Background: an optimization exercise with open tools, aiming at small area, a short achievable clock period and few clock cycles per item. Do not read the settings as production practice.
RTL that was checked went through simulation tests only; none was proved equivalent to the original.
The series may have gaps, and a smaller design here may also do less where the tests do not look.
For runs 3 to 10, only the layout was checked, not whether the RTL still works.

==> design/flow/design.v <==
module alu(
	output reg[15:0] data_out,
	output reg       valid_out,
	output reg       cmd_out,
	input [15:0]     data_in,
	input            valid_in,
	input            cmd_in,
	output reg       amm_read,
	output reg[7:0]  amm_address,
	input [7:0]      amm_readdata,
	input            amm_waitrequest,
	input [1:0]      amm_response,
	input clk,
	input rst_n
	);
	localparam D = 62;               
	reg        busy;                 
	reg        rx;                   
	reg        last;                 
	reg [5:0]  rem;                  
	reg        idx0, idx1;           
	reg [3:0]  op;
	reg        ee;                   
	reg        err;                  
	reg        dly;                  
	reg        b_v;                  
	reg        b_mem;                
	reg        b_iss;                
	reg        b_i1;                 
	reg [7:0]  b_val;
	reg [7:0]  stk [0:D-1];
	reg [5:0]  cnt;
	reg        pop;                  
	reg        infl_i1;              
	reg        rd_v;                 
	reg        rd_i1;
	reg [7:0]  rd_q;
	reg [8:0]  bsum;                 
	reg [11:0] acc;
	reg [7:0]  s1;
	wire hdr_in  = !busy && !dly && !(valid_out && cmd_out) && valid_in && cmd_in;
	wire beat_in = busy && rx && valid_in;
	wire [3:0] h_op = data_in[11:8];
	wire [5:0] h_n  = data_in[5:0];
	wire h_ee = (h_n == 6'd0) || (h_op >= 4'd10) ||
	            (h_op[3:2] == 2'b01 && h_n != 6'd1) ||
	            (h_op[3:1] == 3'b100 && h_n != 6'd2);
	wire done_rd  = amm_read && !amm_waitrequest;
	wire rsp_err  = done_rd && (amm_response != 2'b00);
	wire err_n    = err || rsp_err;
	wire push     = b_mem && !b_iss && !err;
	wire head_ok  = (cnt != 6'd0) && !pop;
	wire new_mem  = beat_in && data_in[8] && !ee;
	wire port_free = !amm_read || !amm_waitrequest;
	wire can_iss   = busy && port_free && !err_n;
	wire src_b     = push;
	wire src_e     = !push && head_ok;
	wire src_d     = !push && !head_ok && new_mem;
	wire issue     = can_iss && (src_b || src_e || src_d);
	wire waiting   = push || head_ok || new_mem;
	wire reads_done = err_n || (!(amm_read && amm_waitrequest) && !waiting);
	wire beats_done = !rx || (last && valid_in);
	wire respond    = busy && beats_done && reads_done;
	wire hdr_go     = (respond && !o_add) || dly;
	wire [7:0] vb  = b_v  ? b_val : 8'h00;
	wire [7:0] vr  = rd_v ? rd_q  : 8'h00;
	wire [7:0] vb0 = (b_v  && !b_i1)  ? b_val : 8'h00;
	wire [7:0] vr0 = (rd_v && !rd_i1) ? rd_q  : 8'h00;
	wire [7:0] vb1 = (b_v  && b_i1)   ? b_val : 8'h00;
	wire [7:0] vr1 = (rd_v && rd_i1)  ? rd_q  : 8'h00;
	wire [7:0] ab  = b_v  ? b_val : 8'hff;
	wire [7:0] ar  = rd_v ? rd_q  : 8'hff;
	function [11:0] pf_add;
		input [11:0] x, y;
		reg [11:0] g, t, gn, tn;
		integer i, d;
		begin
			g = x & y;
			t = x | y;
			for (d = 1; d < 12; d = d * 2) begin
				gn = g;
				tn = t;
				for (i = d; i < 12; i = i + 1) begin
					gn[i] = g[i] | (t[i] & g[i-d]);
					tn[i] = t[i] & t[i-d];
				end
				g = gn;
				t = tn;
			end
			pf_add = (x ^ {g[10:0], 1'b0}) ^ y;
		end
	endfunction
	wire [11:0] bsum_n = pf_add({4'h0, (beat_in && !new_mem) ? data_in[7:0] : 8'h00},
	                            {4'h0, done_rd ? amm_readdata : 8'h00});
	wire [11:0] sum = pf_add(acc, {3'h0, bsum});
	wire o_add = (op == 4'd0);
	wire o_and = (op == 4'd1);
	wire o_or  = (op == 4'd2);
	wire o_xor = (op == 4'd3);
	wire o_not = (op == 4'd4);
	wire o_inc = (op == 4'd5);
	wire o_dec = (op == 4'd6);
	wire o_neg = (op == 4'd7);
	wire o_shr = (op == 4'd8);
	wire o_shl = (op == 4'd9);
	wire [7:0] a_and = acc[7:0] & ab & ar;
	wire [7:0] a_or  = acc[7:0] | vb | vr;
	wire [7:0] a_xor = acc[7:0] ^ vb ^ vr;
	wire [7:0] a0    = acc[7:0] | vb0 | vr0;     
	wire [7:0] s1_n  = s1 | vb1 | vr1;           
	wire [11:0] acc_n = o_add ? sum :
	                    {4'h0, ({8{o_and}} & a_and) | ({8{o_or}} & a_or) |
	                           ({8{o_xor}} & a_xor) | ({8{!op[3] && op[2]}} & a0) |
	                           ({8{op[3]}} & a0)};
	wire [7:0] u0 = b_v ? b_val : rd_q;    
	reg  [7:0] u_all1, u_any1;             
	integer j;
	always @(*) begin
		u_all1[0] = 1'b1;
		u_any1[0] = 1'b0;
		for (j = 1; j < 8; j = j + 1) begin
			u_all1[j] = u_all1[j-1] & u0[j-1];
			u_any1[j] = u_any1[j-1] | u0[j-1];
		end
	end
	wire [11:0] u_inc = {3'h0, u_all1[7] & u0[7], u0 ^ u_all1};
	wire [11:0] u_dec = {{4{!(u_any1[7] | u0[7])}}, u0 ^ ~u_any1};
	wire [7:0]  u_neg = u0 ^ u_any1;
	wire [7:0]  u_shr = a0 >> s1_n;
	wire [7:0]  u_shl = a0 << s1_n;
	wire [11:0] res = ({12{o_add}} & acc) |
	                  {4'h0, ({8{o_and}} & a_and) | ({8{o_or}} & a_or) | ({8{o_xor}} & a_xor) |
	                         ({8{o_not}} & ~u0) | ({8{o_neg}} & u_neg) |
	                         ({8{o_shr}} & u_shr) | ({8{o_shl}} & u_shl)} |
	                  ({12{o_inc}} & u_inc) | ({12{o_dec}} & u_dec);
	integer k;
	always @(posedge clk) begin
		if (push) begin
			stk[0] <= b_val;
			if (!pop)
				for (k = 1; k < D; k = k + 1) stk[k] <= stk[k-1];
		end
		else if (pop) begin
			for (k = 0; k < D-1; k = k + 1) stk[k] <= stk[k+1];
		end
		b_val <= data_in[7:0];
		b_i1  <= idx1;
		rd_q  <= amm_readdata;
		bsum  <= bsum_n[8:0];
		rd_i1 <= infl_i1;
		data_out <= (valid_out && cmd_out) ? (err ? 16'h0bad : {4'h0, res})
		                                   : {11'h0, err_n, op};
		if (!(amm_read && amm_waitrequest)) begin
			amm_address <= src_b ? b_val : (src_e ? stk[0] : data_in[7:0]);
			infl_i1     <= src_b ? b_i1 : (src_e ? 1'b1 : idx1);
		end
		if (!rst_n) begin
			busy      <= 1'b0;
			rx        <= 1'b0;
			last      <= 1'b0;
			rem       <= 6'd0;
			idx0      <= 1'b0;
			idx1      <= 1'b0;
			op        <= 4'd0;
			ee        <= 1'b0;
			err       <= 1'b0;
			b_v       <= 1'b0;
			b_mem     <= 1'b0;
			b_iss     <= 1'b0;
			cnt       <= 6'd0;
			pop       <= 1'b0;
			rd_v      <= 1'b0;
			acc       <= 12'd0;
			s1        <= 8'd0;
			amm_read  <= 1'b0;
			valid_out <= 1'b0;
			cmd_out   <= 1'b0;
			dly       <= 1'b0;
		end
		else begin
			if (hdr_in) begin
				busy <= 1'b1;
				rx   <= (h_n != 6'd0);
				last <= (h_n == 6'd1);
				rem  <= h_n;
				idx0 <= 1'b1;
				idx1 <= 1'b0;
				op   <= h_op;
				ee   <= h_ee;
				err  <= h_ee;
				acc  <= (h_op == 4'd1) ? 12'h0ff : 12'h000;
				s1   <= 8'd0;
			end
			else begin
				acc <= acc_n;
				s1  <= s1_n;
				err <= err_n;
			end
			if (beat_in) begin
				rem  <= rem - 6'd1;
				last <= (rem == 6'd2);
				rx   <= !last;
				idx0 <= 1'b0;
				idx1 <= idx0;
			end
			b_v   <= beat_in && !(data_in[8] && !ee);
			b_mem <= new_mem;
			b_iss <= issue && src_d;
			cnt <= err ? 6'd0 : cnt + {5'd0, push} - {5'd0, pop};
			pop <= issue && !src_d;
			amm_read <= (amm_read && amm_waitrequest) || issue;
			rd_v     <= done_rd;
			if (respond) busy <= 1'b0;
			dly       <= respond && o_add;
			valid_out <= hdr_go || (valid_out && cmd_out);
			cmd_out   <= hdr_go;
		end
	end
endmodule
==> design/flow/flow/run.sh <==
#!/bin/bash
# The standard layout (standard.sh), with synthesis changed in two ways:
# adders are left to ABC as plain logic (no full/half-adder cells, ADDER_MAP_FILE
# empty), and ABC maps with a delay target (flow/synth.tcl). Registers and their
# names are those of the standard synthesis.
set -euo pipefail
here=$(pwd)
export MY_ABC_D=1200
bash standard.sh synth SYNTH_SCRIPT="$here/flow/synth.tcl" ADDER_MAP_FILE= > "$here/synth.log" 2>&1
bash standard.sh finish SYNTH_SCRIPT="$here/flow/synth.tcl" ADDER_MAP_FILE= > "$here/layout.log" 2>&1
test -f "$here/out/final.def"
==> design/flow/flow/synth.tcl <==
# The standard flow's synthesis script (synth_recipe.tcl), with one change: ABC maps with a
# delay target (the flow's speed script, -D on the mapper and the sizers).
proc synth {args} { yosys synth -nofsm -noshare {*}$args }
if {![info exists ::env(MY_ABC_D)]} { set ::env(MY_ABC_D) 1200 }
proc abc {args} {
  set i [lsearch -exact $args -script]
  if {$i >= 0} {
    set d $::env(MY_ABC_D)
    set s "+&get -n;&st;&dch;&nf -D $d;&st;&syn2;&if -g -K 6;&synch2;&nf -D $d;&st;&syn2;&if -g -K 6;&synch2;&nf -D $d;&put;buffer -c;topo;stime -c;upsize -c -D $d;dnsize -c -D $d"
    set args [lreplace $args $i [expr {$i + 1}] -script $s]
  }
  yosys abc {*}$args
}
source $::env(SCRIPTS_DIR)/synth.tcl
# left out here: clear keep_hierarchy, flatten, clean up, hide names made inside functions, write 1_2_yosys.v
==> design/flow/standard.sh <==
#!/bin/bash
# synth_recipe.tcl (not shown) runs the flow's synth.tcl, then flattens the netlist and writes it again
# the make line also repeats each setting of config.mk as NAME=value (left out here)
make -C /OpenROAD-flow-scripts/flow DESIGN_CONFIG=/design/flow/config.mk WORK_HOME=/design/flow/orfs CLKGATE_MAP_FILE= SYNTH_SCRIPT=/design/flow/synth_recipe.tcl "${@:-finish}"
==> design/flow/config.mk <==
export PLATFORM = sky130hd
export DESIGN_NAME = alu
export DESIGN_NICKNAME = alu
export VERILOG_FILES = /design/flow/design.v
export SDC_FILE = /design/flow/constraint.sdc
export NUM_CORES = 4
export LEC_CHECK = 0
export ABC_CLOCK_PERIOD_IN_PS = 1800
export CAP_MARGIN = 20
export CORE_MARGIN = 2
export CORE_UTILIZATION = 40
export SETUP_SLACK_MARGIN = 3.0
export SLEW_MARGIN = 20
==> design/flow/constraint.sdc <==
create_clock -name core_clock -period 5.0 [get_ports {clk}]
set_input_delay 1.0000 -clock core_clock [delete_from_list [all_inputs] [get_ports {clk}]]
set_output_delay 1.0000 -clock core_clock [all_outputs]
set_load 0.01 [all_outputs]
Fig. 1: run 1, clock tree branches
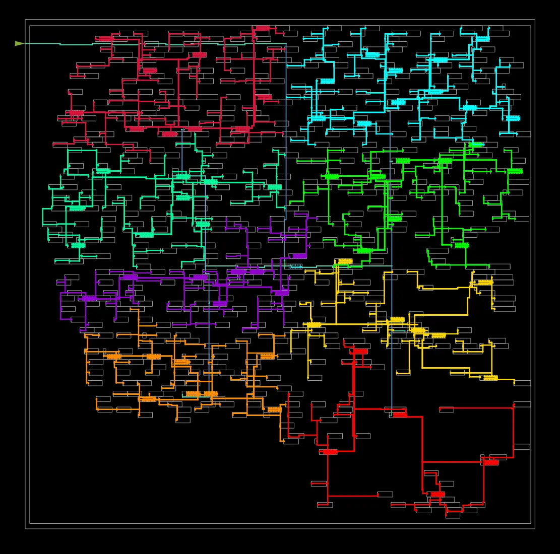
layout sequential cell count: 596
buffer cell driving the clock tree root: sky130_fd_sc_hd__clkbuf_16
total clock sinks: 596
htree depth: 3
Num CTS Buffers: 68

Fig. 2: run 1, gate-type map
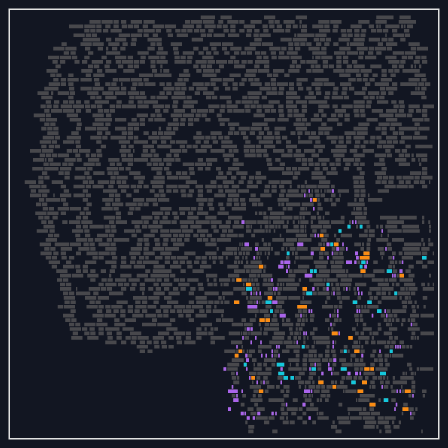
AND-OR and OR-AND gates -> orange  # cells 33
NAND gates -> purple  # cells 140
AND and OR gates -> cyan  # cells 33
leading cell type in the layout, fill and taps excluded: sky130_fd_sc_hd__mux2i_1
fraction of area in multi-input gates: 45.1%

Fig. 3: run 1, path with the least slack
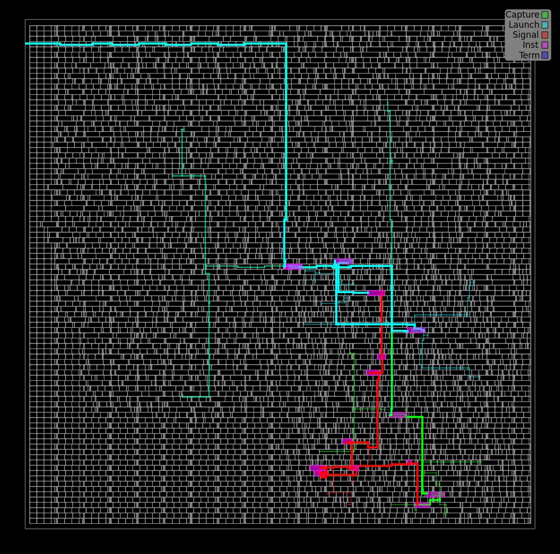
final non-filler cell total: 3,410
post-route minimum period: 2.56 ns
final setup margin: 2.44 ns

==> impl_metrics.toml, run 1 <==
[status]
outcome = "complete, no violations"

[logic_synthesis]
synth_area_in_adders_pct = 0.156
syn_avg_cell_area_um2 = 11.1
synth_compound_gate_area_share_pct = 7.20
yosys_register_bits = 596
synth_top_family_by_area = "multiplexers"
post_synth_inst_count = 2393
synthFlopType = "sky130_fd_sc_hd__dfxtp_1"
ys_types = 85
synth.mux.area_fraction_pct = 36.8
yosysSeqAreaShare_pct = 45.6
netlist_area_um2 = 26500
synth_enable_flop_cells = 17
asyncSetResetFlopFracSynth_pct = 0

[cells_and_area]
nets = 2525
insertedDiodeCount = 0
synthToLayoutAreaGrowth_pct = 20.5
post_route_cells_drive_above_1_share_pct = 18.2
most-common-layout-cells = "sky130_fd_sc_hd__mux2i_1, sky130_fd_sc_hd__dfxtp_1, sky130_fd_sc_hd__buf_4"
layout.cell_area.non_filler_um2 = 32000

[setup_path]
rrSetupSlack_ns = 2.44
worst-r2r-cell-count = 8
cp.arrival_ns = 3.05
critical_path.slowest_cell = "sky130_fd_sc_hd__or4_4"
regToRegStartpoint = "b_val[6]"
critical-path-top-delay-family = "simple AND/OR/NAND/NOR gates"
r2r_end = "data_out[5]"
worstSetupPathType = "reg -> reg"
critical_path.max_stage_delay_ns = 0.53
cp_cell_sequence = "or4_4 > a31o_4 > or4b_4 > buf_6 > o22ai_4 > a21oi_2 > a211o_1 > a31oi_1"
setup.worst_path.start_class = "flop"
worst_setup_path_end_kind = "flop"

[sta]
report.final.setup_viol = 0
clock_skew_ns = 0.0276
timing_worst_slew_pin_value_ns = 1.20
slew_headroom_pct = 18.8
final_max_slew_viol_count = 0
fmax_mhz = 390
setup_repair_after_global_routing_missed_its_margin = "true"
tns_ns = 0
final_hold_viol_count = 0

[global_route]
vias_in_the_first_global_route = 17856
global_route_wire_length_before_repair_mm = 93.0
grt.total_usage_pct = 16.6
number_of_antenna_violations_at_the_first_check_in_global_routing = 0

[floorplan]
dieHeight_um = 262
top_level_ports = 58
initial_core_util_pct = 40.4
design.die.area_um2 = 68400
core-area_um2 = 65700
rows = 94

[min_path]
min-delay-start = "infl_i1"
hold_depth = 0
whs_endpoint = "rd_i1"
hold_path_class = "reg -> reg"

[place]
gp_congestion = 0.893
placed_cell_area_um2 = 27900
portBuffers = 49
place_hpwl_mm = 35.1

[routing]
drcViolationCount = 0
vias_per_cell = 5.38
drt-wirelength-per-cell_um = 16.9
routed-via-count = 18355
detail-route-antenna-nets = 0

[clock_tree]
tritoncts = "built"
ctsLongestPathBuffers = 3
Testbench counts for the RTL of run 1, summed over its fixed seeds: cycles 33,362, items 2,000.
## run 1: worst reg2reg max path, cell delays in order (launching register included)
cell	delay, ns
sky130_fd_sc_hd__dfxtp_4	0.34
sky130_fd_sc_hd__or4_4	0.53
sky130_fd_sc_hd__a31o_4	0.26
sky130_fd_sc_hd__or4b_4	0.52
sky130_fd_sc_hd__buf_6	0.16
sky130_fd_sc_hd__o22ai_4	0.11
sky130_fd_sc_hd__a21oi_2	0.04
sky130_fd_sc_hd__a211o_1	0.30
sky130_fd_sc_hd__a31oi_1	0.19
## run 1: cells in the mapped netlist (15+ instances only)
cell type	instances	share of area (%)
sky130_fd_sc_hd__a21oi_1	77	1.5
sky130_fd_sc_hd__buf_1	67	0.95
sky130_fd_sc_hd__clkbuf_1	81	1.1
sky130_fd_sc_hd__dfxtp_1	579	44
sky130_fd_sc_hd__edfxtp_1	17	1.9
sky130_fd_sc_hd__mux2i_1	965	36
sky130_fd_sc_hd__nand2_1	99	1.4
sky130_fd_sc_hd__nand3_1	21	0.40
sky130_fd_sc_hd__nor2_1	78	1.1
sky130_fd_sc_hd__nor2b_1	15	0.35
sky130_fd_sc_hd__nor3_1	18	0.34
sky130_fd_sc_hd__o21ai_0	35	0.66
sky130_fd_sc_hd__o22ai_1	20	0.47
sky130_fd_sc_hd__o31ai_1	18	0.51
sky130_fd_sc_hd__xnor2_1	44	1.5
sky130_fd_sc_hd__xor2_1	21	0.69
## run 1: how the worst max path moves through the flow
stage	start	endpoint	slack, ns
global route	rd_i1	data_out[3]	2.37
floorplan	data_in[1]	bsum[7]	2.37
detailed placement	amm_waitrequest	bsum[4]	1.35
CTS	b_val[6]	data_out[4]	2.39
finish	b_val[6]	data_out[5]	2.44
global placement	amm_waitrequest	bsum[4]	1.37
## run 1: sequential cells by signal, summed over array words and instances (netlist names), 4 cells and up
| register | count |
|---|---|
| op | 4 |
| cnt | 6 |
| rem | 6 |
| b_val | 8 |
| stk | 496 |
| acc | 12 |
| s1 | 8 |
| amm_address | 8 |
| rd_q | 8 |
| data_out | 12 |
| bsum | 9 |
## run 1: routing by layer
metal,track usage [%],wire (µm),part of all wire (%),vias up
met5,0,0,0,-
li1,-,-,-,9019
met4,5.98,1450,2.5,0
met1,22.6,27700,48,8881
met3,3.44,2980,5.2,101
met2,25.9,25700,44,354
## run 1: timing repair
| action | CTS | global route |
|---|---|---|
| endpoints found under the setup margin | 516 | 229 |
| pin swaps | 56 | 46 |
| buffers inserted | 83 | 29 |
| gates resized for setup | 322 | 72 |
| gates cloned | 8 | 1 |
| hold buffers | 0 | 0 |
## run 1: cell families (layout without fill, tap and decap cells)
group / after synthesis / in the layout
multiplexers: 974 / 974
flip-flops: 596 / 596
AND/OR/NAND/NOR: 296 / 296
AO/OA/AOI/OAI: 278 / 278
buffers and inverters: 179 / 329
XOR/XNOR: 65 / 65
adder cells (fa/ha/maj): 4 / 4
other: 1 / 4
## run 1: layout make-up
class | instances | area [µm²]
flip-flops and latches | 596 | 12200
repair buffers | 191 | 1920
clock buffers | 97 | 1990
repair inverters | 3 | 28.8
fillers | 5924 | 33800
inverters | 13 | 72.6
clock inverters | 25 | 274
multi-input cells | 1621 | 14400
well taps | 864 | 1080
## run 1: through the flow
step | util [%] | hold slack [ns] | std cells
floorplan | - | 0.323 | 2396
global placement | 42.4 | 0.329 | 3167
detailed placement | 42.4 | 0.327 | 3167
CTS | 47.9 | 0.326 | 3380
global route | 48.7 | 0.358 | 3410
finish | 48.7 | 0.342 | 3410
Fig. 4: run 1, cells coloured by class
Fill, decap, tap and diode cells in grey.
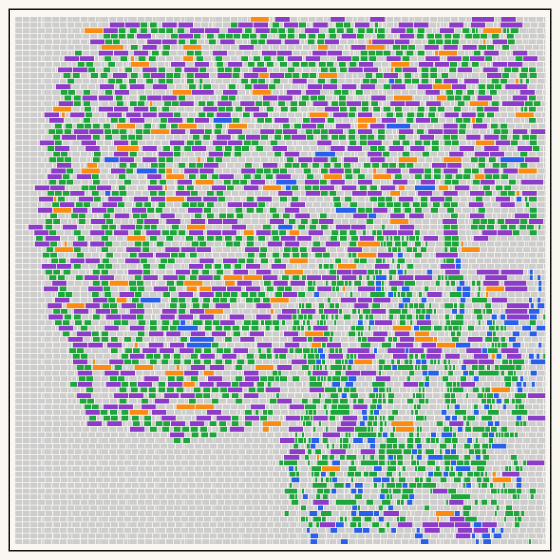

==> run 1 -> run 2 <==
==> design/flow/run.sh (new file) <==
#!/bin/bash
# synth_recipe.tcl (not shown) runs the flow's synth.tcl, then flattens the netlist and writes it again
# the make line also repeats each setting of config.mk as NAME=value (left out here)
make -C /OpenROAD-flow-scripts/flow DESIGN_CONFIG=/design/flow/config.mk WORK_HOME=/design/flow/orfs CLKGATE_MAP_FILE= SYNTH_SCRIPT=/design/flow/synth_recipe.tcl finish
removed: design/flow/flow/run.sh
removed: design/flow/flow/synth.tcl
removed: design/flow/standard.sh
Fig. 5: run 2, cells coloured by class
Fill, decap, tap and diode cells in grey.
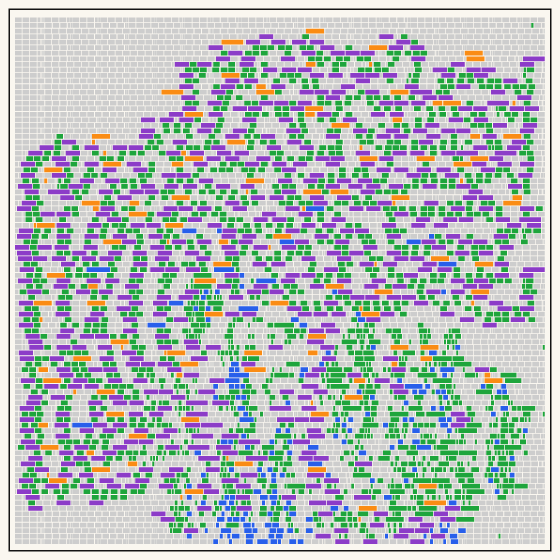
clock drivers and dummy loads -> orange  # cells 122
combinational and other logic -> green  # cells 1,709
flops -> purple  # cells 596
other buffers and delay cells -> blue  # cells 194
Layout Cell Area excl Fill: 32,900 µm²
placeable core region: 67,200 µm²

Fig. 6: run 2, signal wires on met3
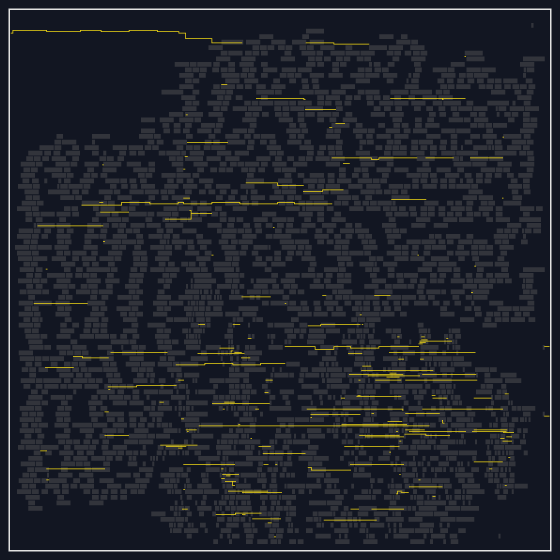
main direction = horizontal
nets with wire on the layer = 77
via count: 18.5k
met3 usage: 2.96%

==> run 2 against run 1 <==
  * Synthesized cell count rose by 2.9%
  * First-iteration DRC count fell by 23%
  * Design area rose by 2.8%
  * Clock skew fell by 0.0044 ns
  * Final cell count rose by 2.5%
  * Still clean
  * Via count rose by 0.64%
==> impl_metrics.toml, run 2 <==
[status]
outcome = "complete, no violations"

[routing]
drt-wirelength-per-cell_um = 16.6
detail-route-antenna-nets = 0
overall_routed_net_length_mm = 58.1
vias_per_cell = 5.29
detailedRoute.firstIterationViolations = 785
drcViolationCount = 0

[floorplan]
fp.dieW_um = 265
initial_core_util_pct = 40.5
top_level_ports = 58
design.die.area_um2 = 70000
rows = 95
dieHeight_um = 265

[setup_path]
rrSetupSlack_ns = 2.36
setup.worst_path.start_class = "input port"
critical_path.max_stage_delay_ns = 0.38
worstSetupPathType = "in -> reg"
cp-startpoint = "valid_in"
cp_max_fo = 4
worst-r2r-cell-count = 14
cp.required_ns = 5.52
worst_setup_path_end_kind = "flop"
regToRegStartpoint = "busy"
cp.arrival_ns = 3.22
crit_path_frequent_cell = "sky130_fd_sc_hd__and3_4"
r2r_end = "bsum[8]"
cp_cell_sequence = "buf_8 > and3_4 > and3_4 > ha_4 > inv_4 > fa_2 > nor3_4 > nor3_2 > o22ai_1 > o211ai_1 > buf_4 > buf_6 > a211oi_2 > o21ai_1 > o31ai_1"
critical_path.slowest_cell = "sky130_fd_sc_hd__fa_2"

[place]
gp_congestion = 0.885
portBuffers = 49
place_hpwl_mm = 35.4
placed_cell_area_um2 = 28600
placedCellCount = 3240

[sta]
timing_worst_slew_pin_value_ns = 0.989
final_hold_viol_count = 0
final_max_slew_viol_count = 0
clock_skew_ns = 0.0231
setup_repair_after_global_routing_missed_its_margin = "true"
post_route_minimum_period_ns = 2.70
tns_ns = 0
final_min_period_over_clock_period_pct = 54.0
report.final.setup_viol = 0
final.hold.worst_slack_ns = 0.357
slew_headroom_pct = 34.0
fmax_mhz = 370

[logic_synthesis]
synth.top_cells.by_count = "sky130_fd_sc_hd__mux2i_1, sky130_fd_sc_hd__dfxtp_1, sky130_fd_sc_hd__nand2_1"
asyncSetResetFlopFracSynth_pct = 0
syn_avg_cell_area_um2 = 11.0
yosysTopAreaCell = "sky130_fd_sc_hd__dfxtp_1"
yosys_register_bits = 596
yosysSeqAreaShare_pct = 44.5
yosys.cell_count.top_type = "sky130_fd_sc_hd__mux2i_1"
synthFlopType = "sky130_fd_sc_hd__dfxtp_1"
synth_enable_flop_cells = 17
post_synth_inst_count = 2462
post-synth-top-area-fraction_pct = 42.7
synth.area.top_cells = "sky130_fd_sc_hd__dfxtp_1, sky130_fd_sc_hd__mux2i_1, sky130_fd_sc_hd__edfxtp_1"
ys_types = 89
netlist_area_um2 = 27200
yosys_warnings = 2

[cells_and_area]
post_route_cells_drive_above_1_share_pct = 20.0
layout.cells.non_filler = 3495
fill_cells = 6071
top_regs = "stk x496, acc x12, data_out x12"
largest_reg_flops = 496
layout_commonest_cell = "sky130_fd_sc_hd__mux2i_1"
synthToLayoutAreaGrowth_pct = 21.1
most-common-layout-cells = "sky130_fd_sc_hd__mux2i_1, sky130_fd_sc_hd__dfxtp_1, sky130_fd_sc_hd__buf_4"
top_register = "stk"
nets = 2637

[clock_tree]
clk_slew_on_worst_s_h_paths_ns = 0.07
ctsLongestPathBuffers = 3
cts_hold_repair.buffers = 0
cts.sinks = 596
tritoncts = "built"
cts_inserted_buffers = 68
cts-htree-levels = 3
cts_root_buf = "sky130_fd_sc_hd__clkbuf_16"

[min_path]
min-delay-start = "infl_i1"
hold_depth = 0
hold_path_class = "reg -> reg"
whs_endpoint = "rd_i1"

[flow_run]
cap_viol_max_count = 0

[global_route]
grt.total_usage_pct = 16.0
global_route_wire_length_before_repair_mm = 92.6
vias_in_the_first_global_route = 18170
number_of_antenna_violations_at_the_first_check_in_global_routing = 0
grt_start_max_net_pins = 146
overflow = 0
-- run 2: cell types whose count changed after synthesis, sizes merged, moves of 9 or more --
cell | previous run | this run
o22ai | 21 | 5
nand3 | 21 | 31
o31ai | 18 | 5
clkbuf | 85 | 62
and2 | 14 | 25
o21ai | 37 | 46
nor2 | 79 | 92
ha | 0 | 34
buf | 81 | 103
a31oi | 11 | 28
inv | 13 | 54
xnor2 | 44 | 22
-- run 2: worst max-delay path by stage --
| stage | to | slack (ns) | depth (start not counted) |
|---|---|---|---|
| global route | bsum[6] | 2.25 | 14 |
| global placement | bsum[6] | 0.84 | 12 |
| detailed placement | bsum[6] | 0.84 | 12 |
| CTS | bsum[6] | 2.26 | 14 |
| floorplan | bsum[6] | 1.90 | 14 |
| finish | bsum[8] | 2.30 | 15 |
-- run 2: metrics by stage --
stage	worst slack, ns	util (%)
after floorplan	1.90	-
after global placement	0.837	42.6
after detailed placement	0.837	42.6
after CTS	2.26	48.0
after global routing	2.25	49.0
final	2.30	49.0
-- run 2: layout make-up --
| class | count | area (µm²) | share of cell area, % |
|---|---|---|---|
| flip-flops and latches | 596 | 12200 | 37.1 |
| repair buffers | 194 | 1900 | 5.78 |
| inverters | 54 | 219 | 0.666 |
| diodes | 1 | 2.50 | 0.00761 |
| multi-input cells | 1655 | 15200 | 46.2 |
| well taps | 873 | 1090 | 3.32 |
| clock buffers | 94 | 1960 | 5.96 |
| clock inverters | 28 | 322 | 0.978 |
-- run 2: critical path, delay by kind of cell --
family / cells / cell delay, ns
AO/OA/AOI/OAI: 5 / 0.61
adder cells (fa/ha/maj): 2 / 0.53
AND/OR/NAND/NOR: 4 / 0.70
buffers and inverters: 4 / 0.37
-- run 2: what timing repair did --
| item | 4_1_cts | 5_1_grt |
|---|---|---|
| endpoints found under the setup margin | 600 | 342 |
| pin swaps | 88 | 70 |
| cloned | 7 | 4 |
| endpoints found under the hold margin | 0 | 0 |
| gates resized for setup | 313 | 79 |
| buffers inserted | 88 | 33 |
-- run 2: kinds of logic after synthesis --
logic type | after synthesis | share of synthesized area (%)
buf+inv | 220 | 3.53
fa+ha+maj | 41 | 1.94
mux | 982 | 36.2
other cells | 1 | 0.0138
simple gates | 321 | 5.84
compound gates | 261 | 6.62
xor+xnor | 40 | 1.29
flops | 596 | 44.5
-- run 2: routing by layer --
layer / global-route usage, % / up-vias / wire [µm]
li1: - / 9194 / -
met1: 21.1 / 8901 / 27400
met2: 26.3 / 258 / 26900
met3: 2.96 / 120 / 2130
met4: 5.36 / 0 / 1660
met5: 0 / - / 0
Fig. 7: run 2, gate-type map
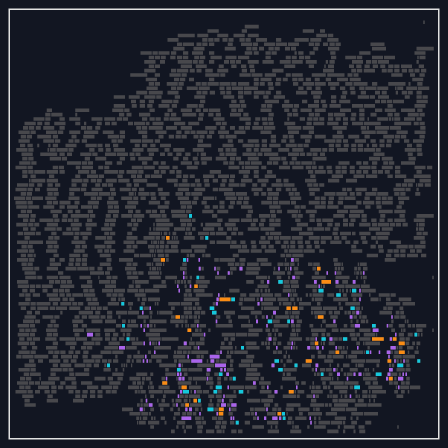

==> run 2 -> run 3 <==
--- a/design/flow/design.v
+++ b/design/flow/design.v
@@ -24,3 +24,2 @@
 	reg        err;                  
-	reg        dly;                  
 	reg        b_v;                  
@@ -40,3 +39,3 @@
 	reg [7:0]  s1;
-	wire hdr_in  = !busy && !dly && !(valid_out && cmd_out) && valid_in && cmd_in;
+	wire hdr_in  = !busy && !(valid_out && cmd_out) && valid_in && cmd_in;
 	wire beat_in = busy && rx && valid_in;
@@ -63,3 +62,2 @@
 	wire respond    = busy && beats_done && reads_done;
-	wire hdr_go     = (respond && !o_add) || dly;
 	wire [7:0] vb  = b_v  ? b_val : 8'h00;
@@ -130,3 +128,3 @@
 	wire [7:0]  u_shl = a0 << s1_n;
-	wire [11:0] res = ({12{o_add}} & acc) |
+	wire [11:0] res = ({12{o_add}} & sum) |
 	                  {4'h0, ({8{o_and}} & a_and) | ({8{o_or}} & a_or) | ({8{o_xor}} & a_xor) |
@@ -177,3 +175,2 @@
 			cmd_out   <= 1'b0;
-			dly       <= 1'b0;
 		end
@@ -213,5 +210,4 @@
 			if (respond) busy <= 1'b0;
-			dly       <= respond && o_add;
-			valid_out <= hdr_go || (valid_out && cmd_out);
-			cmd_out   <= hdr_go;
+			valid_out <= respond || (valid_out && cmd_out);
+			cmd_out   <= respond;
 		end
Fig. 8: run 3, gate-type map
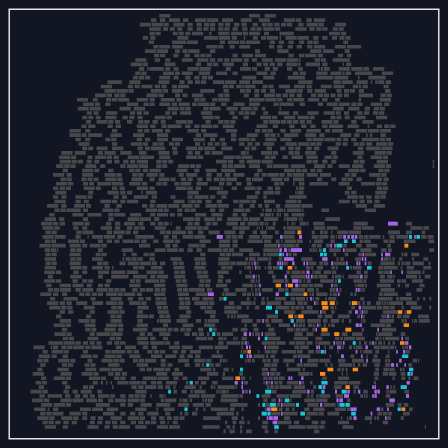
AND-OR and OR-AND gates -> orange  # cells 27
NAND gates -> purple  # cells 154
AND and OR gates -> cyan  # cells 51
final non-filler cell total: 3,430
fraction of area in multi-input gates: 46.5%

Fig. 9: run 3, signal wires on met3
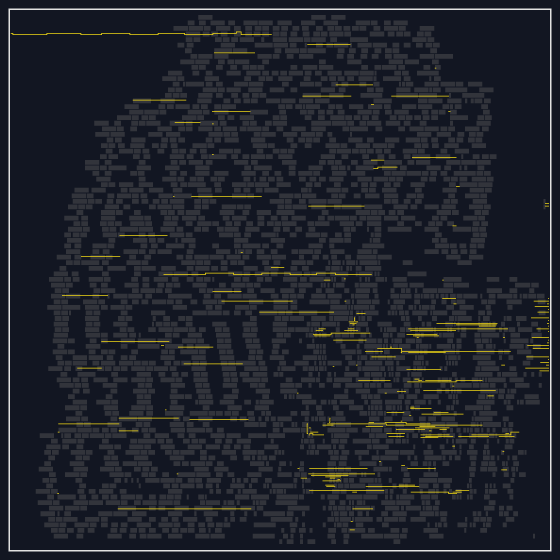
longest straight run = 64.9 µm
nets with wire on the layer = 108
overall routed net length: 55.4 mm
via count: 18.3k
met3 usage: 2.53%

==> run 3 against run 2 <==
  * Final cell count is 1.9% lower
  * Core utilization shrank 1.3 points
  * Worst setup slack got worse by 0.086 ns
  * Fmax is 3.1% lower
  * Non-clock buffer count down 44
  * Die area is 1.0% lower
  * Clock-buffer cell count grew 3
  * Critical path depth unchanged
  * Sequential share of layout area is 1.0 points higher
  * Critical endpoint is now bsum[6]
  * Highest routed layer unchanged
==> impl_metrics.toml, run 3 <==
[sta]
slew_headroom_pct = 36.6
final_min_period_over_clock_period_pct = 55.8
post_route_minimum_period_ns = 2.79
tns_ns = 0
timing_worst_slew_pin_value_ns = 0.951
report.final.setup_viol = 0
final_hold_viol_count = 0
clock_skew_ns = 0.0198
final_max_slew_viol_count = 0
setup_repair_after_global_routing_missed_its_margin = "true"
fmax_mhz = 359

[min_path]
whs_endpoint = "rd_i1"
hold_depth = 0
min-delay-start = "infl_i1"
hold_path_class = "reg -> reg"

[status]
outcome = "complete, no violations"

[cells_and_area]
synthToLayoutAreaGrowth_pct = 18.6
top_register = "stk"
insertedDiodeCount = 0
layout_commonest_cell = "sky130_fd_sc_hd__mux2i_1"
most-common-layout-cells = "sky130_fd_sc_hd__mux2i_1, sky130_fd_sc_hd__dfxtp_1, sky130_fd_sc_hd__nand2_1"
top_regs = "stk x496, acc x12, data_out x12"
largest_reg_flops = 496
post_route_cells_drive_above_1_share_pct = 16.5
nets = 2578
fill_cells = 6130

[logic_synthesis]
synthFlopType = "sky130_fd_sc_hd__dfxtp_1"
post_synth_inst_count = 2454
ys_types = 80
asyncSetResetFlopFracSynth_pct = 0
yosys.cell_count.top_type = "sky130_fd_sc_hd__mux2i_1"
yosysSeqAreaShare_pct = 44.9
yosysTopAreaCell = "sky130_fd_sc_hd__dfxtp_1"
synth.area.top_cells = "sky130_fd_sc_hd__dfxtp_1, sky130_fd_sc_hd__mux2i_1, sky130_fd_sc_hd__edfxtp_1"
yosys_warnings = 2
yosys_register_bits = 595
netlist_area_um2 = 26900
synth_enable_flop_cells = 17
post-synth-top-area-fraction_pct = 43.0
synth.top_cells.by_count = "sky130_fd_sc_hd__mux2i_1, sky130_fd_sc_hd__dfxtp_1, sky130_fd_sc_hd__nand2_1"
syn_avg_cell_area_um2 = 11.0

[clock_tree]
ctsLongestPathBuffers = 3
cts_hold_repair.buffers = 0
cts.sinks = 595
tritoncts = "built"
cts-htree-levels = 3
cts_inserted_buffers = 66
clk_slew_on_worst_s_h_paths_ns = 0.06
cts_root_buf = "sky130_fd_sc_hd__clkbuf_16"
later_pin_clock_latency_in_the_skew_report_ns = 0.60

[global_route]
number_of_antenna_violations_at_the_first_check_in_global_routing = 1
grt_start_max_net_pins = 125
overflow = 0
grt.total_usage_pct = 15.7
vias_in_the_first_global_route = 18458
global_route_wire_length_before_repair_mm = 91.4

[floorplan]
rows = 95
design.die.area_um2 = 69300
dieHeight_um = 263
fp.dieW_um = 263
initial_core_util_pct = 40.2
core-area_um2 = 66900
top_level_ports = 58

[setup_path]
r2r_end = "bsum[6]"
worst_setup_path_end_kind = "flop"
worst-r2r-cell-count = 14
worstSetupPathType = "in -> reg"
setup.worst_path.start_class = "input port"
cp.required_ns = 5.47
cp_max_fo = 4
regToRegStartpoint = "busy"
cp.arrival_ns = 3.26
rrSetupSlack_ns = 2.27

[place]
gp_congestion = 0.827
portBuffers = 49
place_hpwl_mm = 33.6

[routing]
detail-route-antenna-nets = 0
firstDrtPassIters = 7
drcViolationCount = 0
vias_per_cell = 5.32
drt-wirelength-per-cell_um = 16.2
detailedRoute.firstIterationViolations = 961

[flow_run]
cap_viol_max_count = 0
[run 3: cell types whose count changed after synthesis, moves of 11 or more]
cell and delta:
sky130_fd_sc_hd__o21ai_0 +11, sky130_fd_sc_hd__a21oi_1 +16, sky130_fd_sc_hd__buf_1 +28, sky130_fd_sc_hd__buf_2 -40
sky130_fd_sc_hd__clkbuf_1 +19, sky130_fd_sc_hd__a31oi_1 -16
[run 3: how the worst max path moves through the flow]
stage / start / end / cells past startpoint
global placement: valid_in / bsum[6] / 14
detailed placement: valid_in / bsum[6] / 14
CTS: data_in[8] / bsum[6] / 14
global route: data_in[8] / bsum[6] / 15
finish: data_in[8] / bsum[6] / 15
floorplan: data_in[8] / bsum[6] / 15
[run 3: cell families (layout without fill, tap and decap cells)]
family / after synthesis / after routing / synth area share [%]
XOR/XNOR: 40 / 40 / 1.30
AO/OA/AOI/OAI: 252 / 252 / 6.05
multiplexers: 989 / 989 / 36.9
AND/OR/NAND/NOR: 322 / 325 / 5.72
other: 1 / 4 / 0.0139
adder cells (fa/ha/maj): 40 / 40 / 1.93
flip-flops: 595 / 595 / 44.9
buffers and inverters: 215 / 312 / 3.16
[run 3: layout make-up]
cell class,instances,area [µm²],share of cell area (%)
clock inverter,18,180,0.565
multi-input combinational,1650,14800,46.5
tap,873,1090,3.42
sequential,595,12100,38.1
timing repair buffer,150,1570,4.92
clock buffer,97,1890,5.92
inverter,47,186,0.584
[run 3: through the flow]
step	instances	setup slack, ns	cell area, µm²	hold slack [ns]	util, %
6_report	3430	2.21	31900	0.338	47.7
5_1_grt	3430	2.10	31900	0.360	47.7
4_1_cts	3410	2.24	31500	0.339	47.0
3_5_place_dp	3230	0.607	28400	0.327	42.4
3_3_place_gp	3230	0.601	28400	0.327	42.4
2_1_floorplan	2457	1.59	27300	0.323	-
[run 3: timing repair]
action,4_1_cts,5_1_grt
pin swaps,71,54
setup buffers,60,18
resized for setup,283,78
cloned,5,2
endpoints found under the setup margin,573,116
[run 3: worst max-delay path, stage by stage]
cell	delay [ns]
sky130_fd_sc_hd__buf_8	0.10
sky130_fd_sc_hd__nor2b_4	0.13
sky130_fd_sc_hd__nor2_4	0.12
sky130_fd_sc_hd__and2_4	0.16
sky130_fd_sc_hd__ha_4	0.13
sky130_fd_sc_hd__inv_2	0.04
sky130_fd_sc_hd__fa_2	0.38
sky130_fd_sc_hd__a21oi_2	0.16
sky130_fd_sc_hd__o21ai_1	0.10
sky130_fd_sc_hd__a21oi_2	0.21
sky130_fd_sc_hd__nor4_2	0.08
sky130_fd_sc_hd__nor4_2	0.28
sky130_fd_sc_hd__buf_4	0.18
sky130_fd_sc_hd__a21o_1	0.08
sky130_fd_sc_hd__nand3_1	0.09
[run 3: layer usage]
layer	share of wire (%)	up-vias	track usage [%]	routed length, µm
met3	3.7	80	2.53	2070
met2	49	281	27.3	27000
met1	45	8858	19.5	25000
met5	0	-	0	0
li1	-	9043	-	-
met4	2.3	0	5.54	1280
Fig. 10: run 3, cells coloured by class
Fill, decap, tap and diode cells in grey.
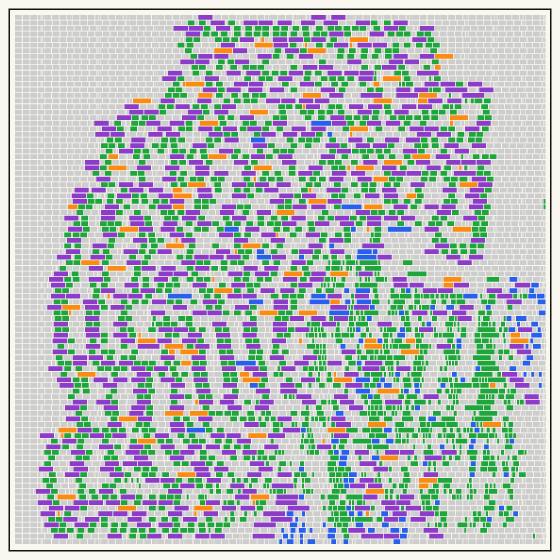

==> run 3 -> run 4 <==
--- a/design/flow/design.v
+++ b/design/flow/design.v
@@ -36,3 +36,2 @@
 	reg [7:0]  rd_q;
-	reg [8:0]  bsum;                 
 	reg [11:0] acc;
@@ -70,65 +69,27 @@
 	wire [7:0] ar  = rd_v ? rd_q  : 8'hff;
-	function [11:0] pf_add;
-		input [11:0] x, y;
-		reg [11:0] g, t, gn, tn;
-		integer i, d;
-		begin
-			g = x & y;
-			t = x | y;
-			for (d = 1; d < 12; d = d * 2) begin
-				gn = g;
-				tn = t;
-				for (i = d; i < 12; i = i + 1) begin
-					gn[i] = g[i] | (t[i] & g[i-d]);
-					tn[i] = t[i] & t[i-d];
-				end
-				g = gn;
-				t = tn;
-			end
-			pf_add = (x ^ {g[10:0], 1'b0}) ^ y;
-		end
-	endfunction
-	wire [11:0] bsum_n = pf_add({4'h0, (beat_in && !new_mem) ? data_in[7:0] : 8'h00},
-	                            {4'h0, done_rd ? amm_readdata : 8'h00});
-	wire [11:0] sum = pf_add(acc, {3'h0, bsum});
-	wire o_add = (op == 4'd0);
-	wire o_and = (op == 4'd1);
-	wire o_or  = (op == 4'd2);
-	wire o_xor = (op == 4'd3);
-	wire o_not = (op == 4'd4);
-	wire o_inc = (op == 4'd5);
-	wire o_dec = (op == 4'd6);
-	wire o_neg = (op == 4'd7);
-	wire o_shr = (op == 4'd8);
-	wire o_shl = (op == 4'd9);
-	wire [7:0] a_and = acc[7:0] & ab & ar;
-	wire [7:0] a_or  = acc[7:0] | vb | vr;
-	wire [7:0] a_xor = acc[7:0] ^ vb ^ vr;
-	wire [7:0] a0    = acc[7:0] | vb0 | vr0;     
-	wire [7:0] s1_n  = s1 | vb1 | vr1;           
-	wire [11:0] acc_n = o_add ? sum :
-	                    {4'h0, ({8{o_and}} & a_and) | ({8{o_or}} & a_or) |
-	                           ({8{o_xor}} & a_xor) | ({8{!op[3] && op[2]}} & a0) |
-	                           ({8{op[3]}} & a0)};
+	reg [11:0] acc_n;
+	always @(*) begin
+		case (op)
+			4'd0:    acc_n = acc + {4'h0, vb} + {4'h0, vr};
+			4'd1:    acc_n = {4'h0, acc[7:0] & ab & ar};
+			4'd3:    acc_n = {4'h0, acc[7:0] ^ vb ^ vr};
+			4'd2:    acc_n = {4'h0, acc[7:0] | vb | vr};
+			default: acc_n = {4'h0, acc[7:0] | vb0 | vr0};
+		endcase
+	end
+	wire [7:0] s1_n = s1 | vb1 | vr1;
+	wire [7:0] a0 = acc_n[7:0];
 	wire [7:0] u0 = b_v ? b_val : rd_q;    
-	reg  [7:0] u_all1, u_any1;             
-	integer j;
+	reg [11:0] res;
 	always @(*) begin
-		u_all1[0] = 1'b1;
-		u_any1[0] = 1'b0;
-		for (j = 1; j < 8; j = j + 1) begin
-			u_all1[j] = u_all1[j-1] & u0[j-1];
-			u_any1[j] = u_any1[j-1] | u0[j-1];
-		end
+		case (op)
+			4'd4:    res = {4'h0, ~u0};
+			4'd5:    res = {4'h0, u0} + 12'd1;
+			4'd6:    res = {4'h0, u0} - 12'd1;
+			4'd7:    res = {4'h0, 8'd0 - u0};
+			4'd8:    res = {4'h0, a0 >> s1_n};
+			4'd9:    res = {4'h0, a0 << s1_n};
+			default: res = acc_n;
+		endcase
 	end
-	wire [11:0] u_inc = {3'h0, u_all1[7] & u0[7], u0 ^ u_all1};
-	wire [11:0] u_dec = {{4{!(u_any1[7] | u0[7])}}, u0 ^ ~u_any1};
-	wire [7:0]  u_neg = u0 ^ u_any1;
-	wire [7:0]  u_shr = a0 >> s1_n;
-	wire [7:0]  u_shl = a0 << s1_n;
-	wire [11:0] res = ({12{o_add}} & sum) |
-	                  {4'h0, ({8{o_and}} & a_and) | ({8{o_or}} & a_or) | ({8{o_xor}} & a_xor) |
-	                         ({8{o_not}} & ~u0) | ({8{o_neg}} & u_neg) |
-	                         ({8{o_shr}} & u_shr) | ({8{o_shl}} & u_shl)} |
-	                  ({12{o_inc}} & u_inc) | ({12{o_dec}} & u_dec);
 	integer k;
@@ -146,3 +107,2 @@
 		rd_q  <= amm_readdata;
-		bsum  <= bsum_n[8:0];
 		rd_i1 <= infl_i1;
Fig. 11: run 4, cells coloured by class
Fill, decap, tap and diode cells in grey.
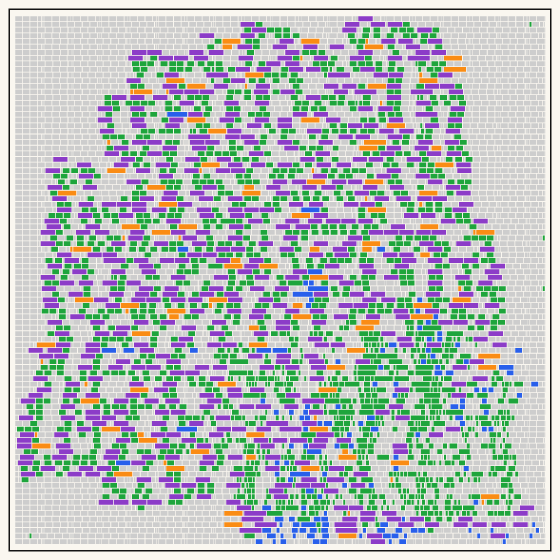
end-of-flow core utilization: 47.4%
Layout Cell Area excl Fill: 31,100 µm²
sequential cell area share: 38.4%

==> run 4 against run 3 <==
  * Core utilization shrank 0.32 points
  * Critical endpoint is now data_out[4]
  * Clock-buffer cell count up 2
  * Area after synthesis down 1.5%
  * Routed wire length down 4.8%
  * Worst setup slack got worse by 0.71 ns
  * Worst hold slack improved by 0.0067 ns
  * Largest cell class unchanged
  * Sequential share of layout area is 0.33 points higher
==> impl_metrics.toml, run 4 <==
[routing]
vias_per_cell = 5.31
firstDrtPassIters = 5
overall_routed_net_length_mm = 52.8
drcViolationCount = 0
drt-wirelength-per-cell_um = 15.8
detail-route-antenna-nets = 0

[setup_path]
r2r_end = "data_out[4]"
worst-r2r-cell-count = 13
cp_cell_sequence = "nand2_4 > inv_4 > fa_2 > ha_4 > fa_2 > a211oi_4 > nor4b_2 > o31a_1 > nor3_4 > mux2_4 > o31a_1 > nand3_2 > a221o_1"
cp_max_fo = 7
critical_path.max_stage_delay_ns = 0.46
cp.required_ns = 5.47
crit_buf_inv = 1
regToRegStartpoint = "b_v"
rrSetupSlack_ns = 1.50
worst_setup_path_end_kind = "flop"
cp.arrival_ns = 3.97
critical_path.slowest_cell = "sky130_fd_sc_hd__fa_2"

[sta]
final.hold.worst_slack_ns = 0.344
setup_repair_after_global_routing_missed_its_margin = "true"
report.final.setup_viol = 0
post_route_minimum_period_ns = 3.50
final_max_slew_viol_count = 0
final_hold_viol_count = 0
fmax_mhz = 286
timing_worst_slew_pin_value_ns = 1.03
clock_skew_ns = 0.0201
tns_ns = 0

[floorplan]
design.die.area_um2 = 68300
rows = 94
fp.dieW_um = 261
core-area_um2 = 65600
dieHeight_um = 261
initial_core_util_pct = 40.3
top_level_ports = 58

[logic_synthesis]
synth.mux.area_fraction_pct = 37.2
synth_simple_gate_area_share_pct = 5.57
synth_enable_flop_cells = 17
asyncSetResetFlopFracSynth_pct = 0
synth_top_family_by_area = "multiplexers"
synth.area.top_cells = "sky130_fd_sc_hd__dfxtp_1, sky130_fd_sc_hd__mux2i_1, sky130_fd_sc_hd__edfxtp_1"
netlist_area_um2 = 26500
post_synth_inst_count = 2359
synth_compound_gate_area_share_pct = 6.14
yosysTopAreaCell = "sky130_fd_sc_hd__dfxtp_1"
yosys_warnings = 2
yosysSeqAreaShare_pct = 44.9
fraction_of_synthesized_cell_area_in_xor_and_xnor_cells_pct = 0.761
yosys_register_bits = 586
syn_avg_cell_area_um2 = 11.2
synthFlopType = "sky130_fd_sc_hd__dfxtp_1"
post-synth-top-area-fraction_pct = 43.0

[min_path]
min-delay-start = "infl_i1"
hold_path_class = "reg -> reg"
hold_depth = 0
whs_endpoint = "rd_i1"

[clock_tree]
cts_hold_repair.buffers = 0
clk_slew_on_worst_s_h_paths_ns = 0.06
cts-htree-levels = 3
cts.sinks = 586
tritoncts = "built"
ctsLongestPathBuffers = 3
later_pin_clock_latency_in_the_skew_report_ns = 0.59
cts_root_buf = "sky130_fd_sc_hd__clkbuf_16"

[flow_run]
cap_viol_max_count = 0

[global_route]
global_route_wire_length_before_repair_mm = 87.3
vias_in_the_first_global_route = 17672
grt_start_max_net_pins = 119
grt.total_usage_pct = 15.3
overflow = 0

[cells_and_area]
post_route_cells_drive_above_1_share_pct = 14.8
insertedDiodeCount = 0
most-common-layout-cells = "sky130_fd_sc_hd__mux2i_1, sky130_fd_sc_hd__dfxtp_1, sky130_fd_sc_hd__nor2_1"
synthToLayoutAreaGrowth_pct = 17.4
top_regs = "stk x496, acc x12, data_out x12"
top_register = "stk"

[status]
outcome = "complete, no violations"

[place]
place_hpwl_mm = 32.2
detailedPlace.worstSlack_ns = 0.806
portBuffers = 49
placed_cell_area_um2 = 27800
gp_congestion = 0.863
Fig. 12: run 4, signal wires on met3
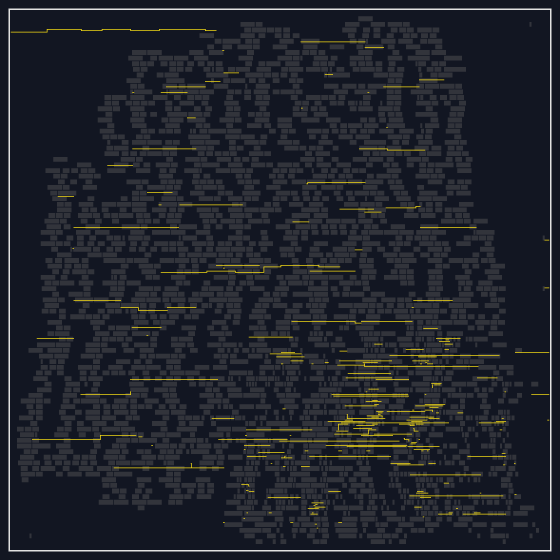
longest straight run = 58.0 µm
main direction = horizontal
share of all routed wire = 4.5%
via count: 17.7k
met3 usage: 2.60%

## run 4: metrics by stage
step / util, % / instances
after floorplan: - / 2362
after global placement: 42.3 / 3142
after detailed placement: 42.3 / 3142
after CTS: 46.8 / 3311
after global routing: 47.4 / 3331
final: 47.4 / 3331
## run 4: how the worst max path moves through the flow
stage	startpoint	to	cells past startpoint
after floorplan	b_v	data_out[4]	15
after global placement	b_v	data_out[4]	12
after detailed placement	b_v	data_out[4]	12
after CTS	b_v	data_out[4]	13
after global routing	b_v	data_out[4]	13
final	b_v	data_out[4]	13
## run 4: final cells by class
type                       instances  area [µm²]  share of cell area, %
sequential                       586       11900                   38.4
clock inverter                    16         188                  0.604
multi-input combinational       1577       14300                   46.0
tap                              864        1080                   3.48
timing repair buffer             141        1370                   4.41
inverter                          47         204                  0.656
timing repair inverter             1        8.76                 0.0282
clock buffer                      99        1990                   6.41
## run 4: repair_timing
item                                    in CTS  in global routing
endpoints found under the setup margin     522                206
buffers inserted                            50                 19
gates cloned                                 4                  1
pin swaps                                   55                 36
resized for setup                          201                 45
## run 4: metal layers
metal	vias to the layer above	global-route usage (%)	wire [µm]
li1	8747	-	-
met1	8480	18.9	23300
met2	345	26.4	25500
met3	111	2.60	2370
met4	0	6.39	1590
met5	-	0	0
## run 4: cells by family (layout without fill, tap and decap cells)
| family | count (synthesis) | after routing |
|---|---|---|
| and+or+nand+nor | 290 | 293 |
| xor gates and xnor gates | 23 | 23 |
| other | 1 | 4 |
| adders and majority gates | 38 | 38 |
| buffers and inverters | 202 | 304 |
| muxes | 982 | 982 |
| DFF | 586 | 586 |
| AOI/OAI and AO/OA | 237 | 237 |
Fig. 13: run 4, cell density map
26 x 26 tiles, from white (low) to dark blue (high), 0 to 100% covered.
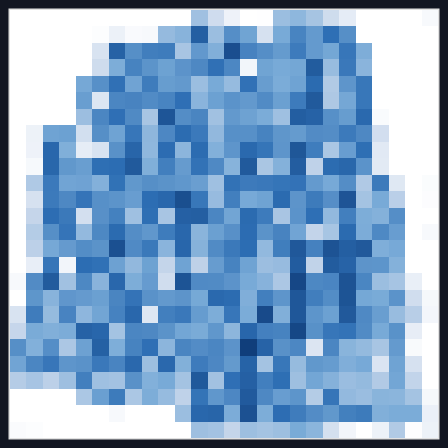

==> run 4 -> run 5 <==
--- a/design/flow/design.v
+++ b/design/flow/design.v
@@ -60,3 +60,4 @@
 	wire beats_done = !rx || (last && valid_in);
-	wire respond    = busy && beats_done && reads_done;
+	wire respond    = (busy && beats_done && reads_done) ||
+	                  (hdr_in && h_n == 6'd0);
 	wire [7:0] vb  = b_v  ? b_val : 8'h00;
@@ -81,3 +82,2 @@
 	wire [7:0] a0 = acc_n[7:0];
-	wire [7:0] u0 = b_v ? b_val : rd_q;    
 	reg [11:0] res;
@@ -85,6 +85,6 @@
 		case (op)
-			4'd4:    res = {4'h0, ~u0};
-			4'd5:    res = {4'h0, u0} + 12'd1;
-			4'd6:    res = {4'h0, u0} - 12'd1;
-			4'd7:    res = {4'h0, 8'd0 - u0};
+			4'd4:    res = {4'h0, ~a0};
+			4'd5:    res = {4'h0, a0} + 12'd1;
+			4'd6:    res = {4'h0, a0} - 12'd1;
+			4'd7:    res = {4'h0, 8'd0 - a0};
 			4'd8:    res = {4'h0, a0 >> s1_n};
@@ -108,5 +108,5 @@
 		rd_i1 <= infl_i1;
-		data_out <= (valid_out && cmd_out) ? (err ? 16'h0bad : {4'h0, res})
-		                                   : {11'h0, err_n, op};
-		if (!(amm_read && amm_waitrequest)) begin
+		data_out <= respond ? {11'h0, (hdr_in ? 1'b1 : err_n), (hdr_in ? h_op : op)}
+		                    : (err ? 16'h0bad : {4'h0, res});
+		if (issue) begin
 			amm_address <= src_b ? b_val : (src_e ? stk[0] : data_in[7:0]);
--- a/design/flow/config.mk
+++ b/design/flow/config.mk
@@ -7,3 +7,2 @@
 export LEC_CHECK = 0
-export ABC_CLOCK_PERIOD_IN_PS = 1800
 export CAP_MARGIN = 20
@@ -11,3 +10,2 @@
 export CORE_UTILIZATION = 40
-export SETUP_SLACK_MARGIN = 3.0
 export SLEW_MARGIN = 20
Fig. 14: run 5, cell density map
26 x 26 tiles, from white (low) to dark blue (high), 0 to 100% covered.
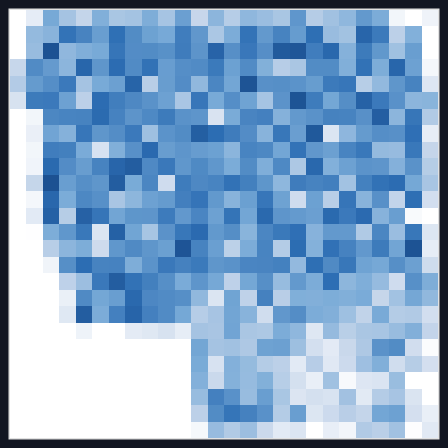
tiles over 75% full = 6.4%
fullest tile = 87%
mean over tiles = 42%
emptiest ninth of the die = lower left
initial standard-cell utilization of the core: 40.4%
placeable core region: 65,700 µm²

==> run 5 against run 4 <==
  * Still clean
  * Worst hold slack better by 0.0031 ns
  * Clock skew is 0.0025 ns lower
  * Fmax down 18%
  * Register-to-register slack worse by 0.78 ns
  * Clock-buffer cell count is 2 lower
  * Via count is 2.2% lower
  * First-iteration DRC count grew 9.0%
==> impl_metrics.toml, run 5 <==
[status]
outcome = "complete, no violations"

[global_route]
overflow = 0
vias_in_the_first_global_route = 16921
global_route_wire_length_before_repair_mm = 87.2

[logic_synthesis]
yosys_register_bits = 586
syn_avg_cell_area_um2 = 11.2
synth.mux.area_fraction_pct = 36.8
post_synth_inst_count = 2373
synth_simple_gate_area_share_pct = 6.06
netlist_area_um2 = 26600
yosys.cell_count.top_type = "sky130_fd_sc_hd__mux2i_1"
synth_area_in_adders_pct = 2.07
ys_types = 92
synth_top_family_by_area = "multiplexers"
post-synth-top-area-fraction_pct = 42.9
asyncSetResetFlopFracSynth_pct = 0
fraction_of_synthesized_cell_area_in_xor_and_xnor_cells_pct = 0.593
synth_enable_flop_cells = 17
synth.top_cells.by_count = "sky130_fd_sc_hd__mux2i_1, sky130_fd_sc_hd__dfxtp_1, sky130_fd_sc_hd__clkbuf_1"

[place]
place_hpwl_mm = 35.2
portBuffers = 49

[floorplan]
top_level_ports = 58
design.die.area_um2 = 68500
dieHeight_um = 262
rows = 94

[sta]
post_route_minimum_period_ns = 4.28
final_max_slew_viol_count = 0
final_min_period_over_clock_period_pct = 85.6
timing_worst_slew_pin_value_ns = 1.11
tns_ns = 0
clock_skew_ns = 0.0177

[cells_and_area]
largest_reg_flops = 496
top_register = "stk"
insertedDiodeCount = 0
area.sequential_um2 = 11900
fill_cells = 6047
most-common-layout-cells = "sky130_fd_sc_hd__mux2i_1, sky130_fd_sc_hd__dfxtp_1, sky130_fd_sc_hd__nor2_1"

[clock_tree]
tritoncts = "built"
later_pin_clock_latency_in_the_skew_report_ns = 0.61
cts_root_buf = "sky130_fd_sc_hd__clkbuf_16"
cts_repair_resize_count = 0

[setup_path]
cp_cell_sequence = "buf_4 > nand2_1 > inv_1 > fa_1 > ha_1 > fa_1 > a211oi_2 > nor3_1 > or3_1 > o21ai_2 > inv_1 > a211oi_1 > o21ai_0 > a211o_1"
worst_setup_path_end_kind = "flop"
worst-r2r-cell-count = 14
critical_path.slowest_cell = "sky130_fd_sc_hd__fa_1"
cp_max_fo = 20
worstSetupPathType = "reg -> reg"
regToRegStartpoint = "b_v"

[routing]
drt-wirelength-per-cell_um = 16.2
vias_per_cell = 5.26
drcViolationCount = 0
detailroute.wirelength.met2_mm = 23.0

[min_path]
min-delay-start = "infl_i1"
hold_path_class = "reg -> reg"

[flow_run]
cap_viol_max_count = 0

[power_and_ir_drop]
Fig. 15: run 5, clock tree branches
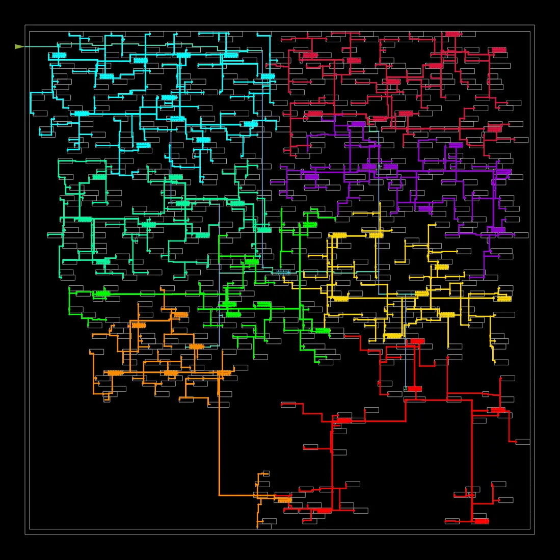
layout sequential cell count: 586
total clock sinks: 586

[run 5: logic make-up after synthesis]
group | Yosys count
muxes | 976
and+or+nand+nor | 304
DFF | 586
buffers and inverters | 205
xor gates and xnor gates | 18
AOI/OAI and AO/OA | 245
adders and majority gates | 38
other | 1
[run 5: stage by stage]
step	instances	area (µm²)	hold slack [ns]	worst slack [ns]
2_1_floorplan	2376	26600	0.323	1.18
3_3_place_gp	3167	27800	0.330	0.699
3_5_place_dp	3167	27800	0.338	0.770
4_1_cts	3287	30100	0.351	0.735
5_1_grt	3288	30100	0.351	0.520
6_report	3288	30100	0.347	0.719
[run 5: layout make-up]
class | count | area share [%]
Sequential cell | 586 | 39.6
Timing Repair Buffer | 87 | 2.81
Multi-Input combinational cell | 1585 | 45.9
Clock buffer | 97 | 6.38
Tap cell | 864 | 3.59
Inverter | 46 | 0.582
Clock inverter | 23 | 1.17
[run 5: metal layers]
layer,GRT usage [%],up-vias
met5,0,-
met4,5.26,0
met3,3.23,77
met2,23.5,250
met1,21.7,8308
li1,-,8662
[run 5: worst paths after layout]
check                                    to  slack [ns]
worst max-delay path            data_out[4]        0.72
worst min-delay path                  rd_i1        0.35
worst max register to register  data_out[4]        0.72
worst min register to register        rd_i1        0.35
[run 5: worst max-delay path: cells and delay by family, from the launching register on]
family | cells | cell delay [ns]
and+or+nand+nor | 3 | 0.67
DFF | 1 | 0.31
AOI/OAI and AO/OA | 5 | 1.52
adders and majority gates | 3 | 1.14
buffers and inverters | 3 | 0.49
Fig. 16: run 5, cells coloured by class
Fill, decap, tap and diode cells in grey.
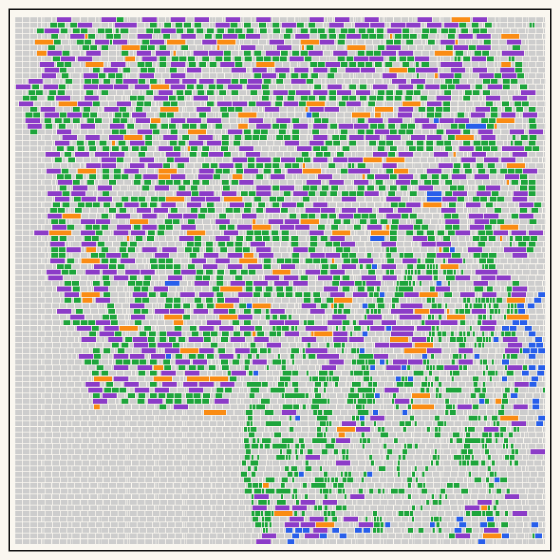

==> run 5 -> run 6 <==
--- a/design/flow/config.mk
+++ b/design/flow/config.mk
@@ -7,2 +7,3 @@
 export LEC_CHECK = 0
+export ABC_CLOCK_PERIOD_IN_PS = 1800
 export CAP_MARGIN = 20
@@ -10,2 +11,3 @@
 export CORE_UTILIZATION = 40
+export SETUP_SLACK_MARGIN = 3.0
 export SLEW_MARGIN = 20
Fig. 17: run 6, cells coloured by class
Fill, decap, tap and diode cells in grey.
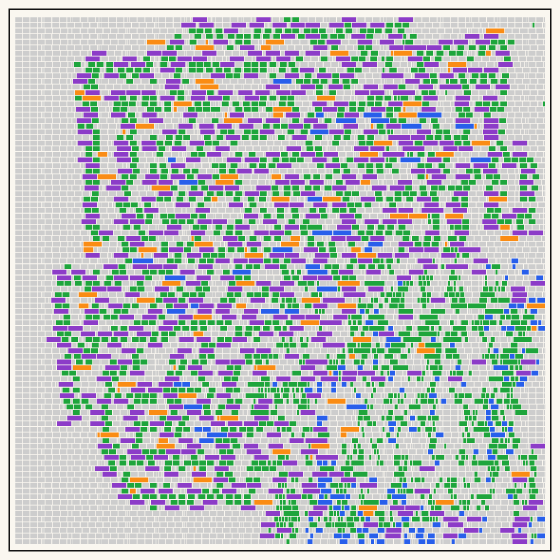
end-of-flow core utilization: 48.6%
row count: 94
Layout Cell Area excl Fill: 31,900 µm²
sequential cell area share: 37.4%

Fig. 18: run 6, clock tree branches
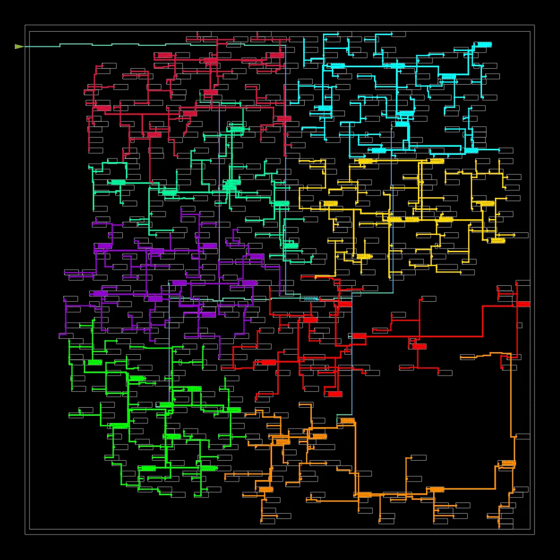
Num CTS Buffers: 66

==> run 6 against run 5 <==
  * Still clean on timing, DRC and antenna
  * Worst hold slack worse by 0.0032 ns
  * Synthesized cell count did not move
  * Critical path depth did not move
  * Flip-flop and latch count unchanged
  * Critical endpoint is now data_out[8]
  * Largest cell class unchanged
==> impl_metrics.toml, run 6 <==
[routing]
detail-route-antenna-nets = 0
detailedRoute.firstIterationViolations = 849
firstDrtPassIters = 5
drcViolationCount = 0
vias_per_cell = 5.30
drt-wirelength-per-cell_um = 17.4
overall_routed_net_length_mm = 58.8
routed-via-count = 17912

[logic_synthesis]
netlist_area_um2 = 26600
yosys.cell_count.top_type = "sky130_fd_sc_hd__mux2i_1"
syn_avg_cell_area_um2 = 11.2
yosys_warnings = 2
synth_enable_flop_cells = 17
ys_types = 92
yosysTopAreaCell = "sky130_fd_sc_hd__dfxtp_1"
yosys_register_bits = 586
synth.area.top_cells = "sky130_fd_sc_hd__dfxtp_1, sky130_fd_sc_hd__mux2i_1, sky130_fd_sc_hd__edfxtp_1"
post-synth-top-area-fraction_pct = 42.9
asyncSetResetFlopFracSynth_pct = 0
yosysSeqAreaShare_pct = 44.8
synth.top_cells.by_count = "sky130_fd_sc_hd__mux2i_1, sky130_fd_sc_hd__dfxtp_1, sky130_fd_sc_hd__clkbuf_1"
synthFlopType = "sky130_fd_sc_hd__dfxtp_1"
post_synth_inst_count = 2373

[global_route]
global_route_wire_length_before_repair_mm = 90.4
vias_in_the_first_global_route = 17467
grt_start_max_net_pins = 123
grt.total_usage_pct = 16.2
number_of_antenna_violations_at_the_first_check_in_global_routing = 0
overflow = 0

[clock_tree]
cts.sinks = 586
ctsLongestPathBuffers = 3
cts-htree-levels = 3
later_pin_clock_latency_in_the_skew_report_ns = 0.58
cts_hold_repair.buffers = 0
clk_slew_on_worst_s_h_paths_ns = 0.06
cts_root_buf = "sky130_fd_sc_hd__clkbuf_16"
tritoncts = "built"

[setup_path]
critical_path.max_stage_delay_ns = 0.58
cp.required_ns = 5.51
cp.arrival_ns = 4.15
critical_path.slowest_cell = "sky130_fd_sc_hd__fa_2"
worstSetupPathType = "reg -> reg"
worst-r2r-cell-count = 14
setup.worst_path.start_class = "flop"
cp_max_fo = 5
cp_cell_sequence = "buf_4 > and2_4 > fa_2 > fa_2 > a211oi_4 > buf_4 > buf_6 > o2111a_1 > or3_4 > o21ai_4 > nand2_1 > or4_4 > nor2b_4 > a31oi_1"
worst_setup_path_end_kind = "flop"

[status]
outcome = "complete, no violations"

[cells_and_area]
insertedDiodeCount = 0
most-common-layout-cells = "sky130_fd_sc_hd__mux2i_1, sky130_fd_sc_hd__dfxtp_1, sky130_fd_sc_hd__nor2_1"
synthToLayoutAreaGrowth_pct = 20.2
top_regs = "stk x496, acc x12, data_out x12"
post_route_cells_drive_above_1_share_pct = 17.2
layout_commonest_cell = "sky130_fd_sc_hd__mux2i_1"
nets = 2539
top_register = "stk"
largest_reg_flops = 496

[flow_run]
cap_viol_max_count = 0

[sta]
report.final.setup_viol = 0
final_hold_viol_count = 0
slew_headroom_pct = 10.7
setup_repair_after_global_routing_missed_its_margin = "true"
tns_ns = 0
timing_worst_slew_pin_value_ns = 1.33
post_route_minimum_period_ns = 3.64
final_min_period_over_clock_period_pct = 72.8
final.hold.worst_slack_ns = 0.344
final_max_slew_viol_count = 0
fmax_mhz = 275
clock_skew_ns = 0.0155

[min_path]
hold_depth = 0
hold_path_class = "reg -> reg"

[floorplan]
dieHeight_um = 262
core-area_um2 = 65700
initial_core_util_pct = 40.4
design.die.area_um2 = 68500
top_level_ports = 58
fp.dieW_um = 262

[place]
gp_congestion = 0.849
portBuffers = 49
place_hpwl_mm = 34.9
==> run 6: cell counts after synthesis <==
Identical to the previous run, type by type.
==> run 6: path summary, 6_finish.rpt <==
check / to / start / slack (ns)
worst max-delay path: data_out[8] / rd_v / 1.36
worst min-delay path: rd_i1 / infl_i1 / 0.34
worst max register to register: data_out[8] / rd_v / 1.36
worst min register to register: rd_i1 / infl_i1 / 0.34
==> run 6: layout make-up <==
type,instances,area [µm²]
fill,5836,33800
multi-input combinational,1588,14500
sequential,586,11900
timing repair buffer,180,2140
clock buffer,102,1960
tap,864,1080
inverter,46,205
clock inverter,10,98.8
timing repair inverter,2,16.3
==> run 6: routing by layer <==
metal / track usage, % / wire, µm / vias to the layer above / part of all wire [%]
met5: 0 / 0 / - / 0
met4: 6.87 / 1640 / 0 / 2.8
met3: 3.70 / 2870 / 99 / 4.9
met2: 25.8 / 27000 / 287 / 46
met1: 21.0 / 27300 / 8662 / 46
li1: - / - / 8864 / -
==> run 6: repair_timing <==
item,in CTS,in global routing
setup buffers,55,23
pin swaps,44,50
endpoints found under the setup margin,539,274
hold endpoints to repair,0,0
cloned,8,17
gates resized for setup,266,91
==> run 6: per-stage QoR <==
step,worst slack (ns),area (µm²),utilization [%],instances
6_report,1.36,31900,48.6,3378
5_1_grt,1.24,31900,48.6,3378
4_1_cts,1.43,31000,47.2,3338
3_5_place_dp,0.959,27900,42.5,3163
3_3_place_gp,0.907,27900,42.5,3163
2_1_floorplan,1.53,26900,-,2376
==> run 6: critical path, delay by kind of cell, from the launching register on <==
kind                     cells  cell delay (ns)
buffers and inverters        3             0.41
AND/OR/NAND/NOR              5             1.23
AO/OA/AOI/OAI                4             0.72
adder cells (fa/ha/maj)      2             0.85
flip-flops                   1             0.37
==> run 6: logic make-up after synthesis <==
group / count (synthesis) / share of synthesized area [%]
muxes: 976 / 36.8
DFF: 586 / 44.8
adders and majority gates: 38 / 2.07
xor gates and xnor gates: 18 / 0.593
buffers and inverters: 205 / 3.29
and+or+nand+nor: 304 / 6.06
AOI/OAI and AO/OA: 245 / 6.34
other: 1 / 0.0141
Fig. 19: run 6, gate-type map
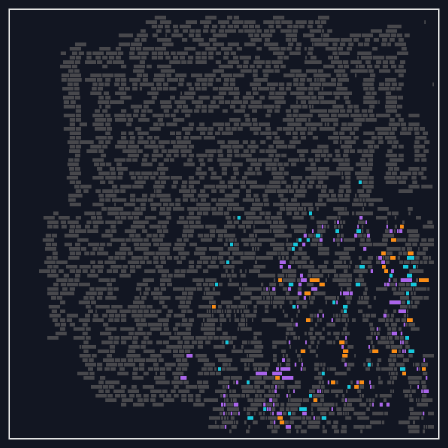

==> run 6 -> run 7 <==
--- a/design/flow/design.v
+++ b/design/flow/design.v
@@ -60,4 +60,3 @@
 	wire beats_done = !rx || (last && valid_in);
-	wire respond    = (busy && beats_done && reads_done) ||
-	                  (hdr_in && h_n == 6'd0);
+	wire respond    = busy && beats_done && reads_done;
 	wire [7:0] vb  = b_v  ? b_val : 8'h00;
@@ -70,2 +69,25 @@
 	wire [7:0] ar  = rd_v ? rd_q  : 8'hff;
+	function [11:0] ks_add;
+		input [11:0] x, y;
+		reg [11:0] g, p, gn, pn;
+		integer i, d;
+		begin
+			g = x & y;
+			p = x ^ y;
+			for (d = 1; d < 12; d = d * 2) begin
+				gn = g;
+				pn = p;
+				for (i = d; i < 12; i = i + 1) begin
+					gn[i] = g[i] | (p[i] & g[i-d]);
+					pn[i] = p[i] & p[i-d];
+				end
+				g = gn;
+				p = pn;
+			end
+			ks_add = x ^ y ^ {g[10:0], 1'b0};
+		end
+	endfunction
+	wire [11:0] cs_s = acc ^ {4'h0, vb ^ vr};
+	wire [11:0] cs_c = {acc[10:0] & {3'h0, vb | vr} | {3'h0, vb & vr}, 1'b0};
+	wire [11:0] sum  = ks_add(cs_s, cs_c);
 	reg [11:0] acc_n;
@@ -73,3 +95,3 @@
 		case (op)
-			4'd0:    acc_n = acc + {4'h0, vb} + {4'h0, vr};
+			4'd0:    acc_n = sum;
 			4'd1:    acc_n = {4'h0, acc[7:0] & ab & ar};
@@ -82,2 +104,16 @@
 	wire [7:0] a0 = acc_n[7:0];
+	wire [7:0] u0 = b_v ? b_val : rd_q;    
+	reg  [7:0] u_all1, u_any1;             
+	integer j;
+	always @(*) begin
+		u_all1[0] = 1'b1;
+		u_any1[0] = 1'b0;
+		for (j = 1; j < 8; j = j + 1) begin
+			u_all1[j] = u_all1[j-1] & u0[j-1];
+			u_any1[j] = u_any1[j-1] | u0[j-1];
+		end
+	end
+	wire [11:0] u_inc = {3'h0, u_all1[7] & u0[7], u0 ^ u_all1};
+	wire [11:0] u_dec = {{4{!(u_any1[7] | u0[7])}}, u0 ^ ~u_any1};
+	wire [7:0]  u_neg = u0 ^ u_any1;
 	reg [11:0] res;
@@ -85,6 +121,6 @@
 		case (op)
-			4'd4:    res = {4'h0, ~a0};
-			4'd5:    res = {4'h0, a0} + 12'd1;
-			4'd6:    res = {4'h0, a0} - 12'd1;
-			4'd7:    res = {4'h0, 8'd0 - a0};
+			4'd4:    res = {4'h0, ~u0};
+			4'd5:    res = u_inc;
+			4'd6:    res = u_dec;
+			4'd7:    res = {4'h0, u_neg};
 			4'd8:    res = {4'h0, a0 >> s1_n};
@@ -108,5 +144,5 @@
 		rd_i1 <= infl_i1;
-		data_out <= respond ? {11'h0, (hdr_in ? 1'b1 : err_n), (hdr_in ? h_op : op)}
-		                    : (err ? 16'h0bad : {4'h0, res});
-		if (issue) begin
+		data_out <= (valid_out && cmd_out) ? (err ? 16'h0bad : {4'h0, res})
+		                                   : {11'h0, err_n, op};
+		if (!(amm_read && amm_waitrequest)) begin
 			amm_address <= src_b ? b_val : (src_e ? stk[0] : data_in[7:0]);
Fig. 20: run 7, gate-type map
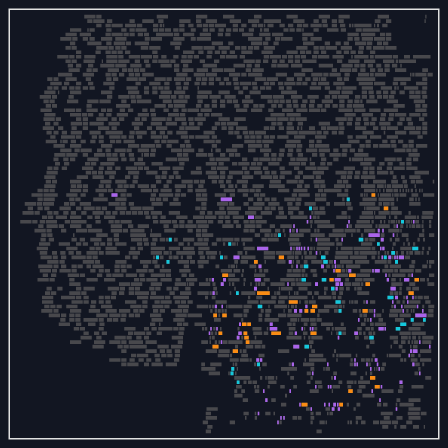
NAND gates -> purple  # cells 145
AND-OR and OR-AND gates -> orange  # cells 34
AND and OR gates -> cyan  # cells 37
final non-filler cell total: 3,361
fraction of area in multi-input gates: 46.0%

==> run 7 against run 6 <==
  * Flip-flop and latch count unchanged
  * Still clean on timing, DRC and antenna
  * Final cell count decreased by 0.50%
  * Largest cell class unchanged
  * Worst setup slack improved by 0.21 ns
  * Via count increased by 0.38%
  * Worst hold slack got worse by 0.0025 ns
  * Routed wire length increased by 0.85%
==> impl_metrics.toml, run 7 <==
[logic_synthesis]
yosys_register_bits = 586
yosys_warnings = 2
netlist_area_um2 = 26400
yosys.cell_count.top_type = "sky130_fd_sc_hd__mux2i_1"
synth.area.top_cells = "sky130_fd_sc_hd__dfxtp_1, sky130_fd_sc_hd__mux2i_1, sky130_fd_sc_hd__edfxtp_1"
synth_compound_gate_area_share_pct = 7.12
fraction_of_synthesized_cell_area_in_xor_and_xnor_cells_pct = 0.663
yosysSeqAreaShare_pct = 45.0
synth_top_family_by_area = "multiplexers"
post_synth_inst_count = 2401
syn_avg_cell_area_um2 = 11.0
post-synth-top-area-fraction_pct = 43.1
synthFlopType = "sky130_fd_sc_hd__dfxtp_1"
synth_simple_gate_area_share_pct = 5.38
asyncSetResetFlopFracSynth_pct = 0

[cells_and_area]
insertedDiodeCount = 0
post_route_cells_drive_above_1_share_pct = 15.1
most-common-layout-cells = "sky130_fd_sc_hd__mux2i_1, sky130_fd_sc_hd__dfxtp_1, sky130_fd_sc_hd__nand2_1"
largest_reg_flops = 496
layout_commonest_cell = "sky130_fd_sc_hd__mux2i_1"
fill_cells = 6032
synthToLayoutAreaGrowth_pct = 18.7
top_regs = "stk x496, acc x12, data_out x12"

[routing]
drcViolationCount = 0
overall_routed_net_length_mm = 59.3
detail-route-antenna-nets = 0
vias_per_cell = 5.35
firstDrtPassIters = 5

[setup_path]
critical_path.max_stage_delay_ns = 0.41
critical_path.slowest_cell = "sky130_fd_sc_hd__fa_2"
worst_setup_path_end_kind = "flop"
cp_max_fo = 5
cp.arrival_ns = 3.94
cp.required_ns = 5.50
crit_path_frequent_cell = "sky130_fd_sc_hd__ha_4"
critical-path-top-delay-family = "compound AO/OA/AOI/OAI gates"

[global_route]
number_of_antenna_violations_at_the_first_check_in_global_routing = 0
overflow = 0
global_route_wire_length_before_repair_mm = 94.1
vias_in_the_first_global_route = 17623
grt.total_usage_pct = 17.0

[flow_run]
cap_viol_max_count = 0

[sta]
final_min_period_over_clock_period_pct = 68.6
report.final.setup_viol = 0
final_max_slew_viol_count = 0
fmax_mhz = 291
final_hold_viol_count = 0
setup_repair_after_global_routing_missed_its_margin = "true"
clock_skew_ns = 0.0260
timing_worst_slew_pin_value_ns = 0.997
post_route_minimum_period_ns = 3.43

[clock_tree]
cts_inserted_buffers = 66
cts.sinks = 586
tritoncts = "built"
clk_slew_on_worst_s_h_paths_ns = 0.06
cts-htree-levels = 3
cts_hold_repair.buffers = 0
cts_root_buf = "sky130_fd_sc_hd__clkbuf_16"

[min_path]
hold_path_class = "reg -> reg"

[floorplan]
core-area_um2 = 65600
fp.dieW_um = 261
rows = 94
top_level_ports = 58
initial_core_util_pct = 40.3

[status]
outcome = "complete, no violations"

[place]
portBuffers = 49
gp_congestion = 0.842
Fig. 21: run 7, clock tree branches
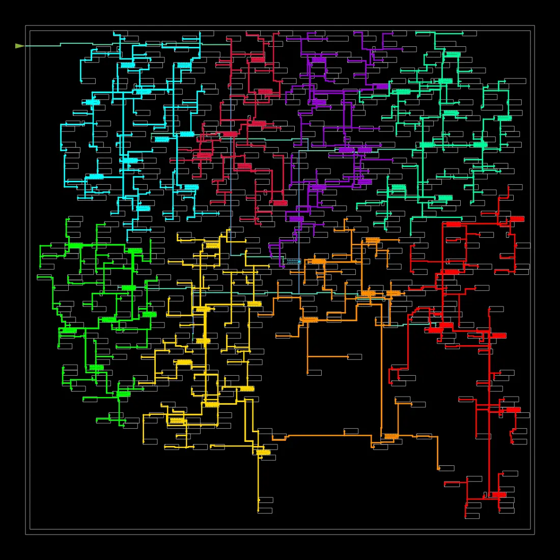

==> run 7: cell count changes after synthesis, sizes merged, moves of 7 or more <==
cell	delta
a211oi	-9
buf	-9
mux2i	-9
nand2	+27
o22ai	+7
o31ai	+8
clkbuf	+12
nor2	-9
nor3	-8
==> run 7: final timing paths <==
path | start | end | slack (ns) | cells after the start
setup / recovery | rd_v | data_out[7] | 1.57 | 15
hold / removal | infl_i1 | rd_i1 | 0.34 | 0
setup reg to reg | rd_v | data_out[7] | 1.57 | 15
hold reg to reg | infl_i1 | rd_i1 | 0.34 | 0
==> run 7: metrics by stage <==
stage	util [%]	area (µm²)	instances	setup slack, ns	hold WS (ns)
final	47.8	31400	3361	1.57	0.342
after global routing	47.8	31400	3361	1.44	0.349
after CTS	47.1	30900	3344	1.54	0.343
after detailed placement	42.4	27800	3180	1.06	0.328
after global placement	42.4	27800	3180	1.05	0.326
after floorplan	-	26700	2404	1.76	0.323
==> run 7: what timing repair did <==
action / 4_1_cts / 5_1_grt
gates resized for setup: 237 / 79
cloned: 9 / 2
endpoints found under the setup margin: 594 / 323
endpoints found under the hold margin: 0 / 0
setup buffers: 40 / 15
pin swaps: 30 / 43
==> run 7: metal layers <==
layer / routed length [µm] / up-vias / global-route usage, %
li1: - / 8903 / -
met1: 29600 / 8680 / 24.1
met3: 2350 / 79 / 3.18
met2: 26300 / 318 / 26.6
met5: 0 / - / 0
met4: 1060 / 0 / 4.45
==> run 7: cell type report <==
cell class	instances	area, µm²	area share (%)
Timing Repair inverter	1	8.76	0.0279
Multi-Input combinational cell	1607	14400	46.0
Clock buffer	97	1920	6.12
Sequential cell	586	12000	38.1
Tap cell	864	1080	3.44
Inverter	52	234	0.745
Timing Repair Buffer	136	1520	4.84
Clock inverter	18	226	0.722
==> run 7: cells by family after synthesis <==
logic type / count (synthesis)
adders and majority gates: 36
other: 1
DFF: 586
muxes: 968
AOI/OAI and AO/OA: 278
xor gates and xnor gates: 20
and+or+nand+nor: 298
buffers and inverters: 214
==> run 7: worst register-to-register path, delay by kind of cell, from the launching register on <==
family                     cells  cell delay (ns)
AOI/OAI and AO/OA              6             1.38
adders and majority gates      3             0.86
DFF                            1             0.39
and+or+nand+nor                2             0.25
muxes                          1             0.21
xor gates and xnor gates       1             0.17
buffers and inverters          2             0.08
Fig. 22: run 7, cell density map
26 x 26 tiles, from white (low) to dark blue (high), 0 to 100% covered.
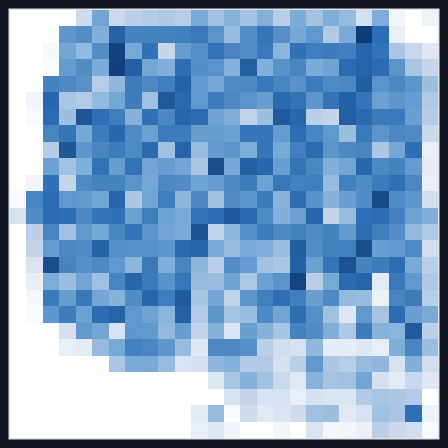

--- run 8 (changed files replaced; the others as in run 7) ---
removed: design/flow/run.sh
==> design/flow/design.v <==
module alu(
	output reg[15:0] data_out,
	output reg       valid_out,
	output reg       cmd_out,
	input [15:0]     data_in,
	input            valid_in,
	input            cmd_in,
	output reg       amm_read,
	output reg[7:0]  amm_address,
	input [7:0]      amm_readdata,
	input            amm_waitrequest,
	input [1:0]      amm_response,
	input clk,
	input rst_n
	);
	localparam D = 62;               
	reg        busy;                 
	reg        rx;                   
	reg        last;                 
	reg [5:0]  rem;                  
	reg        idx0, idx1;           
	reg [3:0]  op;
	reg        ee;                   
	reg        err;                  
	reg        dly;                  
	reg        b_v;                  
	reg        b_mem;                
	reg        b_iss;                
	reg        b_i1;                 
	reg [7:0]  b_val;
	reg [7:0]  stk [0:D-1];
	reg [5:0]  cnt;
	reg        pop;                  
	reg        infl_i1;              
	reg        rd_v;                 
	reg [7:0]  rd_q;
	reg [8:0]  bsum;                 
	reg [7:0]  v0r, v1r;             
	reg [11:0] ures;                 
	reg [11:0] acc;
	wire hdr_in  = !busy && !dly && !(valid_out && cmd_out) && valid_in && cmd_in;
	wire beat_in = busy && rx && valid_in;
	wire [3:0] h_op = data_in[11:8];
	wire [5:0] h_n  = data_in[5:0];
	wire h_ee = (h_n == 6'd0) || (h_op >= 4'd10) ||
	            (h_op[3:2] == 2'b01 && h_n != 6'd1) ||
	            (h_op[3:1] == 3'b100 && h_n != 6'd2);
	wire done_rd  = amm_read && !amm_waitrequest;
	wire rsp_err  = done_rd && (amm_response != 2'b00);
	wire err_n    = err || rsp_err;
	wire push     = b_mem && !b_iss && !err;
	wire head_ok  = (cnt != 6'd0) && !pop;
	wire new_mem  = beat_in && data_in[8] && !ee;
	wire port_free = !amm_read || !amm_waitrequest;
	wire can_iss   = busy && port_free && !err_n;
	wire src_b     = push;
	wire src_e     = !push && head_ok;
	wire src_d     = !push && !head_ok && new_mem;
	wire issue     = can_iss && (src_b || src_e || src_d);
	wire waiting   = push || head_ok || new_mem;
	wire reads_done = err_n || (!(amm_read && amm_waitrequest) && !waiting);
	wire beats_done = !rx || (last && valid_in);
	wire respond    = busy && beats_done && reads_done;
	wire hdr_go     = (respond && !o_add) || dly;
	wire       imm_now = beat_in && !new_mem;
	wire [7:0] d_in    = data_in[7:0];
	wire [7:0] r_in    = amm_readdata;
	function [11:0] pf_add;
		input [11:0] x, y;
		reg [11:0] g, t, gn, tn;
		integer i, d;
		begin
			g = x & y;
			t = x | y;
			for (d = 1; d < 12; d = d * 2) begin
				gn = g;
				tn = t;
				for (i = d; i < 12; i = i + 1) begin
					gn[i] = g[i] | (t[i] & g[i-d]);
					tn[i] = t[i] & t[i-d];
				end
				g = gn;
				t = tn;
			end
			pf_add = (x ^ {g[10:0], 1'b0}) ^ y;
		end
	endfunction
	wire [11:0] dr_sum = pf_add({4'h0, d_in}, {4'h0, r_in});
	wire [8:0]  bsum_n = (imm_now && done_rd) ? dr_sum[8:0] :
	                     imm_now ? {1'b0, d_in} : done_rd ? {1'b0, r_in} : 9'd0;
	wire [7:0] x0 = (done_rd && !infl_i1) ? r_in : (imm_now && idx0) ? d_in : v0r;
	wire [7:0] x1 = (done_rd &&  infl_i1) ? r_in : (imm_now && idx1) ? d_in : v1r;
	wire o_add = (op == 4'd0);
	wire o_and = (op == 4'd1);
	wire o_or  = (op == 4'd2);
	wire o_xor = (op == 4'd3);
	wire o_not = (op == 4'd4);
	wire o_inc = (op == 4'd5);
	wire o_dec = (op == 4'd6);
	wire o_neg = (op == 4'd7);
	wire o_shr = (op == 4'd8);
	wire o_shl = (op == 4'd9);
	reg  [7:0] x_all1, x_any1;             
	integer j;
	always @(*) begin
		x_all1[0] = 1'b1;
		x_any1[0] = 1'b0;
		for (j = 1; j < 8; j = j + 1) begin
			x_all1[j] = x_all1[j-1] & x0[j-1];
			x_any1[j] = x_any1[j-1] | x0[j-1];
		end
	end
	wire [11:0] x_inc = {3'h0, x_all1[7] & x0[7], x0 ^ x_all1};
	wire [11:0] x_dec = {{4{!(x_any1[7] | x0[7])}}, x0 ^ ~x_any1};
	wire [7:0]  x_neg = x0 ^ x_any1;
	wire [7:0]  x_shr = x0 >> x1;
	wire [7:0]  x_shl = x0 << x1;
	wire [11:0] ures_n = {4'h0, ({8{o_not}} & ~x0) | ({8{o_neg}} & x_neg) |
	                            ({8{o_shr}} & x_shr) | ({8{o_shl}} & x_shl)} |
	                     ({12{o_inc}} & x_inc) | ({12{o_dec}} & x_dec);
	wire [7:0] vb  = b_v  ? b_val : 8'h00;
	wire [7:0] vr  = rd_v ? rd_q  : 8'h00;
	wire [7:0] ab  = b_v  ? b_val : 8'hff;
	wire [7:0] ar  = rd_v ? rd_q  : 8'hff;
	wire [11:0] sum   = pf_add(acc, {3'h0, bsum});
	wire [7:0]  a_and = acc[7:0] & ab & ar;
	wire [7:0]  a_or  = acc[7:0] | vb | vr;
	wire [7:0]  a_xor = acc[7:0] ^ vb ^ vr;
	wire [11:0] acc_n = o_add ? sum :
	                    {4'h0, ({8{o_and}} & a_and) | ({8{o_or}} & a_or) | ({8{o_xor}} & a_xor)};
	wire [11:0] res = ({12{o_add}} & acc) |
	                  {4'h0, ({8{o_and}} & a_and) | ({8{o_or}} & a_or) | ({8{o_xor}} & a_xor)} |
	                  ({12{op[3] || op[2]}} & ures);
	integer k;
	always @(posedge clk) begin
		if (push) begin
			stk[0] <= b_val;
			if (!pop)
				for (k = 1; k < D; k = k + 1) stk[k] <= stk[k-1];
		end
		else if (pop) begin
			for (k = 0; k < D-1; k = k + 1) stk[k] <= stk[k+1];
		end
		b_val <= data_in[7:0];
		b_i1  <= idx1;
		rd_q  <= amm_readdata;
		bsum  <= bsum_n;
		v0r   <= x0;
		v1r   <= x1;
		ures  <= ures_n;
		data_out <= (valid_out && cmd_out) ? (err ? 16'h0bad : {4'h0, res})
		                                   : {11'h0, err_n, op};
		if (!(amm_read && amm_waitrequest)) begin
			amm_address <= src_b ? b_val : (src_e ? stk[0] : data_in[7:0]);
			infl_i1     <= src_b ? b_i1 : (src_e ? 1'b1 : idx1);
		end
		if (!rst_n) begin
			busy      <= 1'b0;
			rx        <= 1'b0;
			last      <= 1'b0;
			rem       <= 6'd0;
			idx0      <= 1'b0;
			idx1      <= 1'b0;
			op        <= 4'd0;
			ee        <= 1'b0;
			err       <= 1'b0;
			b_v       <= 1'b0;
			b_mem     <= 1'b0;
			b_iss     <= 1'b0;
			cnt       <= 6'd0;
			pop       <= 1'b0;
			rd_v      <= 1'b0;
			acc       <= 12'd0;
			amm_read  <= 1'b0;
			valid_out <= 1'b0;
			cmd_out   <= 1'b0;
			dly       <= 1'b0;
		end
		else begin
			if (hdr_in) begin
				busy <= 1'b1;
				rx   <= (h_n != 6'd0);
				last <= (h_n == 6'd1);
				rem  <= h_n;
				idx0 <= 1'b1;
				idx1 <= 1'b0;
				op   <= h_op;
				ee   <= h_ee;
				err  <= h_ee;
				acc  <= (h_op == 4'd1) ? 12'h0ff : 12'h000;
			end
			else begin
				acc <= acc_n;
				err <= err_n;
			end
			if (beat_in) begin
				rem  <= rem - 6'd1;
				last <= (rem == 6'd2);
				rx   <= !last;
				idx0 <= 1'b0;
				idx1 <= idx0;
			end
			b_v   <= beat_in && !(data_in[8] && !ee);
			b_mem <= new_mem;
			b_iss <= issue && src_d;
			cnt <= err ? 6'd0 : cnt + {5'd0, push} - {5'd0, pop};
			pop <= issue && !src_d;
			amm_read <= (amm_read && amm_waitrequest) || issue;
			rd_v     <= done_rd;
			if (respond) busy <= 1'b0;
			dly       <= respond && o_add;
			valid_out <= hdr_go || (valid_out && cmd_out);
			cmd_out   <= hdr_go;
		end
	end
endmodule
==> design/flow/flow/run.sh <==
#!/bin/bash
# The standard layout (standard.sh), with synthesis changed in two ways:
# adders are left to ABC as plain logic (no full/half-adder cells, ADDER_MAP_FILE
# empty), and ABC maps with a delay target (flow/synth.tcl). Registers and their
# names are those of the standard synthesis.
set -euo pipefail
here=$(pwd)
export MY_ABC_D=1200
bash standard.sh synth SYNTH_SCRIPT="$here/flow/synth.tcl" ADDER_MAP_FILE= > "$here/synth.log" 2>&1
bash standard.sh finish SYNTH_SCRIPT="$here/flow/synth.tcl" ADDER_MAP_FILE= > "$here/layout.log" 2>&1
test -f "$here/out/final.def"
==> design/flow/flow/synth.tcl <==
# The standard flow's synthesis script (synth_recipe.tcl), with one change: ABC maps with a
# delay target (the flow's speed script, -D on the mapper and the sizers).
proc synth {args} { yosys synth -nofsm -noshare {*}$args }
if {![info exists ::env(MY_ABC_D)]} { set ::env(MY_ABC_D) 1200 }
proc abc {args} {
  set i [lsearch -exact $args -script]
  if {$i >= 0} {
    set d $::env(MY_ABC_D)
    set s "+&get -n;&st;&dch;&nf -D $d;&st;&syn2;&if -g -K 6;&synch2;&nf -D $d;&st;&syn2;&if -g -K 6;&synch2;&nf -D $d;&put;buffer -c;topo;stime -c;upsize -c -D $d;dnsize -c -D $d"
    set args [lreplace $args $i [expr {$i + 1}] -script $s]
  }
  yosys abc {*}$args
}
source $::env(SCRIPTS_DIR)/synth.tcl
# left out here: clear keep_hierarchy, flatten, clean up, hide names made inside functions, write 1_2_yosys.v
==> design/flow/standard.sh <==
#!/bin/bash
# synth_recipe.tcl (not shown) runs the flow's synth.tcl, then flattens the netlist and writes it again
# the make line also repeats each setting of config.mk as NAME=value (left out here)
make -C /OpenROAD-flow-scripts/flow DESIGN_CONFIG=/design/flow/config.mk WORK_HOME=/design/flow/orfs CLKGATE_MAP_FILE= SYNTH_SCRIPT=/design/flow/synth_recipe.tcl "${@:-finish}"
Fig. 23: run 8, cell density map
27 x 27 tiles, from white (low) to dark blue (high), 0 to 100% covered.
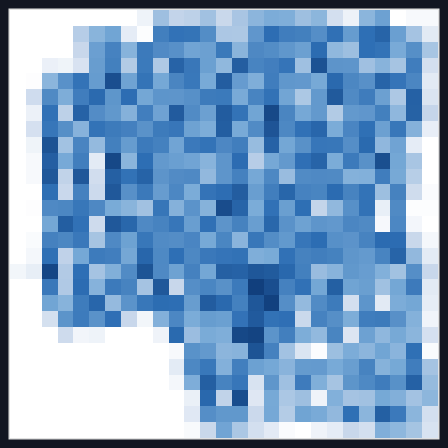
emptiest ninth of the die = lower left
tiles over 75% full = 11%
fullest tile = 94%
initial standard-cell utilization of the core: 40.2%
placeable core region: 68,300 µm²
end-of-flow core utilization: 48.6%

Fig. 24: run 8, cells coloured by class
Fill, decap, tap and diode cells in grey.
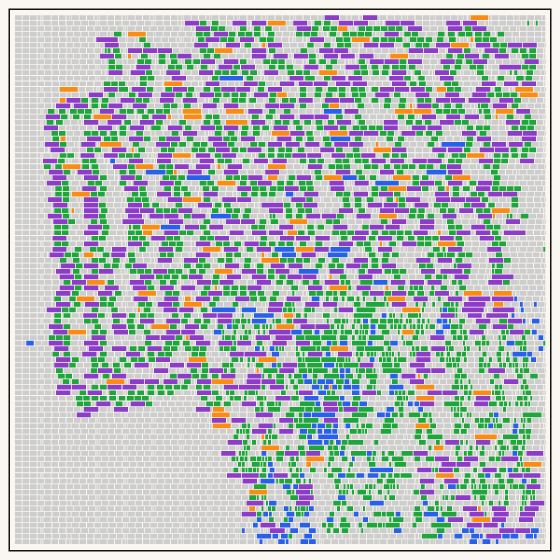
Layout Cell Area excl Fill: 33,200 µm²
sequential cell area share: 37.6%
row count: 96

==> run 8 against run 7 <==
  * Worst hold slack gained 0.12 ns
  * Clock-buffer cell count shrank 3
  * First-iteration DRC count grew 11%
  * Register-to-register slack gained 0.84 ns
==> impl_metrics.toml, run 8 <==
[status]
outcome = "complete, no violations"

[clock_tree]
cts_inserted_buffers = 68
cts_hold_repair.buffers = 0
later_pin_clock_latency_in_the_skew_report_ns = 0.60
ctsLongestPathBuffers = 3
cts.sinks = 613
cts_root_buf = "sky130_fd_sc_hd__clkbuf_16"
clk_slew_on_worst_s_h_paths_ns = 0.06

[place]
portBuffers = 49
place_hpwl_mm = 36.0
placed_cell_area_um2 = 28800
gp_congestion = 0.859

[cells_and_area]
synthToLayoutAreaGrowth_pct = 20.8
post_route_cells_drive_above_1_share_pct = 17.9
most-common-layout-cells = "sky130_fd_sc_hd__mux2i_1, sky130_fd_sc_hd__dfxtp_1, sky130_fd_sc_hd__nor2_1"
top_register = "stk"
largest_reg_flops = 496
fill_cells = 6089
nets = 2622

[setup_path]
worst_setup_path_end_kind = "flop"
cp.arrival_ns = 3.14
cp_max_fo = 6
worst-r2r-cell-count = 11
cp.required_ns = 5.45
worstSetupPathType = "in -> reg"
setup.worst_path.start_class = "input port"
regToRegStartpoint = "idx1"

[routing]
drt-wirelength-per-cell_um = 17.3
detailedRoute.firstIterationViolations = 1029
overall_routed_net_length_mm = 60.9
m1WireLength_mm = 28.4
detailroute.wirelength.met2_mm = 28.1
dr.max_layer_used = "met4"
drcViolationCount = 0

[floorplan]
top_level_ports = 58
dieHeight_um = 266

[sta]
final_max_slew_viol_count = 0
setup_repair_after_global_routing_missed_its_margin = "true"
final_hold_viol_count = 0
clock_skew_ns = 0.0233
slew_headroom_pct = 46.7
post_route_minimum_period_ns = 2.69
final_min_period_over_clock_period_pct = 53.8
finalWorstSetupSlack_ns = 2.31
report.final.setup_viol = 0

[min_path]
whs_endpoint = "b_i1"
hold_path_class = "reg -> reg"
min-delay-start = "idx1"

[logic_synthesis]
asyncSetResetFlopFracSynth_pct = 0
synth.top_cells.by_count = "sky130_fd_sc_hd__mux2i_1, sky130_fd_sc_hd__dfxtp_1, sky130_fd_sc_hd__clkbuf_1"
syn_avg_cell_area_um2 = 10.9
synth_enable_flop_cells = 17
synthFlopType = "sky130_fd_sc_hd__dfxtp_1"
yosysSeqAreaShare_pct = 45.2
post_synth_inst_count = 2527
yosys_register_bits = 613
post-synth-top-area-fraction_pct = 43.4
yosys.cell_count.top_type = "sky130_fd_sc_hd__mux2i_1"
ys_types = 87
synth.area.top_cells = "sky130_fd_sc_hd__dfxtp_1, sky130_fd_sc_hd__mux2i_1, sky130_fd_sc_hd__edfxtp_1"

[global_route]
number_of_antenna_violations_at_the_first_check_in_global_routing = 1
grt_start_max_net_pins = 68
grt.total_usage_pct = 16.6
global_route_wire_length_before_repair_mm = 97.3
vias_in_the_first_global_route = 18966

[flow_run]
cap_viol_max_count = 0
run 8: changes by cell type in the layout (fill, tap and decap cells not counted), moves of 12 or more:
cell	delta
sky130_fd_sc_hd__xor2_1	+15
sky130_fd_sc_hd__buf_4	+16
sky130_fd_sc_hd__dfxtp_1	+31
sky130_fd_sc_hd__nor2_4	+12
sky130_fd_sc_hd__a21boi_0	+15
sky130_fd_sc_hd__nand4_1	+18
sky130_fd_sc_hd__clkdlybuf4s50_1	-13
sky130_fd_sc_hd__nor2_1	+25
sky130_fd_sc_hd__ha_1	-18
sky130_fd_sc_hd__nor2b_1	+12
sky130_fd_sc_hd__buf_6	+18
sky130_fd_sc_hd__inv_1	-26
sky130_fd_sc_hd__a31oi_4	+13
run 8: kinds of logic after synthesis:
logic type	count (synthesis)	synth area share (%)
mux	982	35.8
flops	613	45.2
simple gates	362	6.56
compound gates	313	7.84
buf+inv	213	3.16
xor+xnor	41	1.31
fa+ha+maj	2	0.0728
other cells	1	0.0136
run 8: what timing repair did:
action,CTS,global route
setup endpoints to repair,568,216
gates resized for setup,348,99
pin swaps,50,42
setup buffers,59,25
cloned,20,3
run 8: how the worst max path moves through the flow:
stage / start / endpoint / cells after the start
floorplan: amm_waitrequest / ures[5] / 9
global placement: data_in[8] / ures[5] / 11
detailed placement: amm_waitrequest / ures[1] / 9
CTS: data_in[0] / bsum[7] / 10
global route: data_in[0] / bsum[7] / 11
finish: amm_waitrequest / ures[6] / 13
run 8: through the flow:
| step | instances | hold WS [ns] |
|---|---|---|
| global route | 3523 | 0.475 |
| global placement | 3296 | 0.468 |
| CTS | 3495 | 0.447 |
| finish | 3524 | 0.466 |
| detailed placement | 3296 | 0.476 |
| floorplan | 2530 | 0.326 |
run 8: final cells by class:
class / count / area [µm²] / area share, %
diodes: 1 / 2.50 / 0.00753
multi-input cells: 1709 / 15200 / 45.6
clock buffers: 94 / 1950 / 5.88
inverters: 17 / 87.6 / 0.264
clock inverters: 26 / 283 / 0.851
repair buffers: 180 / 2120 / 6.39
well taps: 882 / 1100 / 3.32
flip-flops and latches: 613 / 12500 / 37.6
repair inverters: 2 / 17.5 / 0.0527
run 8: critical path: stages:
cell and delay (ns):
sky130_fd_sc_hd__buf_8 0.10, sky130_fd_sc_hd__or3b_4 0.46, sky130_fd_sc_hd__buf_4 0.19, sky130_fd_sc_hd__buf_4 0.14, sky130_fd_sc_hd__nor2_4 0.10, sky130_fd_sc_hd__a31oi_4 0.06
sky130_fd_sc_hd__buf_6 0.15, sky130_fd_sc_hd__buf_4 0.14, sky130_fd_sc_hd__mux2i_1 0.12, sky130_fd_sc_hd__o22ai_1 0.11, sky130_fd_sc_hd__and3_1 0.20, sky130_fd_sc_hd__o22ai_1 0.22
sky130_fd_sc_hd__o22ai_1 0.14
run 8: layer usage:
| metal | GRT usage (%) | vias up |
|---|---|---|
| met2 | 27.5 | 333 |
| met3 | 3.28 | 113 |
| met1 | 21.5 | 9399 |
| met5 | 0 | - |
| li1 | - | 9405 |
| met4 | 5.92 | 0 |
Fig. 25: run 8, signal wires on met3
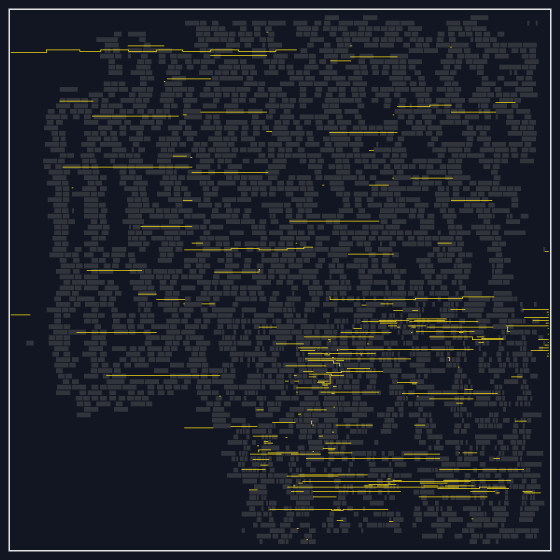

==> run 8 -> run 9 <==
--- a/design/flow/config.mk
+++ b/design/flow/config.mk
@@ -11,2 +11,4 @@
 export CORE_UTILIZATION = 40
+export CTS_CLUSTER_DIAMETER = 60
+export CTS_CLUSTER_SIZE = 24
 export SETUP_SLACK_MARGIN = 3.0
Fig. 26: run 9, signal wires on met3
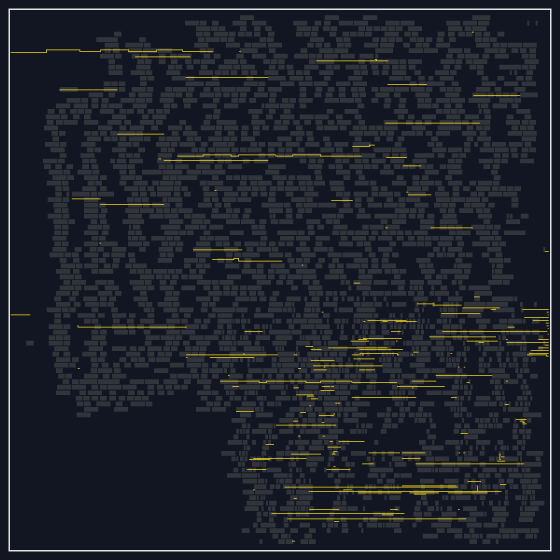
met3 usage: 2.92%
via count: 19.0k
overall routed net length: 59.3 mm

Fig. 27: run 9, cell density map
27 x 27 tiles, from white (low) to dark blue (high), 0 to 100% covered.
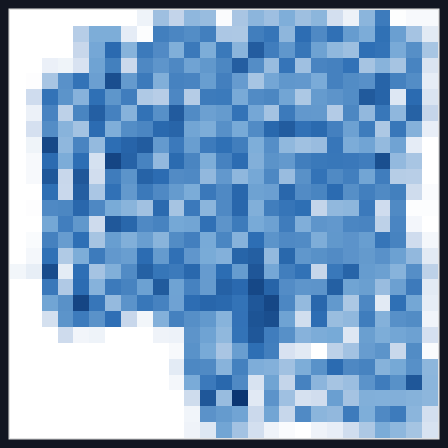
emptiest ninth of the die = lower left
densest ninth of the die = centre
nearly empty tiles = 16%
end-of-flow core utilization: 47.6%

==> run 9 against run 8 <==
  * Fmax is 2.0% higher
  * Critical path type unchanged
  * Sequential share of layout area is 0.77 points higher
  * Core utilization is 0.98 points lower
  * Global-route usage is 0.20 points lower
  * Area after synthesis stayed put
  * Worst hold slack better by 0.018 ns
  * Final cell count is 1.1% lower
  * Worst setup slack better by 0.054 ns
  * Die area stayed put
==> impl_metrics.toml, run 9 <==
[status]
outcome = "complete, no violations"

[floorplan]
fp.dieW_um = 266
core-area_um2 = 68300
top_level_ports = 58
dieHeight_um = 266
initial_core_util_pct = 40.2
rows = 96

[logic_synthesis]
post_synth_inst_count = 2527
yosys_register_bits = 613
netlist_area_um2 = 27500
syn_avg_cell_area_um2 = 10.9
yosysTopAreaCell = "sky130_fd_sc_hd__dfxtp_1"
synthFlopType = "sky130_fd_sc_hd__dfxtp_1"
ys_types = 87
post-synth-top-area-fraction_pct = 43.4
yosysSeqAreaShare_pct = 45.2
synth_enable_flop_cells = 17
yosys.cell_count.top_type = "sky130_fd_sc_hd__mux2i_1"

[sta]
setup_repair_after_global_routing_missed_its_margin = "true"
report.final.setup_viol = 0
final_hold_viol_count = 0
post_route_minimum_period_ns = 2.64
final_min_period_over_clock_period_pct = 52.7
slew_headroom_pct = 46.8
timing_worst_slew_pin_value_ns = 0.799
tns_ns = 0
final_max_slew_viol_count = 0

[cells_and_area]
top_register = "stk"
post_route_cells_drive_above_1_share_pct = 16.8
nets = 2594
synthToLayoutAreaGrowth_pct = 18.4
top_regs = "stk x496, acc x12, data_out x12"
most-common-layout-cells = "sky130_fd_sc_hd__mux2i_1, sky130_fd_sc_hd__dfxtp_1, sky130_fd_sc_hd__nor2_1"
largest_reg_flops = 496

[setup_path]
r2r_end = "ures[6]"
worstSetupPathType = "in -> reg"
worst_setup_path_end_kind = "flop"
cp.arrival_ns = 3.17
cp_max_fo = 7
regToRegStartpoint = "infl_i1"
setup.worst_path.start_class = "input port"
cp.required_ns = 5.53
worst-r2r-cell-count = 10
rrSetupSlack_ns = 2.43

[clock_tree]
cts_hold_repair.buffers = 0
later_pin_clock_latency_in_the_skew_report_ns = 0.63
ctsLongestPathBuffers = 3
cts_inserted_buffers = 48
cts.sinks = 613
cts_root_buf = "sky130_fd_sc_hd__clkbuf_16"
tritoncts = "built"

[routing]
detailedRoute.firstIterationViolations = 1101
firstDrtPassIters = 5
drt-wirelength-per-cell_um = 17.0
detail-route-antenna-nets = 0
vias_per_cell = 5.45

[global_route]
gr_layer_usage_met1_pct = 21.8
number_of_antenna_violations_at_the_first_check_in_global_routing = 0
globalRoute.busiestLayer = "met2"
grt.total_usage_pct = 16.4
overflow = 0
grt_start_max_net_pins = 81
gr_util_met2_pct = 27.4
global_route_wire_length_before_repair_mm = 96.8
vias_in_the_first_global_route = 18773

[min_path]
min-delay-start = "acc[11]"
hold_path_class = "reg -> reg"
whs_endpoint = "data_out[11]"
hold_depth = 2

[place]
portBuffers = 49
gp_congestion = 0.859

[flow_run]
cap_viol_max_count = 0
==> run 9: worst max-delay path by stage <==
stage	from	endpoint	slack, ns	cells past startpoint
floorplan	amm_waitrequest	ures[5]	2.06	9
global placement	data_in[8]	ures[5]	0.87	11
detailed placement	amm_waitrequest	ures[1]	0.81	9
CTS	data_in[0]	bsum[7]	2.43	10
global route	data_in[8]	ures[0]	2.32	13
finish	data_in[8]	ures[6]	2.36	13
==> run 9: what timing repair did <==
action	in CTS	in global routing
gates resized for setup	354	68
pin swaps	49	37
buffers inserted	59	18
endpoints found under the setup margin	568	201
gates cloned	22	0
==> run 9: cell type report <==
| class | instances | area [µm²] |
|---|---|---|
| Timing Repair Buffer | 171 | 1960 |
| Clock inverter | 41 | 563 |
| Inverter | 17 | 91.3 |
| Clock buffer | 49 | 1210 |
| Multi-Input combinational cell | 1710 | 15100 |
| Antenna cell | 1 | 2.50 |
| Sequential cell | 613 | 12500 |
| Fill cell | 6131 | 35800 |
| Timing Repair inverter | 2 | 17.5 |
| Tap cell | 882 | 1100 |
==> run 9: routing by layer <==
layer  wire, µm  share of wire [%]  vias up
li1           -                  -     9366
met1      28200                 48     9253
met2      27500                 46      270
met3       2270                3.8       96
met4       1390                2.3        0
met5          0                  0        -
==> run 9: metrics by stage <==
| step | hold WS (ns) | setup WS (ns) | area, µm² | instances |
|---|---|---|---|---|
| 2_1_floorplan | 0.326 | 2.06 | 27800 | 2530 |
| 3_3_place_gp | 0.468 | 0.869 | 28800 | 3296 |
| 3_5_place_dp | 0.476 | 0.813 | 28800 | 3296 |
| 4_1_cts | 0.450 | 2.43 | 32100 | 3467 |
| 5_1_grt | 0.473 | 2.32 | 32500 | 3485 |
| 6_report | 0.484 | 2.36 | 32500 | 3486 |
==> run 9: logic make-up (layout without fill, tap and decap cells) <==
family,count (synthesis),count (layout),synth area share (%)
mux,982,982,35.8
compound gates,313,314,7.84
other cells,1,5,0.0136
simple gates,362,367,6.56
xor+xnor,41,41,1.31
buf+inv,213,280,3.16
fa+ha+maj,2,2,0.0728
flops,613,613,45.2
==> run 9: critical path, cell delays in order <==
cell and delay (ns):
sky130_fd_sc_hd__buf_8 0.10, sky130_fd_sc_hd__and2b_4 0.19, sky130_fd_sc_hd__buf_8 0.16, sky130_fd_sc_hd__o31ai_4 0.23, sky130_fd_sc_hd__a31oi_4 0.15, sky130_fd_sc_hd__nor4_4 0.29
sky130_fd_sc_hd__buf_4 0.21, sky130_fd_sc_hd__buf_6 0.13, sky130_fd_sc_hd__bufbuf_16 0.25, sky130_fd_sc_hd__nand3_1 0.07, sky130_fd_sc_hd__o21ai_0 0.09, sky130_fd_sc_hd__o22ai_1 0.13
sky130_fd_sc_hd__o22ai_1 0.16
Fig. 28: run 9, path with the least slack
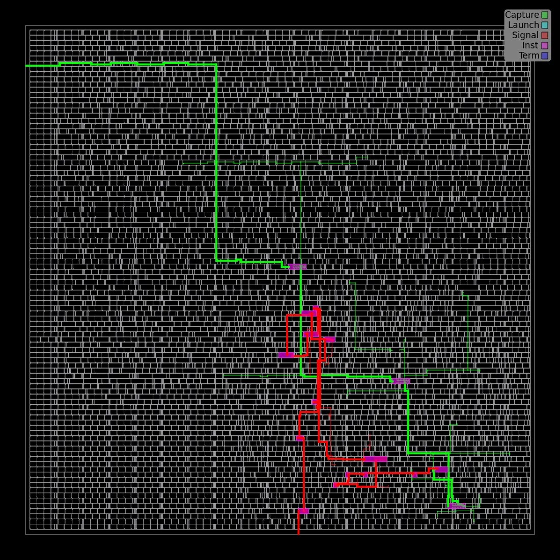

==> run 9 -> run 10 <==
--- a/design/flow/design.v
+++ b/design/flow/design.v
@@ -36,3 +36,3 @@
 	reg [7:0]  rd_q;
-	reg [8:0]  bsum;                 
+	reg        rd_i1;                
 	reg [7:0]  v0r, v1r;             
@@ -63,32 +63,3 @@
 	wire respond    = busy && beats_done && reads_done;
-	wire hdr_go     = (respond && !o_add) || dly;
-	wire       imm_now = beat_in && !new_mem;
-	wire [7:0] d_in    = data_in[7:0];
-	wire [7:0] r_in    = amm_readdata;
-	function [11:0] pf_add;
-		input [11:0] x, y;
-		reg [11:0] g, t, gn, tn;
-		integer i, d;
-		begin
-			g = x & y;
-			t = x | y;
-			for (d = 1; d < 12; d = d * 2) begin
-				gn = g;
-				tn = t;
-				for (i = d; i < 12; i = i + 1) begin
-					gn[i] = g[i] | (t[i] & g[i-d]);
-					tn[i] = t[i] & t[i-d];
-				end
-				g = gn;
-				t = tn;
-			end
-			pf_add = (x ^ {g[10:0], 1'b0}) ^ y;
-		end
-	endfunction
-	wire [11:0] dr_sum = pf_add({4'h0, d_in}, {4'h0, r_in});
-	wire [8:0]  bsum_n = (imm_now && done_rd) ? dr_sum[8:0] :
-	                     imm_now ? {1'b0, d_in} : done_rd ? {1'b0, r_in} : 9'd0;
-	wire [7:0] x0 = (done_rd && !infl_i1) ? r_in : (imm_now && idx0) ? d_in : v0r;
-	wire [7:0] x1 = (done_rd &&  infl_i1) ? r_in : (imm_now && idx1) ? d_in : v1r;
-	wire o_add = (op == 4'd0);
+	wire hdr_go     = (respond && o_log) || dly;
 	wire o_and = (op == 4'd1);
@@ -96,2 +67,3 @@
 	wire o_xor = (op == 4'd3);
+	wire o_log = o_and || o_or || o_xor;
 	wire o_not = (op == 4'd4);
@@ -102,2 +74,15 @@
 	wire o_shl = (op == 4'd9);
+	wire [7:0] vb  = b_v  ? b_val : 8'h00;
+	wire [7:0] vr  = rd_v ? rd_q  : 8'h00;
+	wire [7:0] ab  = b_v  ? b_val : 8'hff;
+	wire [7:0] ar  = rd_v ? rd_q  : 8'hff;
+	wire [11:0] sum   = acc + {4'h0, vb} + {4'h0, vr};
+	wire [7:0]  a_and = acc[7:0] & ab & ar;
+	wire [7:0]  a_or  = acc[7:0] | vb | vr;
+	wire [7:0]  a_xor = acc[7:0] ^ vb ^ vr;
+	wire [11:0] acc_n = o_log ? {4'h0, ({8{o_and}} & a_and) | ({8{o_or}} & a_or) |
+	                                  ({8{o_xor}} & a_xor)}
+	                          : sum;
+	wire [7:0] x0 = (b_v && !b_i1) ? b_val : (rd_v && !rd_i1) ? rd_q : v0r;
+	wire [7:0] x1 = (b_v &&  b_i1) ? b_val : (rd_v &&  rd_i1) ? rd_q : v1r;
 	reg  [7:0] x_all1, x_any1;             
@@ -120,15 +105,3 @@
 	                     ({12{o_inc}} & x_inc) | ({12{o_dec}} & x_dec);
-	wire [7:0] vb  = b_v  ? b_val : 8'h00;
-	wire [7:0] vr  = rd_v ? rd_q  : 8'h00;
-	wire [7:0] ab  = b_v  ? b_val : 8'hff;
-	wire [7:0] ar  = rd_v ? rd_q  : 8'hff;
-	wire [11:0] sum   = pf_add(acc, {3'h0, bsum});
-	wire [7:0]  a_and = acc[7:0] & ab & ar;
-	wire [7:0]  a_or  = acc[7:0] | vb | vr;
-	wire [7:0]  a_xor = acc[7:0] ^ vb ^ vr;
-	wire [11:0] acc_n = o_add ? sum :
-	                    {4'h0, ({8{o_and}} & a_and) | ({8{o_or}} & a_or) | ({8{o_xor}} & a_xor)};
-	wire [11:0] res = ({12{o_add}} & acc) |
-	                  {4'h0, ({8{o_and}} & a_and) | ({8{o_or}} & a_or) | ({8{o_xor}} & a_xor)} |
-	                  ({12{op[3] || op[2]}} & ures);
+	wire [11:0] res = o_log ? acc_n : (op[3] || op[2]) ? ures : acc;
 	integer k;
@@ -146,3 +119,3 @@
 		rd_q  <= amm_readdata;
-		bsum  <= bsum_n;
+		rd_i1 <= infl_i1;
 		v0r   <= x0;
@@ -210,3 +183,3 @@
 			if (respond) busy <= 1'b0;
-			dly       <= respond && o_add;
+			dly       <= respond && !o_log;
 			valid_out <= hdr_go || (valid_out && cmd_out);
--- a/design/flow/flow/run.sh
+++ b/design/flow/flow/run.sh
@@ -3,3 +3,3 @@
 # adders are left to ABC as plain logic (no full/half-adder cells, ADDER_MAP_FILE
-# empty), and ABC maps with a delay target (flow/synth.tcl). Registers and their
+# empty), and ABC maps for delay with light area recovery (flow/synth.tcl). Registers and their
 # names are those of the standard synthesis.
@@ -7,3 +7,3 @@
 here=$(pwd)
-export MY_ABC_D=1200
+
 bash standard.sh synth SYNTH_SCRIPT="$here/flow/synth.tcl" ADDER_MAP_FILE= > "$here/synth.log" 2>&1
==> design/flow/flow/synth.tcl (replaced) <==
# The standard flow's synthesis script (synth_recipe.tcl), with one change: ABC maps with a
# script that maps for delay with a single light area-recovery pass.
proc synth {args} { yosys synth -nofsm -noshare {*}$args }
proc abc {args} {
  set i [lsearch -exact $args -script]
  if {$i >= 0} {
    set s "+&get -n;&st;&syn2;&if -g -K 6;&synch2;&dch;&nf -R 0 -F 1;&put;buffer -c;topo;stime -c;upsize -c;dnsize -c"
    set args [lreplace $args $i [expr {$i + 1}] -script $s]
  }
  yosys abc {*}$args
}
source $::env(SCRIPTS_DIR)/synth.tcl
# left out here: clear keep_hierarchy, flatten, clean up, hide names made inside functions, write 1_2_yosys.v
Fig. 29: run 10, path with the least slack
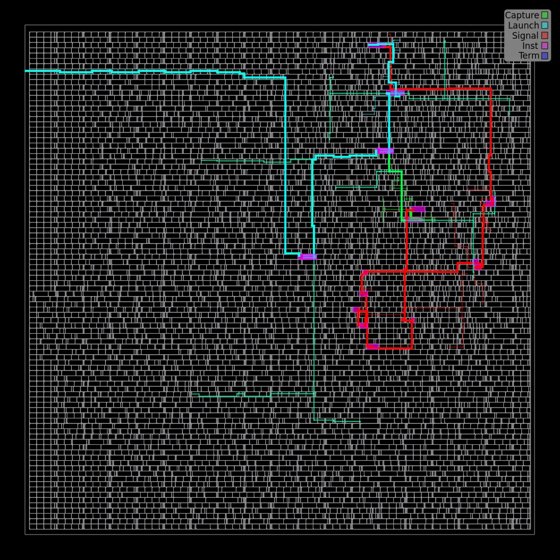
end-of-flow core utilization: 48.0%
final non-filler cell total: 3,388
final setup margin: 2.48 ns

==> run 10 against run 9 <==
  * Die area decreased by 3.2%
  * Fmax increased by 4.7%
  * Highest routed layer unchanged
  * Global-route usage about the same
  * Critical endpoint is now ures[7]
  * Final cell count decreased by 2.8%
  * Still clean
  * Non-clock buffer count decreased by 8
  * Critical path depth decreased by 3
  * Design area decreased by 3.0%
  * Routed wire length decreased by 1.8%
==> impl_metrics.toml, run 10 <==
[setup_path]
worst-r2r-cell-count = 10
setup.worst_path.start_class = "flop"

[routing]
detailedRoute.firstIterationViolations = 832

[clock_tree]
clk_slew_on_worst_s_h_paths_ns = 0.06
cts-htree-levels = 2
cts_repair_resize_count = 279

[logic_synthesis]
yosys_register_bits = 605
syn_avg_cell_area_um2 = 11.0
synth.area.top_cells = "sky130_fd_sc_hd__dfxtp_1, sky130_fd_sc_hd__mux2i_1, sky130_fd_sc_hd__edfxtp_1"
ys_types = 91

[sta]
final_max_slew_viol_count = 0
report.final.setup_viol = 0
final_hold_viol_count = 0

[status]
outcome = "complete, no violations"

[cells_and_area]
nets = 2516

[min_path]
hold_path_class = "reg -> reg"

[place]
place_hpwl_mm = 35.6

[global_route]
number_of_antenna_violations_at_the_first_check_in_global_routing = 0
globalRoute.busiestLayer = "met2"
vias_in_the_first_global_route = 18057
global_route_wire_length_before_repair_mm = 93.0
Fig. 30: run 10, cells coloured by class
Fill, decap, tap and diode cells in grey.
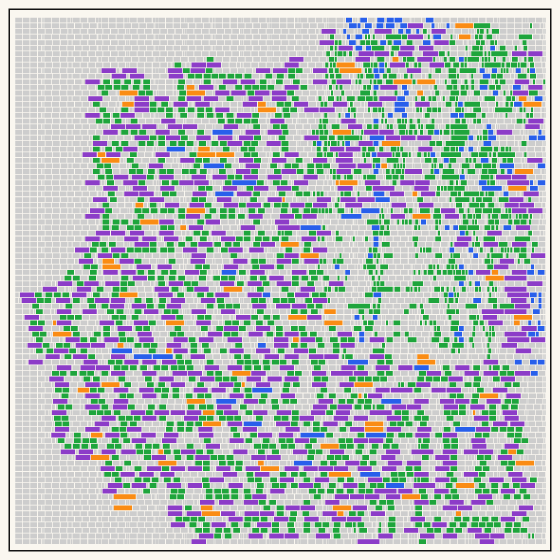
flops -> purple  # cells 605
combinational and other logic -> green  # cells 1,668
other buffers and delay cells -> blue  # cells 163
clock drivers and dummy loads -> orange  # cells 88
Layout Cell Area excl Fill: 31,600 µm²
sequential cell area share: 39.1%
placeable core region: 65,900 µm²
row count: 94

run 10: kinds of logic after synthesis:
logic type             Yosys count
other                            1
multiplexers                   974
AO/OA/AOI/OAI                  270
XOR/XNOR                        29
AND/OR/NAND/NOR                364
buffers and inverters          178
flip-flops                     605
run 10: worst max-delay path, stage by stage (launching register included):
cell and delay [ns]:
sky130_fd_sc_hd__dfxtp_4 0.46, sky130_fd_sc_hd__buf_4 0.15, sky130_fd_sc_hd__nand2b_4 0.10, sky130_fd_sc_hd__a21oi_2 0.15, sky130_fd_sc_hd__a21o_2 0.19, sky130_fd_sc_hd__inv_4 0.09
sky130_fd_sc_hd__or4_4 0.55, sky130_fd_sc_hd__a21boi_2 0.17, sky130_fd_sc_hd__o21ai_2 0.09, sky130_fd_sc_hd__o32ai_2 0.26, sky130_fd_sc_hd__nand2_1 0.15
run 10: area by class of cell:
class,count,area [µm²]
Clock inverter,37,459
Tap cell,864,1080
Clock buffer,51,1230
Fill cell,6032,34300
Timing Repair Buffer,163,1890
Timing Repair inverter,3,22.5
Multi-Input combinational cell,1641,14400
Inverter,24,143
Sequential cell,605,12300
run 10: routing by layer:
layer | part of all wire, % | wire, µm | up-vias
met2 | 48 | 28000 | 241
met4 | 2.6 | 1530 | 0
li1 | - | - | 8947
met1 | 46 | 26700 | 8826
met5 | 0 | 0 | -
met3 | 3.5 | 2050 | 100

==> layout pictures side by side <==
Signal wires on met3.
Plate I
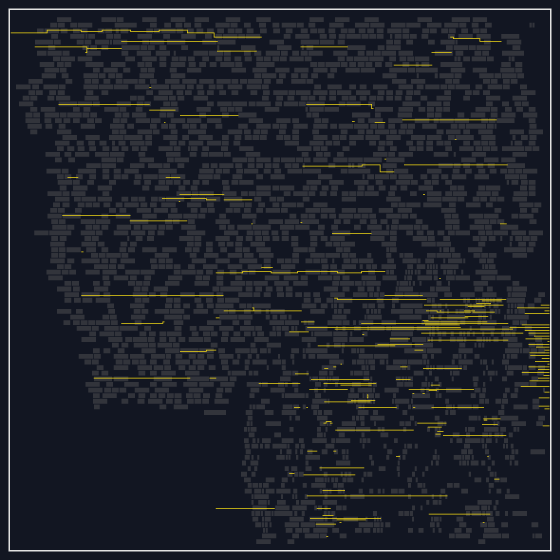
Plate II
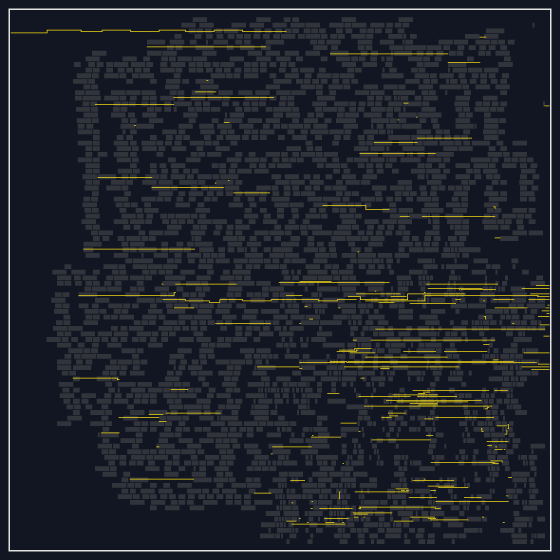
Plate III
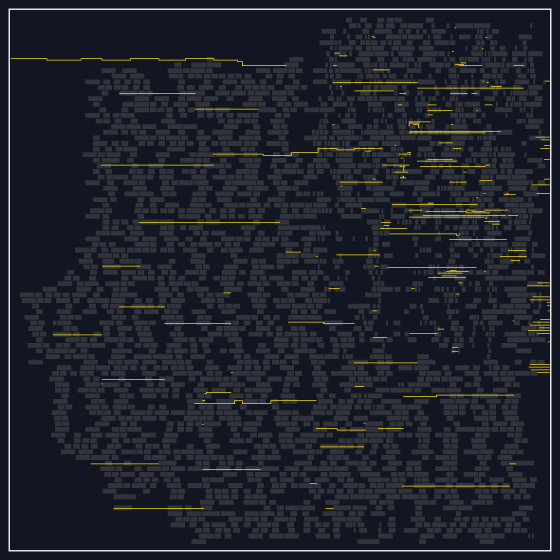
For run 6, see Plate II.
For run 10, see Plate III.
For run 5, see Plate I.

Key to Plate I:
nets with wire on the layer = 96
main direction = horizontal
wire length on this layer = 2,590 µm
longest straight run = 86.0 µm

==> afterwards: timing with drivers on the ports <==
How much do the figures lean on ideal ports? The routed layouts below were timed once more, with nothing changed but the port constraints. Step 1, drivers: a clkbuf_16 drives clk and a buf_2 each remaining input, both assumed. Step 2 moves the port delays by t, midway between the first and last clock arrival at a register: inputs arrive t later, outputs are due t later. That takes back most of the time a late clock gives input paths. Slacks: ideal / step 1 / step 2; pairs: ideal / step 1.
| run | t, ns | slack for setup (ns) | hold slack, ns |
|---|---|---|---|
| run 1 | 0.647 | 2.437 / 2.437 / 2.218 | 0.342 / 0.342 / 0.342 |
| run 2 | 0.651 | 2.298 / 2.307 / 1.656 | 0.357 / 0.357 / 0.357 |
| run 3 | 0.655 | 2.212 / 2.232 / 1.577 | 0.338 / 0.338 / 0.338 |
| run 4 | 0.639 | 1.498 / 1.498 / 1.498 | 0.344 / 0.344 / 0.344 |
| run 5 | 0.659 | 0.719 / 0.719 / 0.719 | 0.347 / 0.347 / 0.347 |
| run 6 | 0.643 | 1.359 / 1.359 / 1.359 | 0.344 / 0.344 / 0.344 |
| run 7 | 0.641 | 1.568 / 1.568 / 1.568 | 0.342 / 0.342 / 0.342 |
| run 8 | 0.644 | 2.311 / 2.329 / 1.685 | 0.466 / 0.466 / 0.466 |
| run 9 | 0.670 | 2.365 / 2.387 / 1.716 | 0.484 / 0.484 / 0.484 |
| run 10 | 0.656 | 2.483 / 2.483 / 2.377 | 0.363 / 0.363 / 0.363 |
After both steps setup and hold are still met in every run listed. For run 9, which loses most, drivers alone change the setup slack by +0.022 ns; drivers and shift together by -0.649 ns.
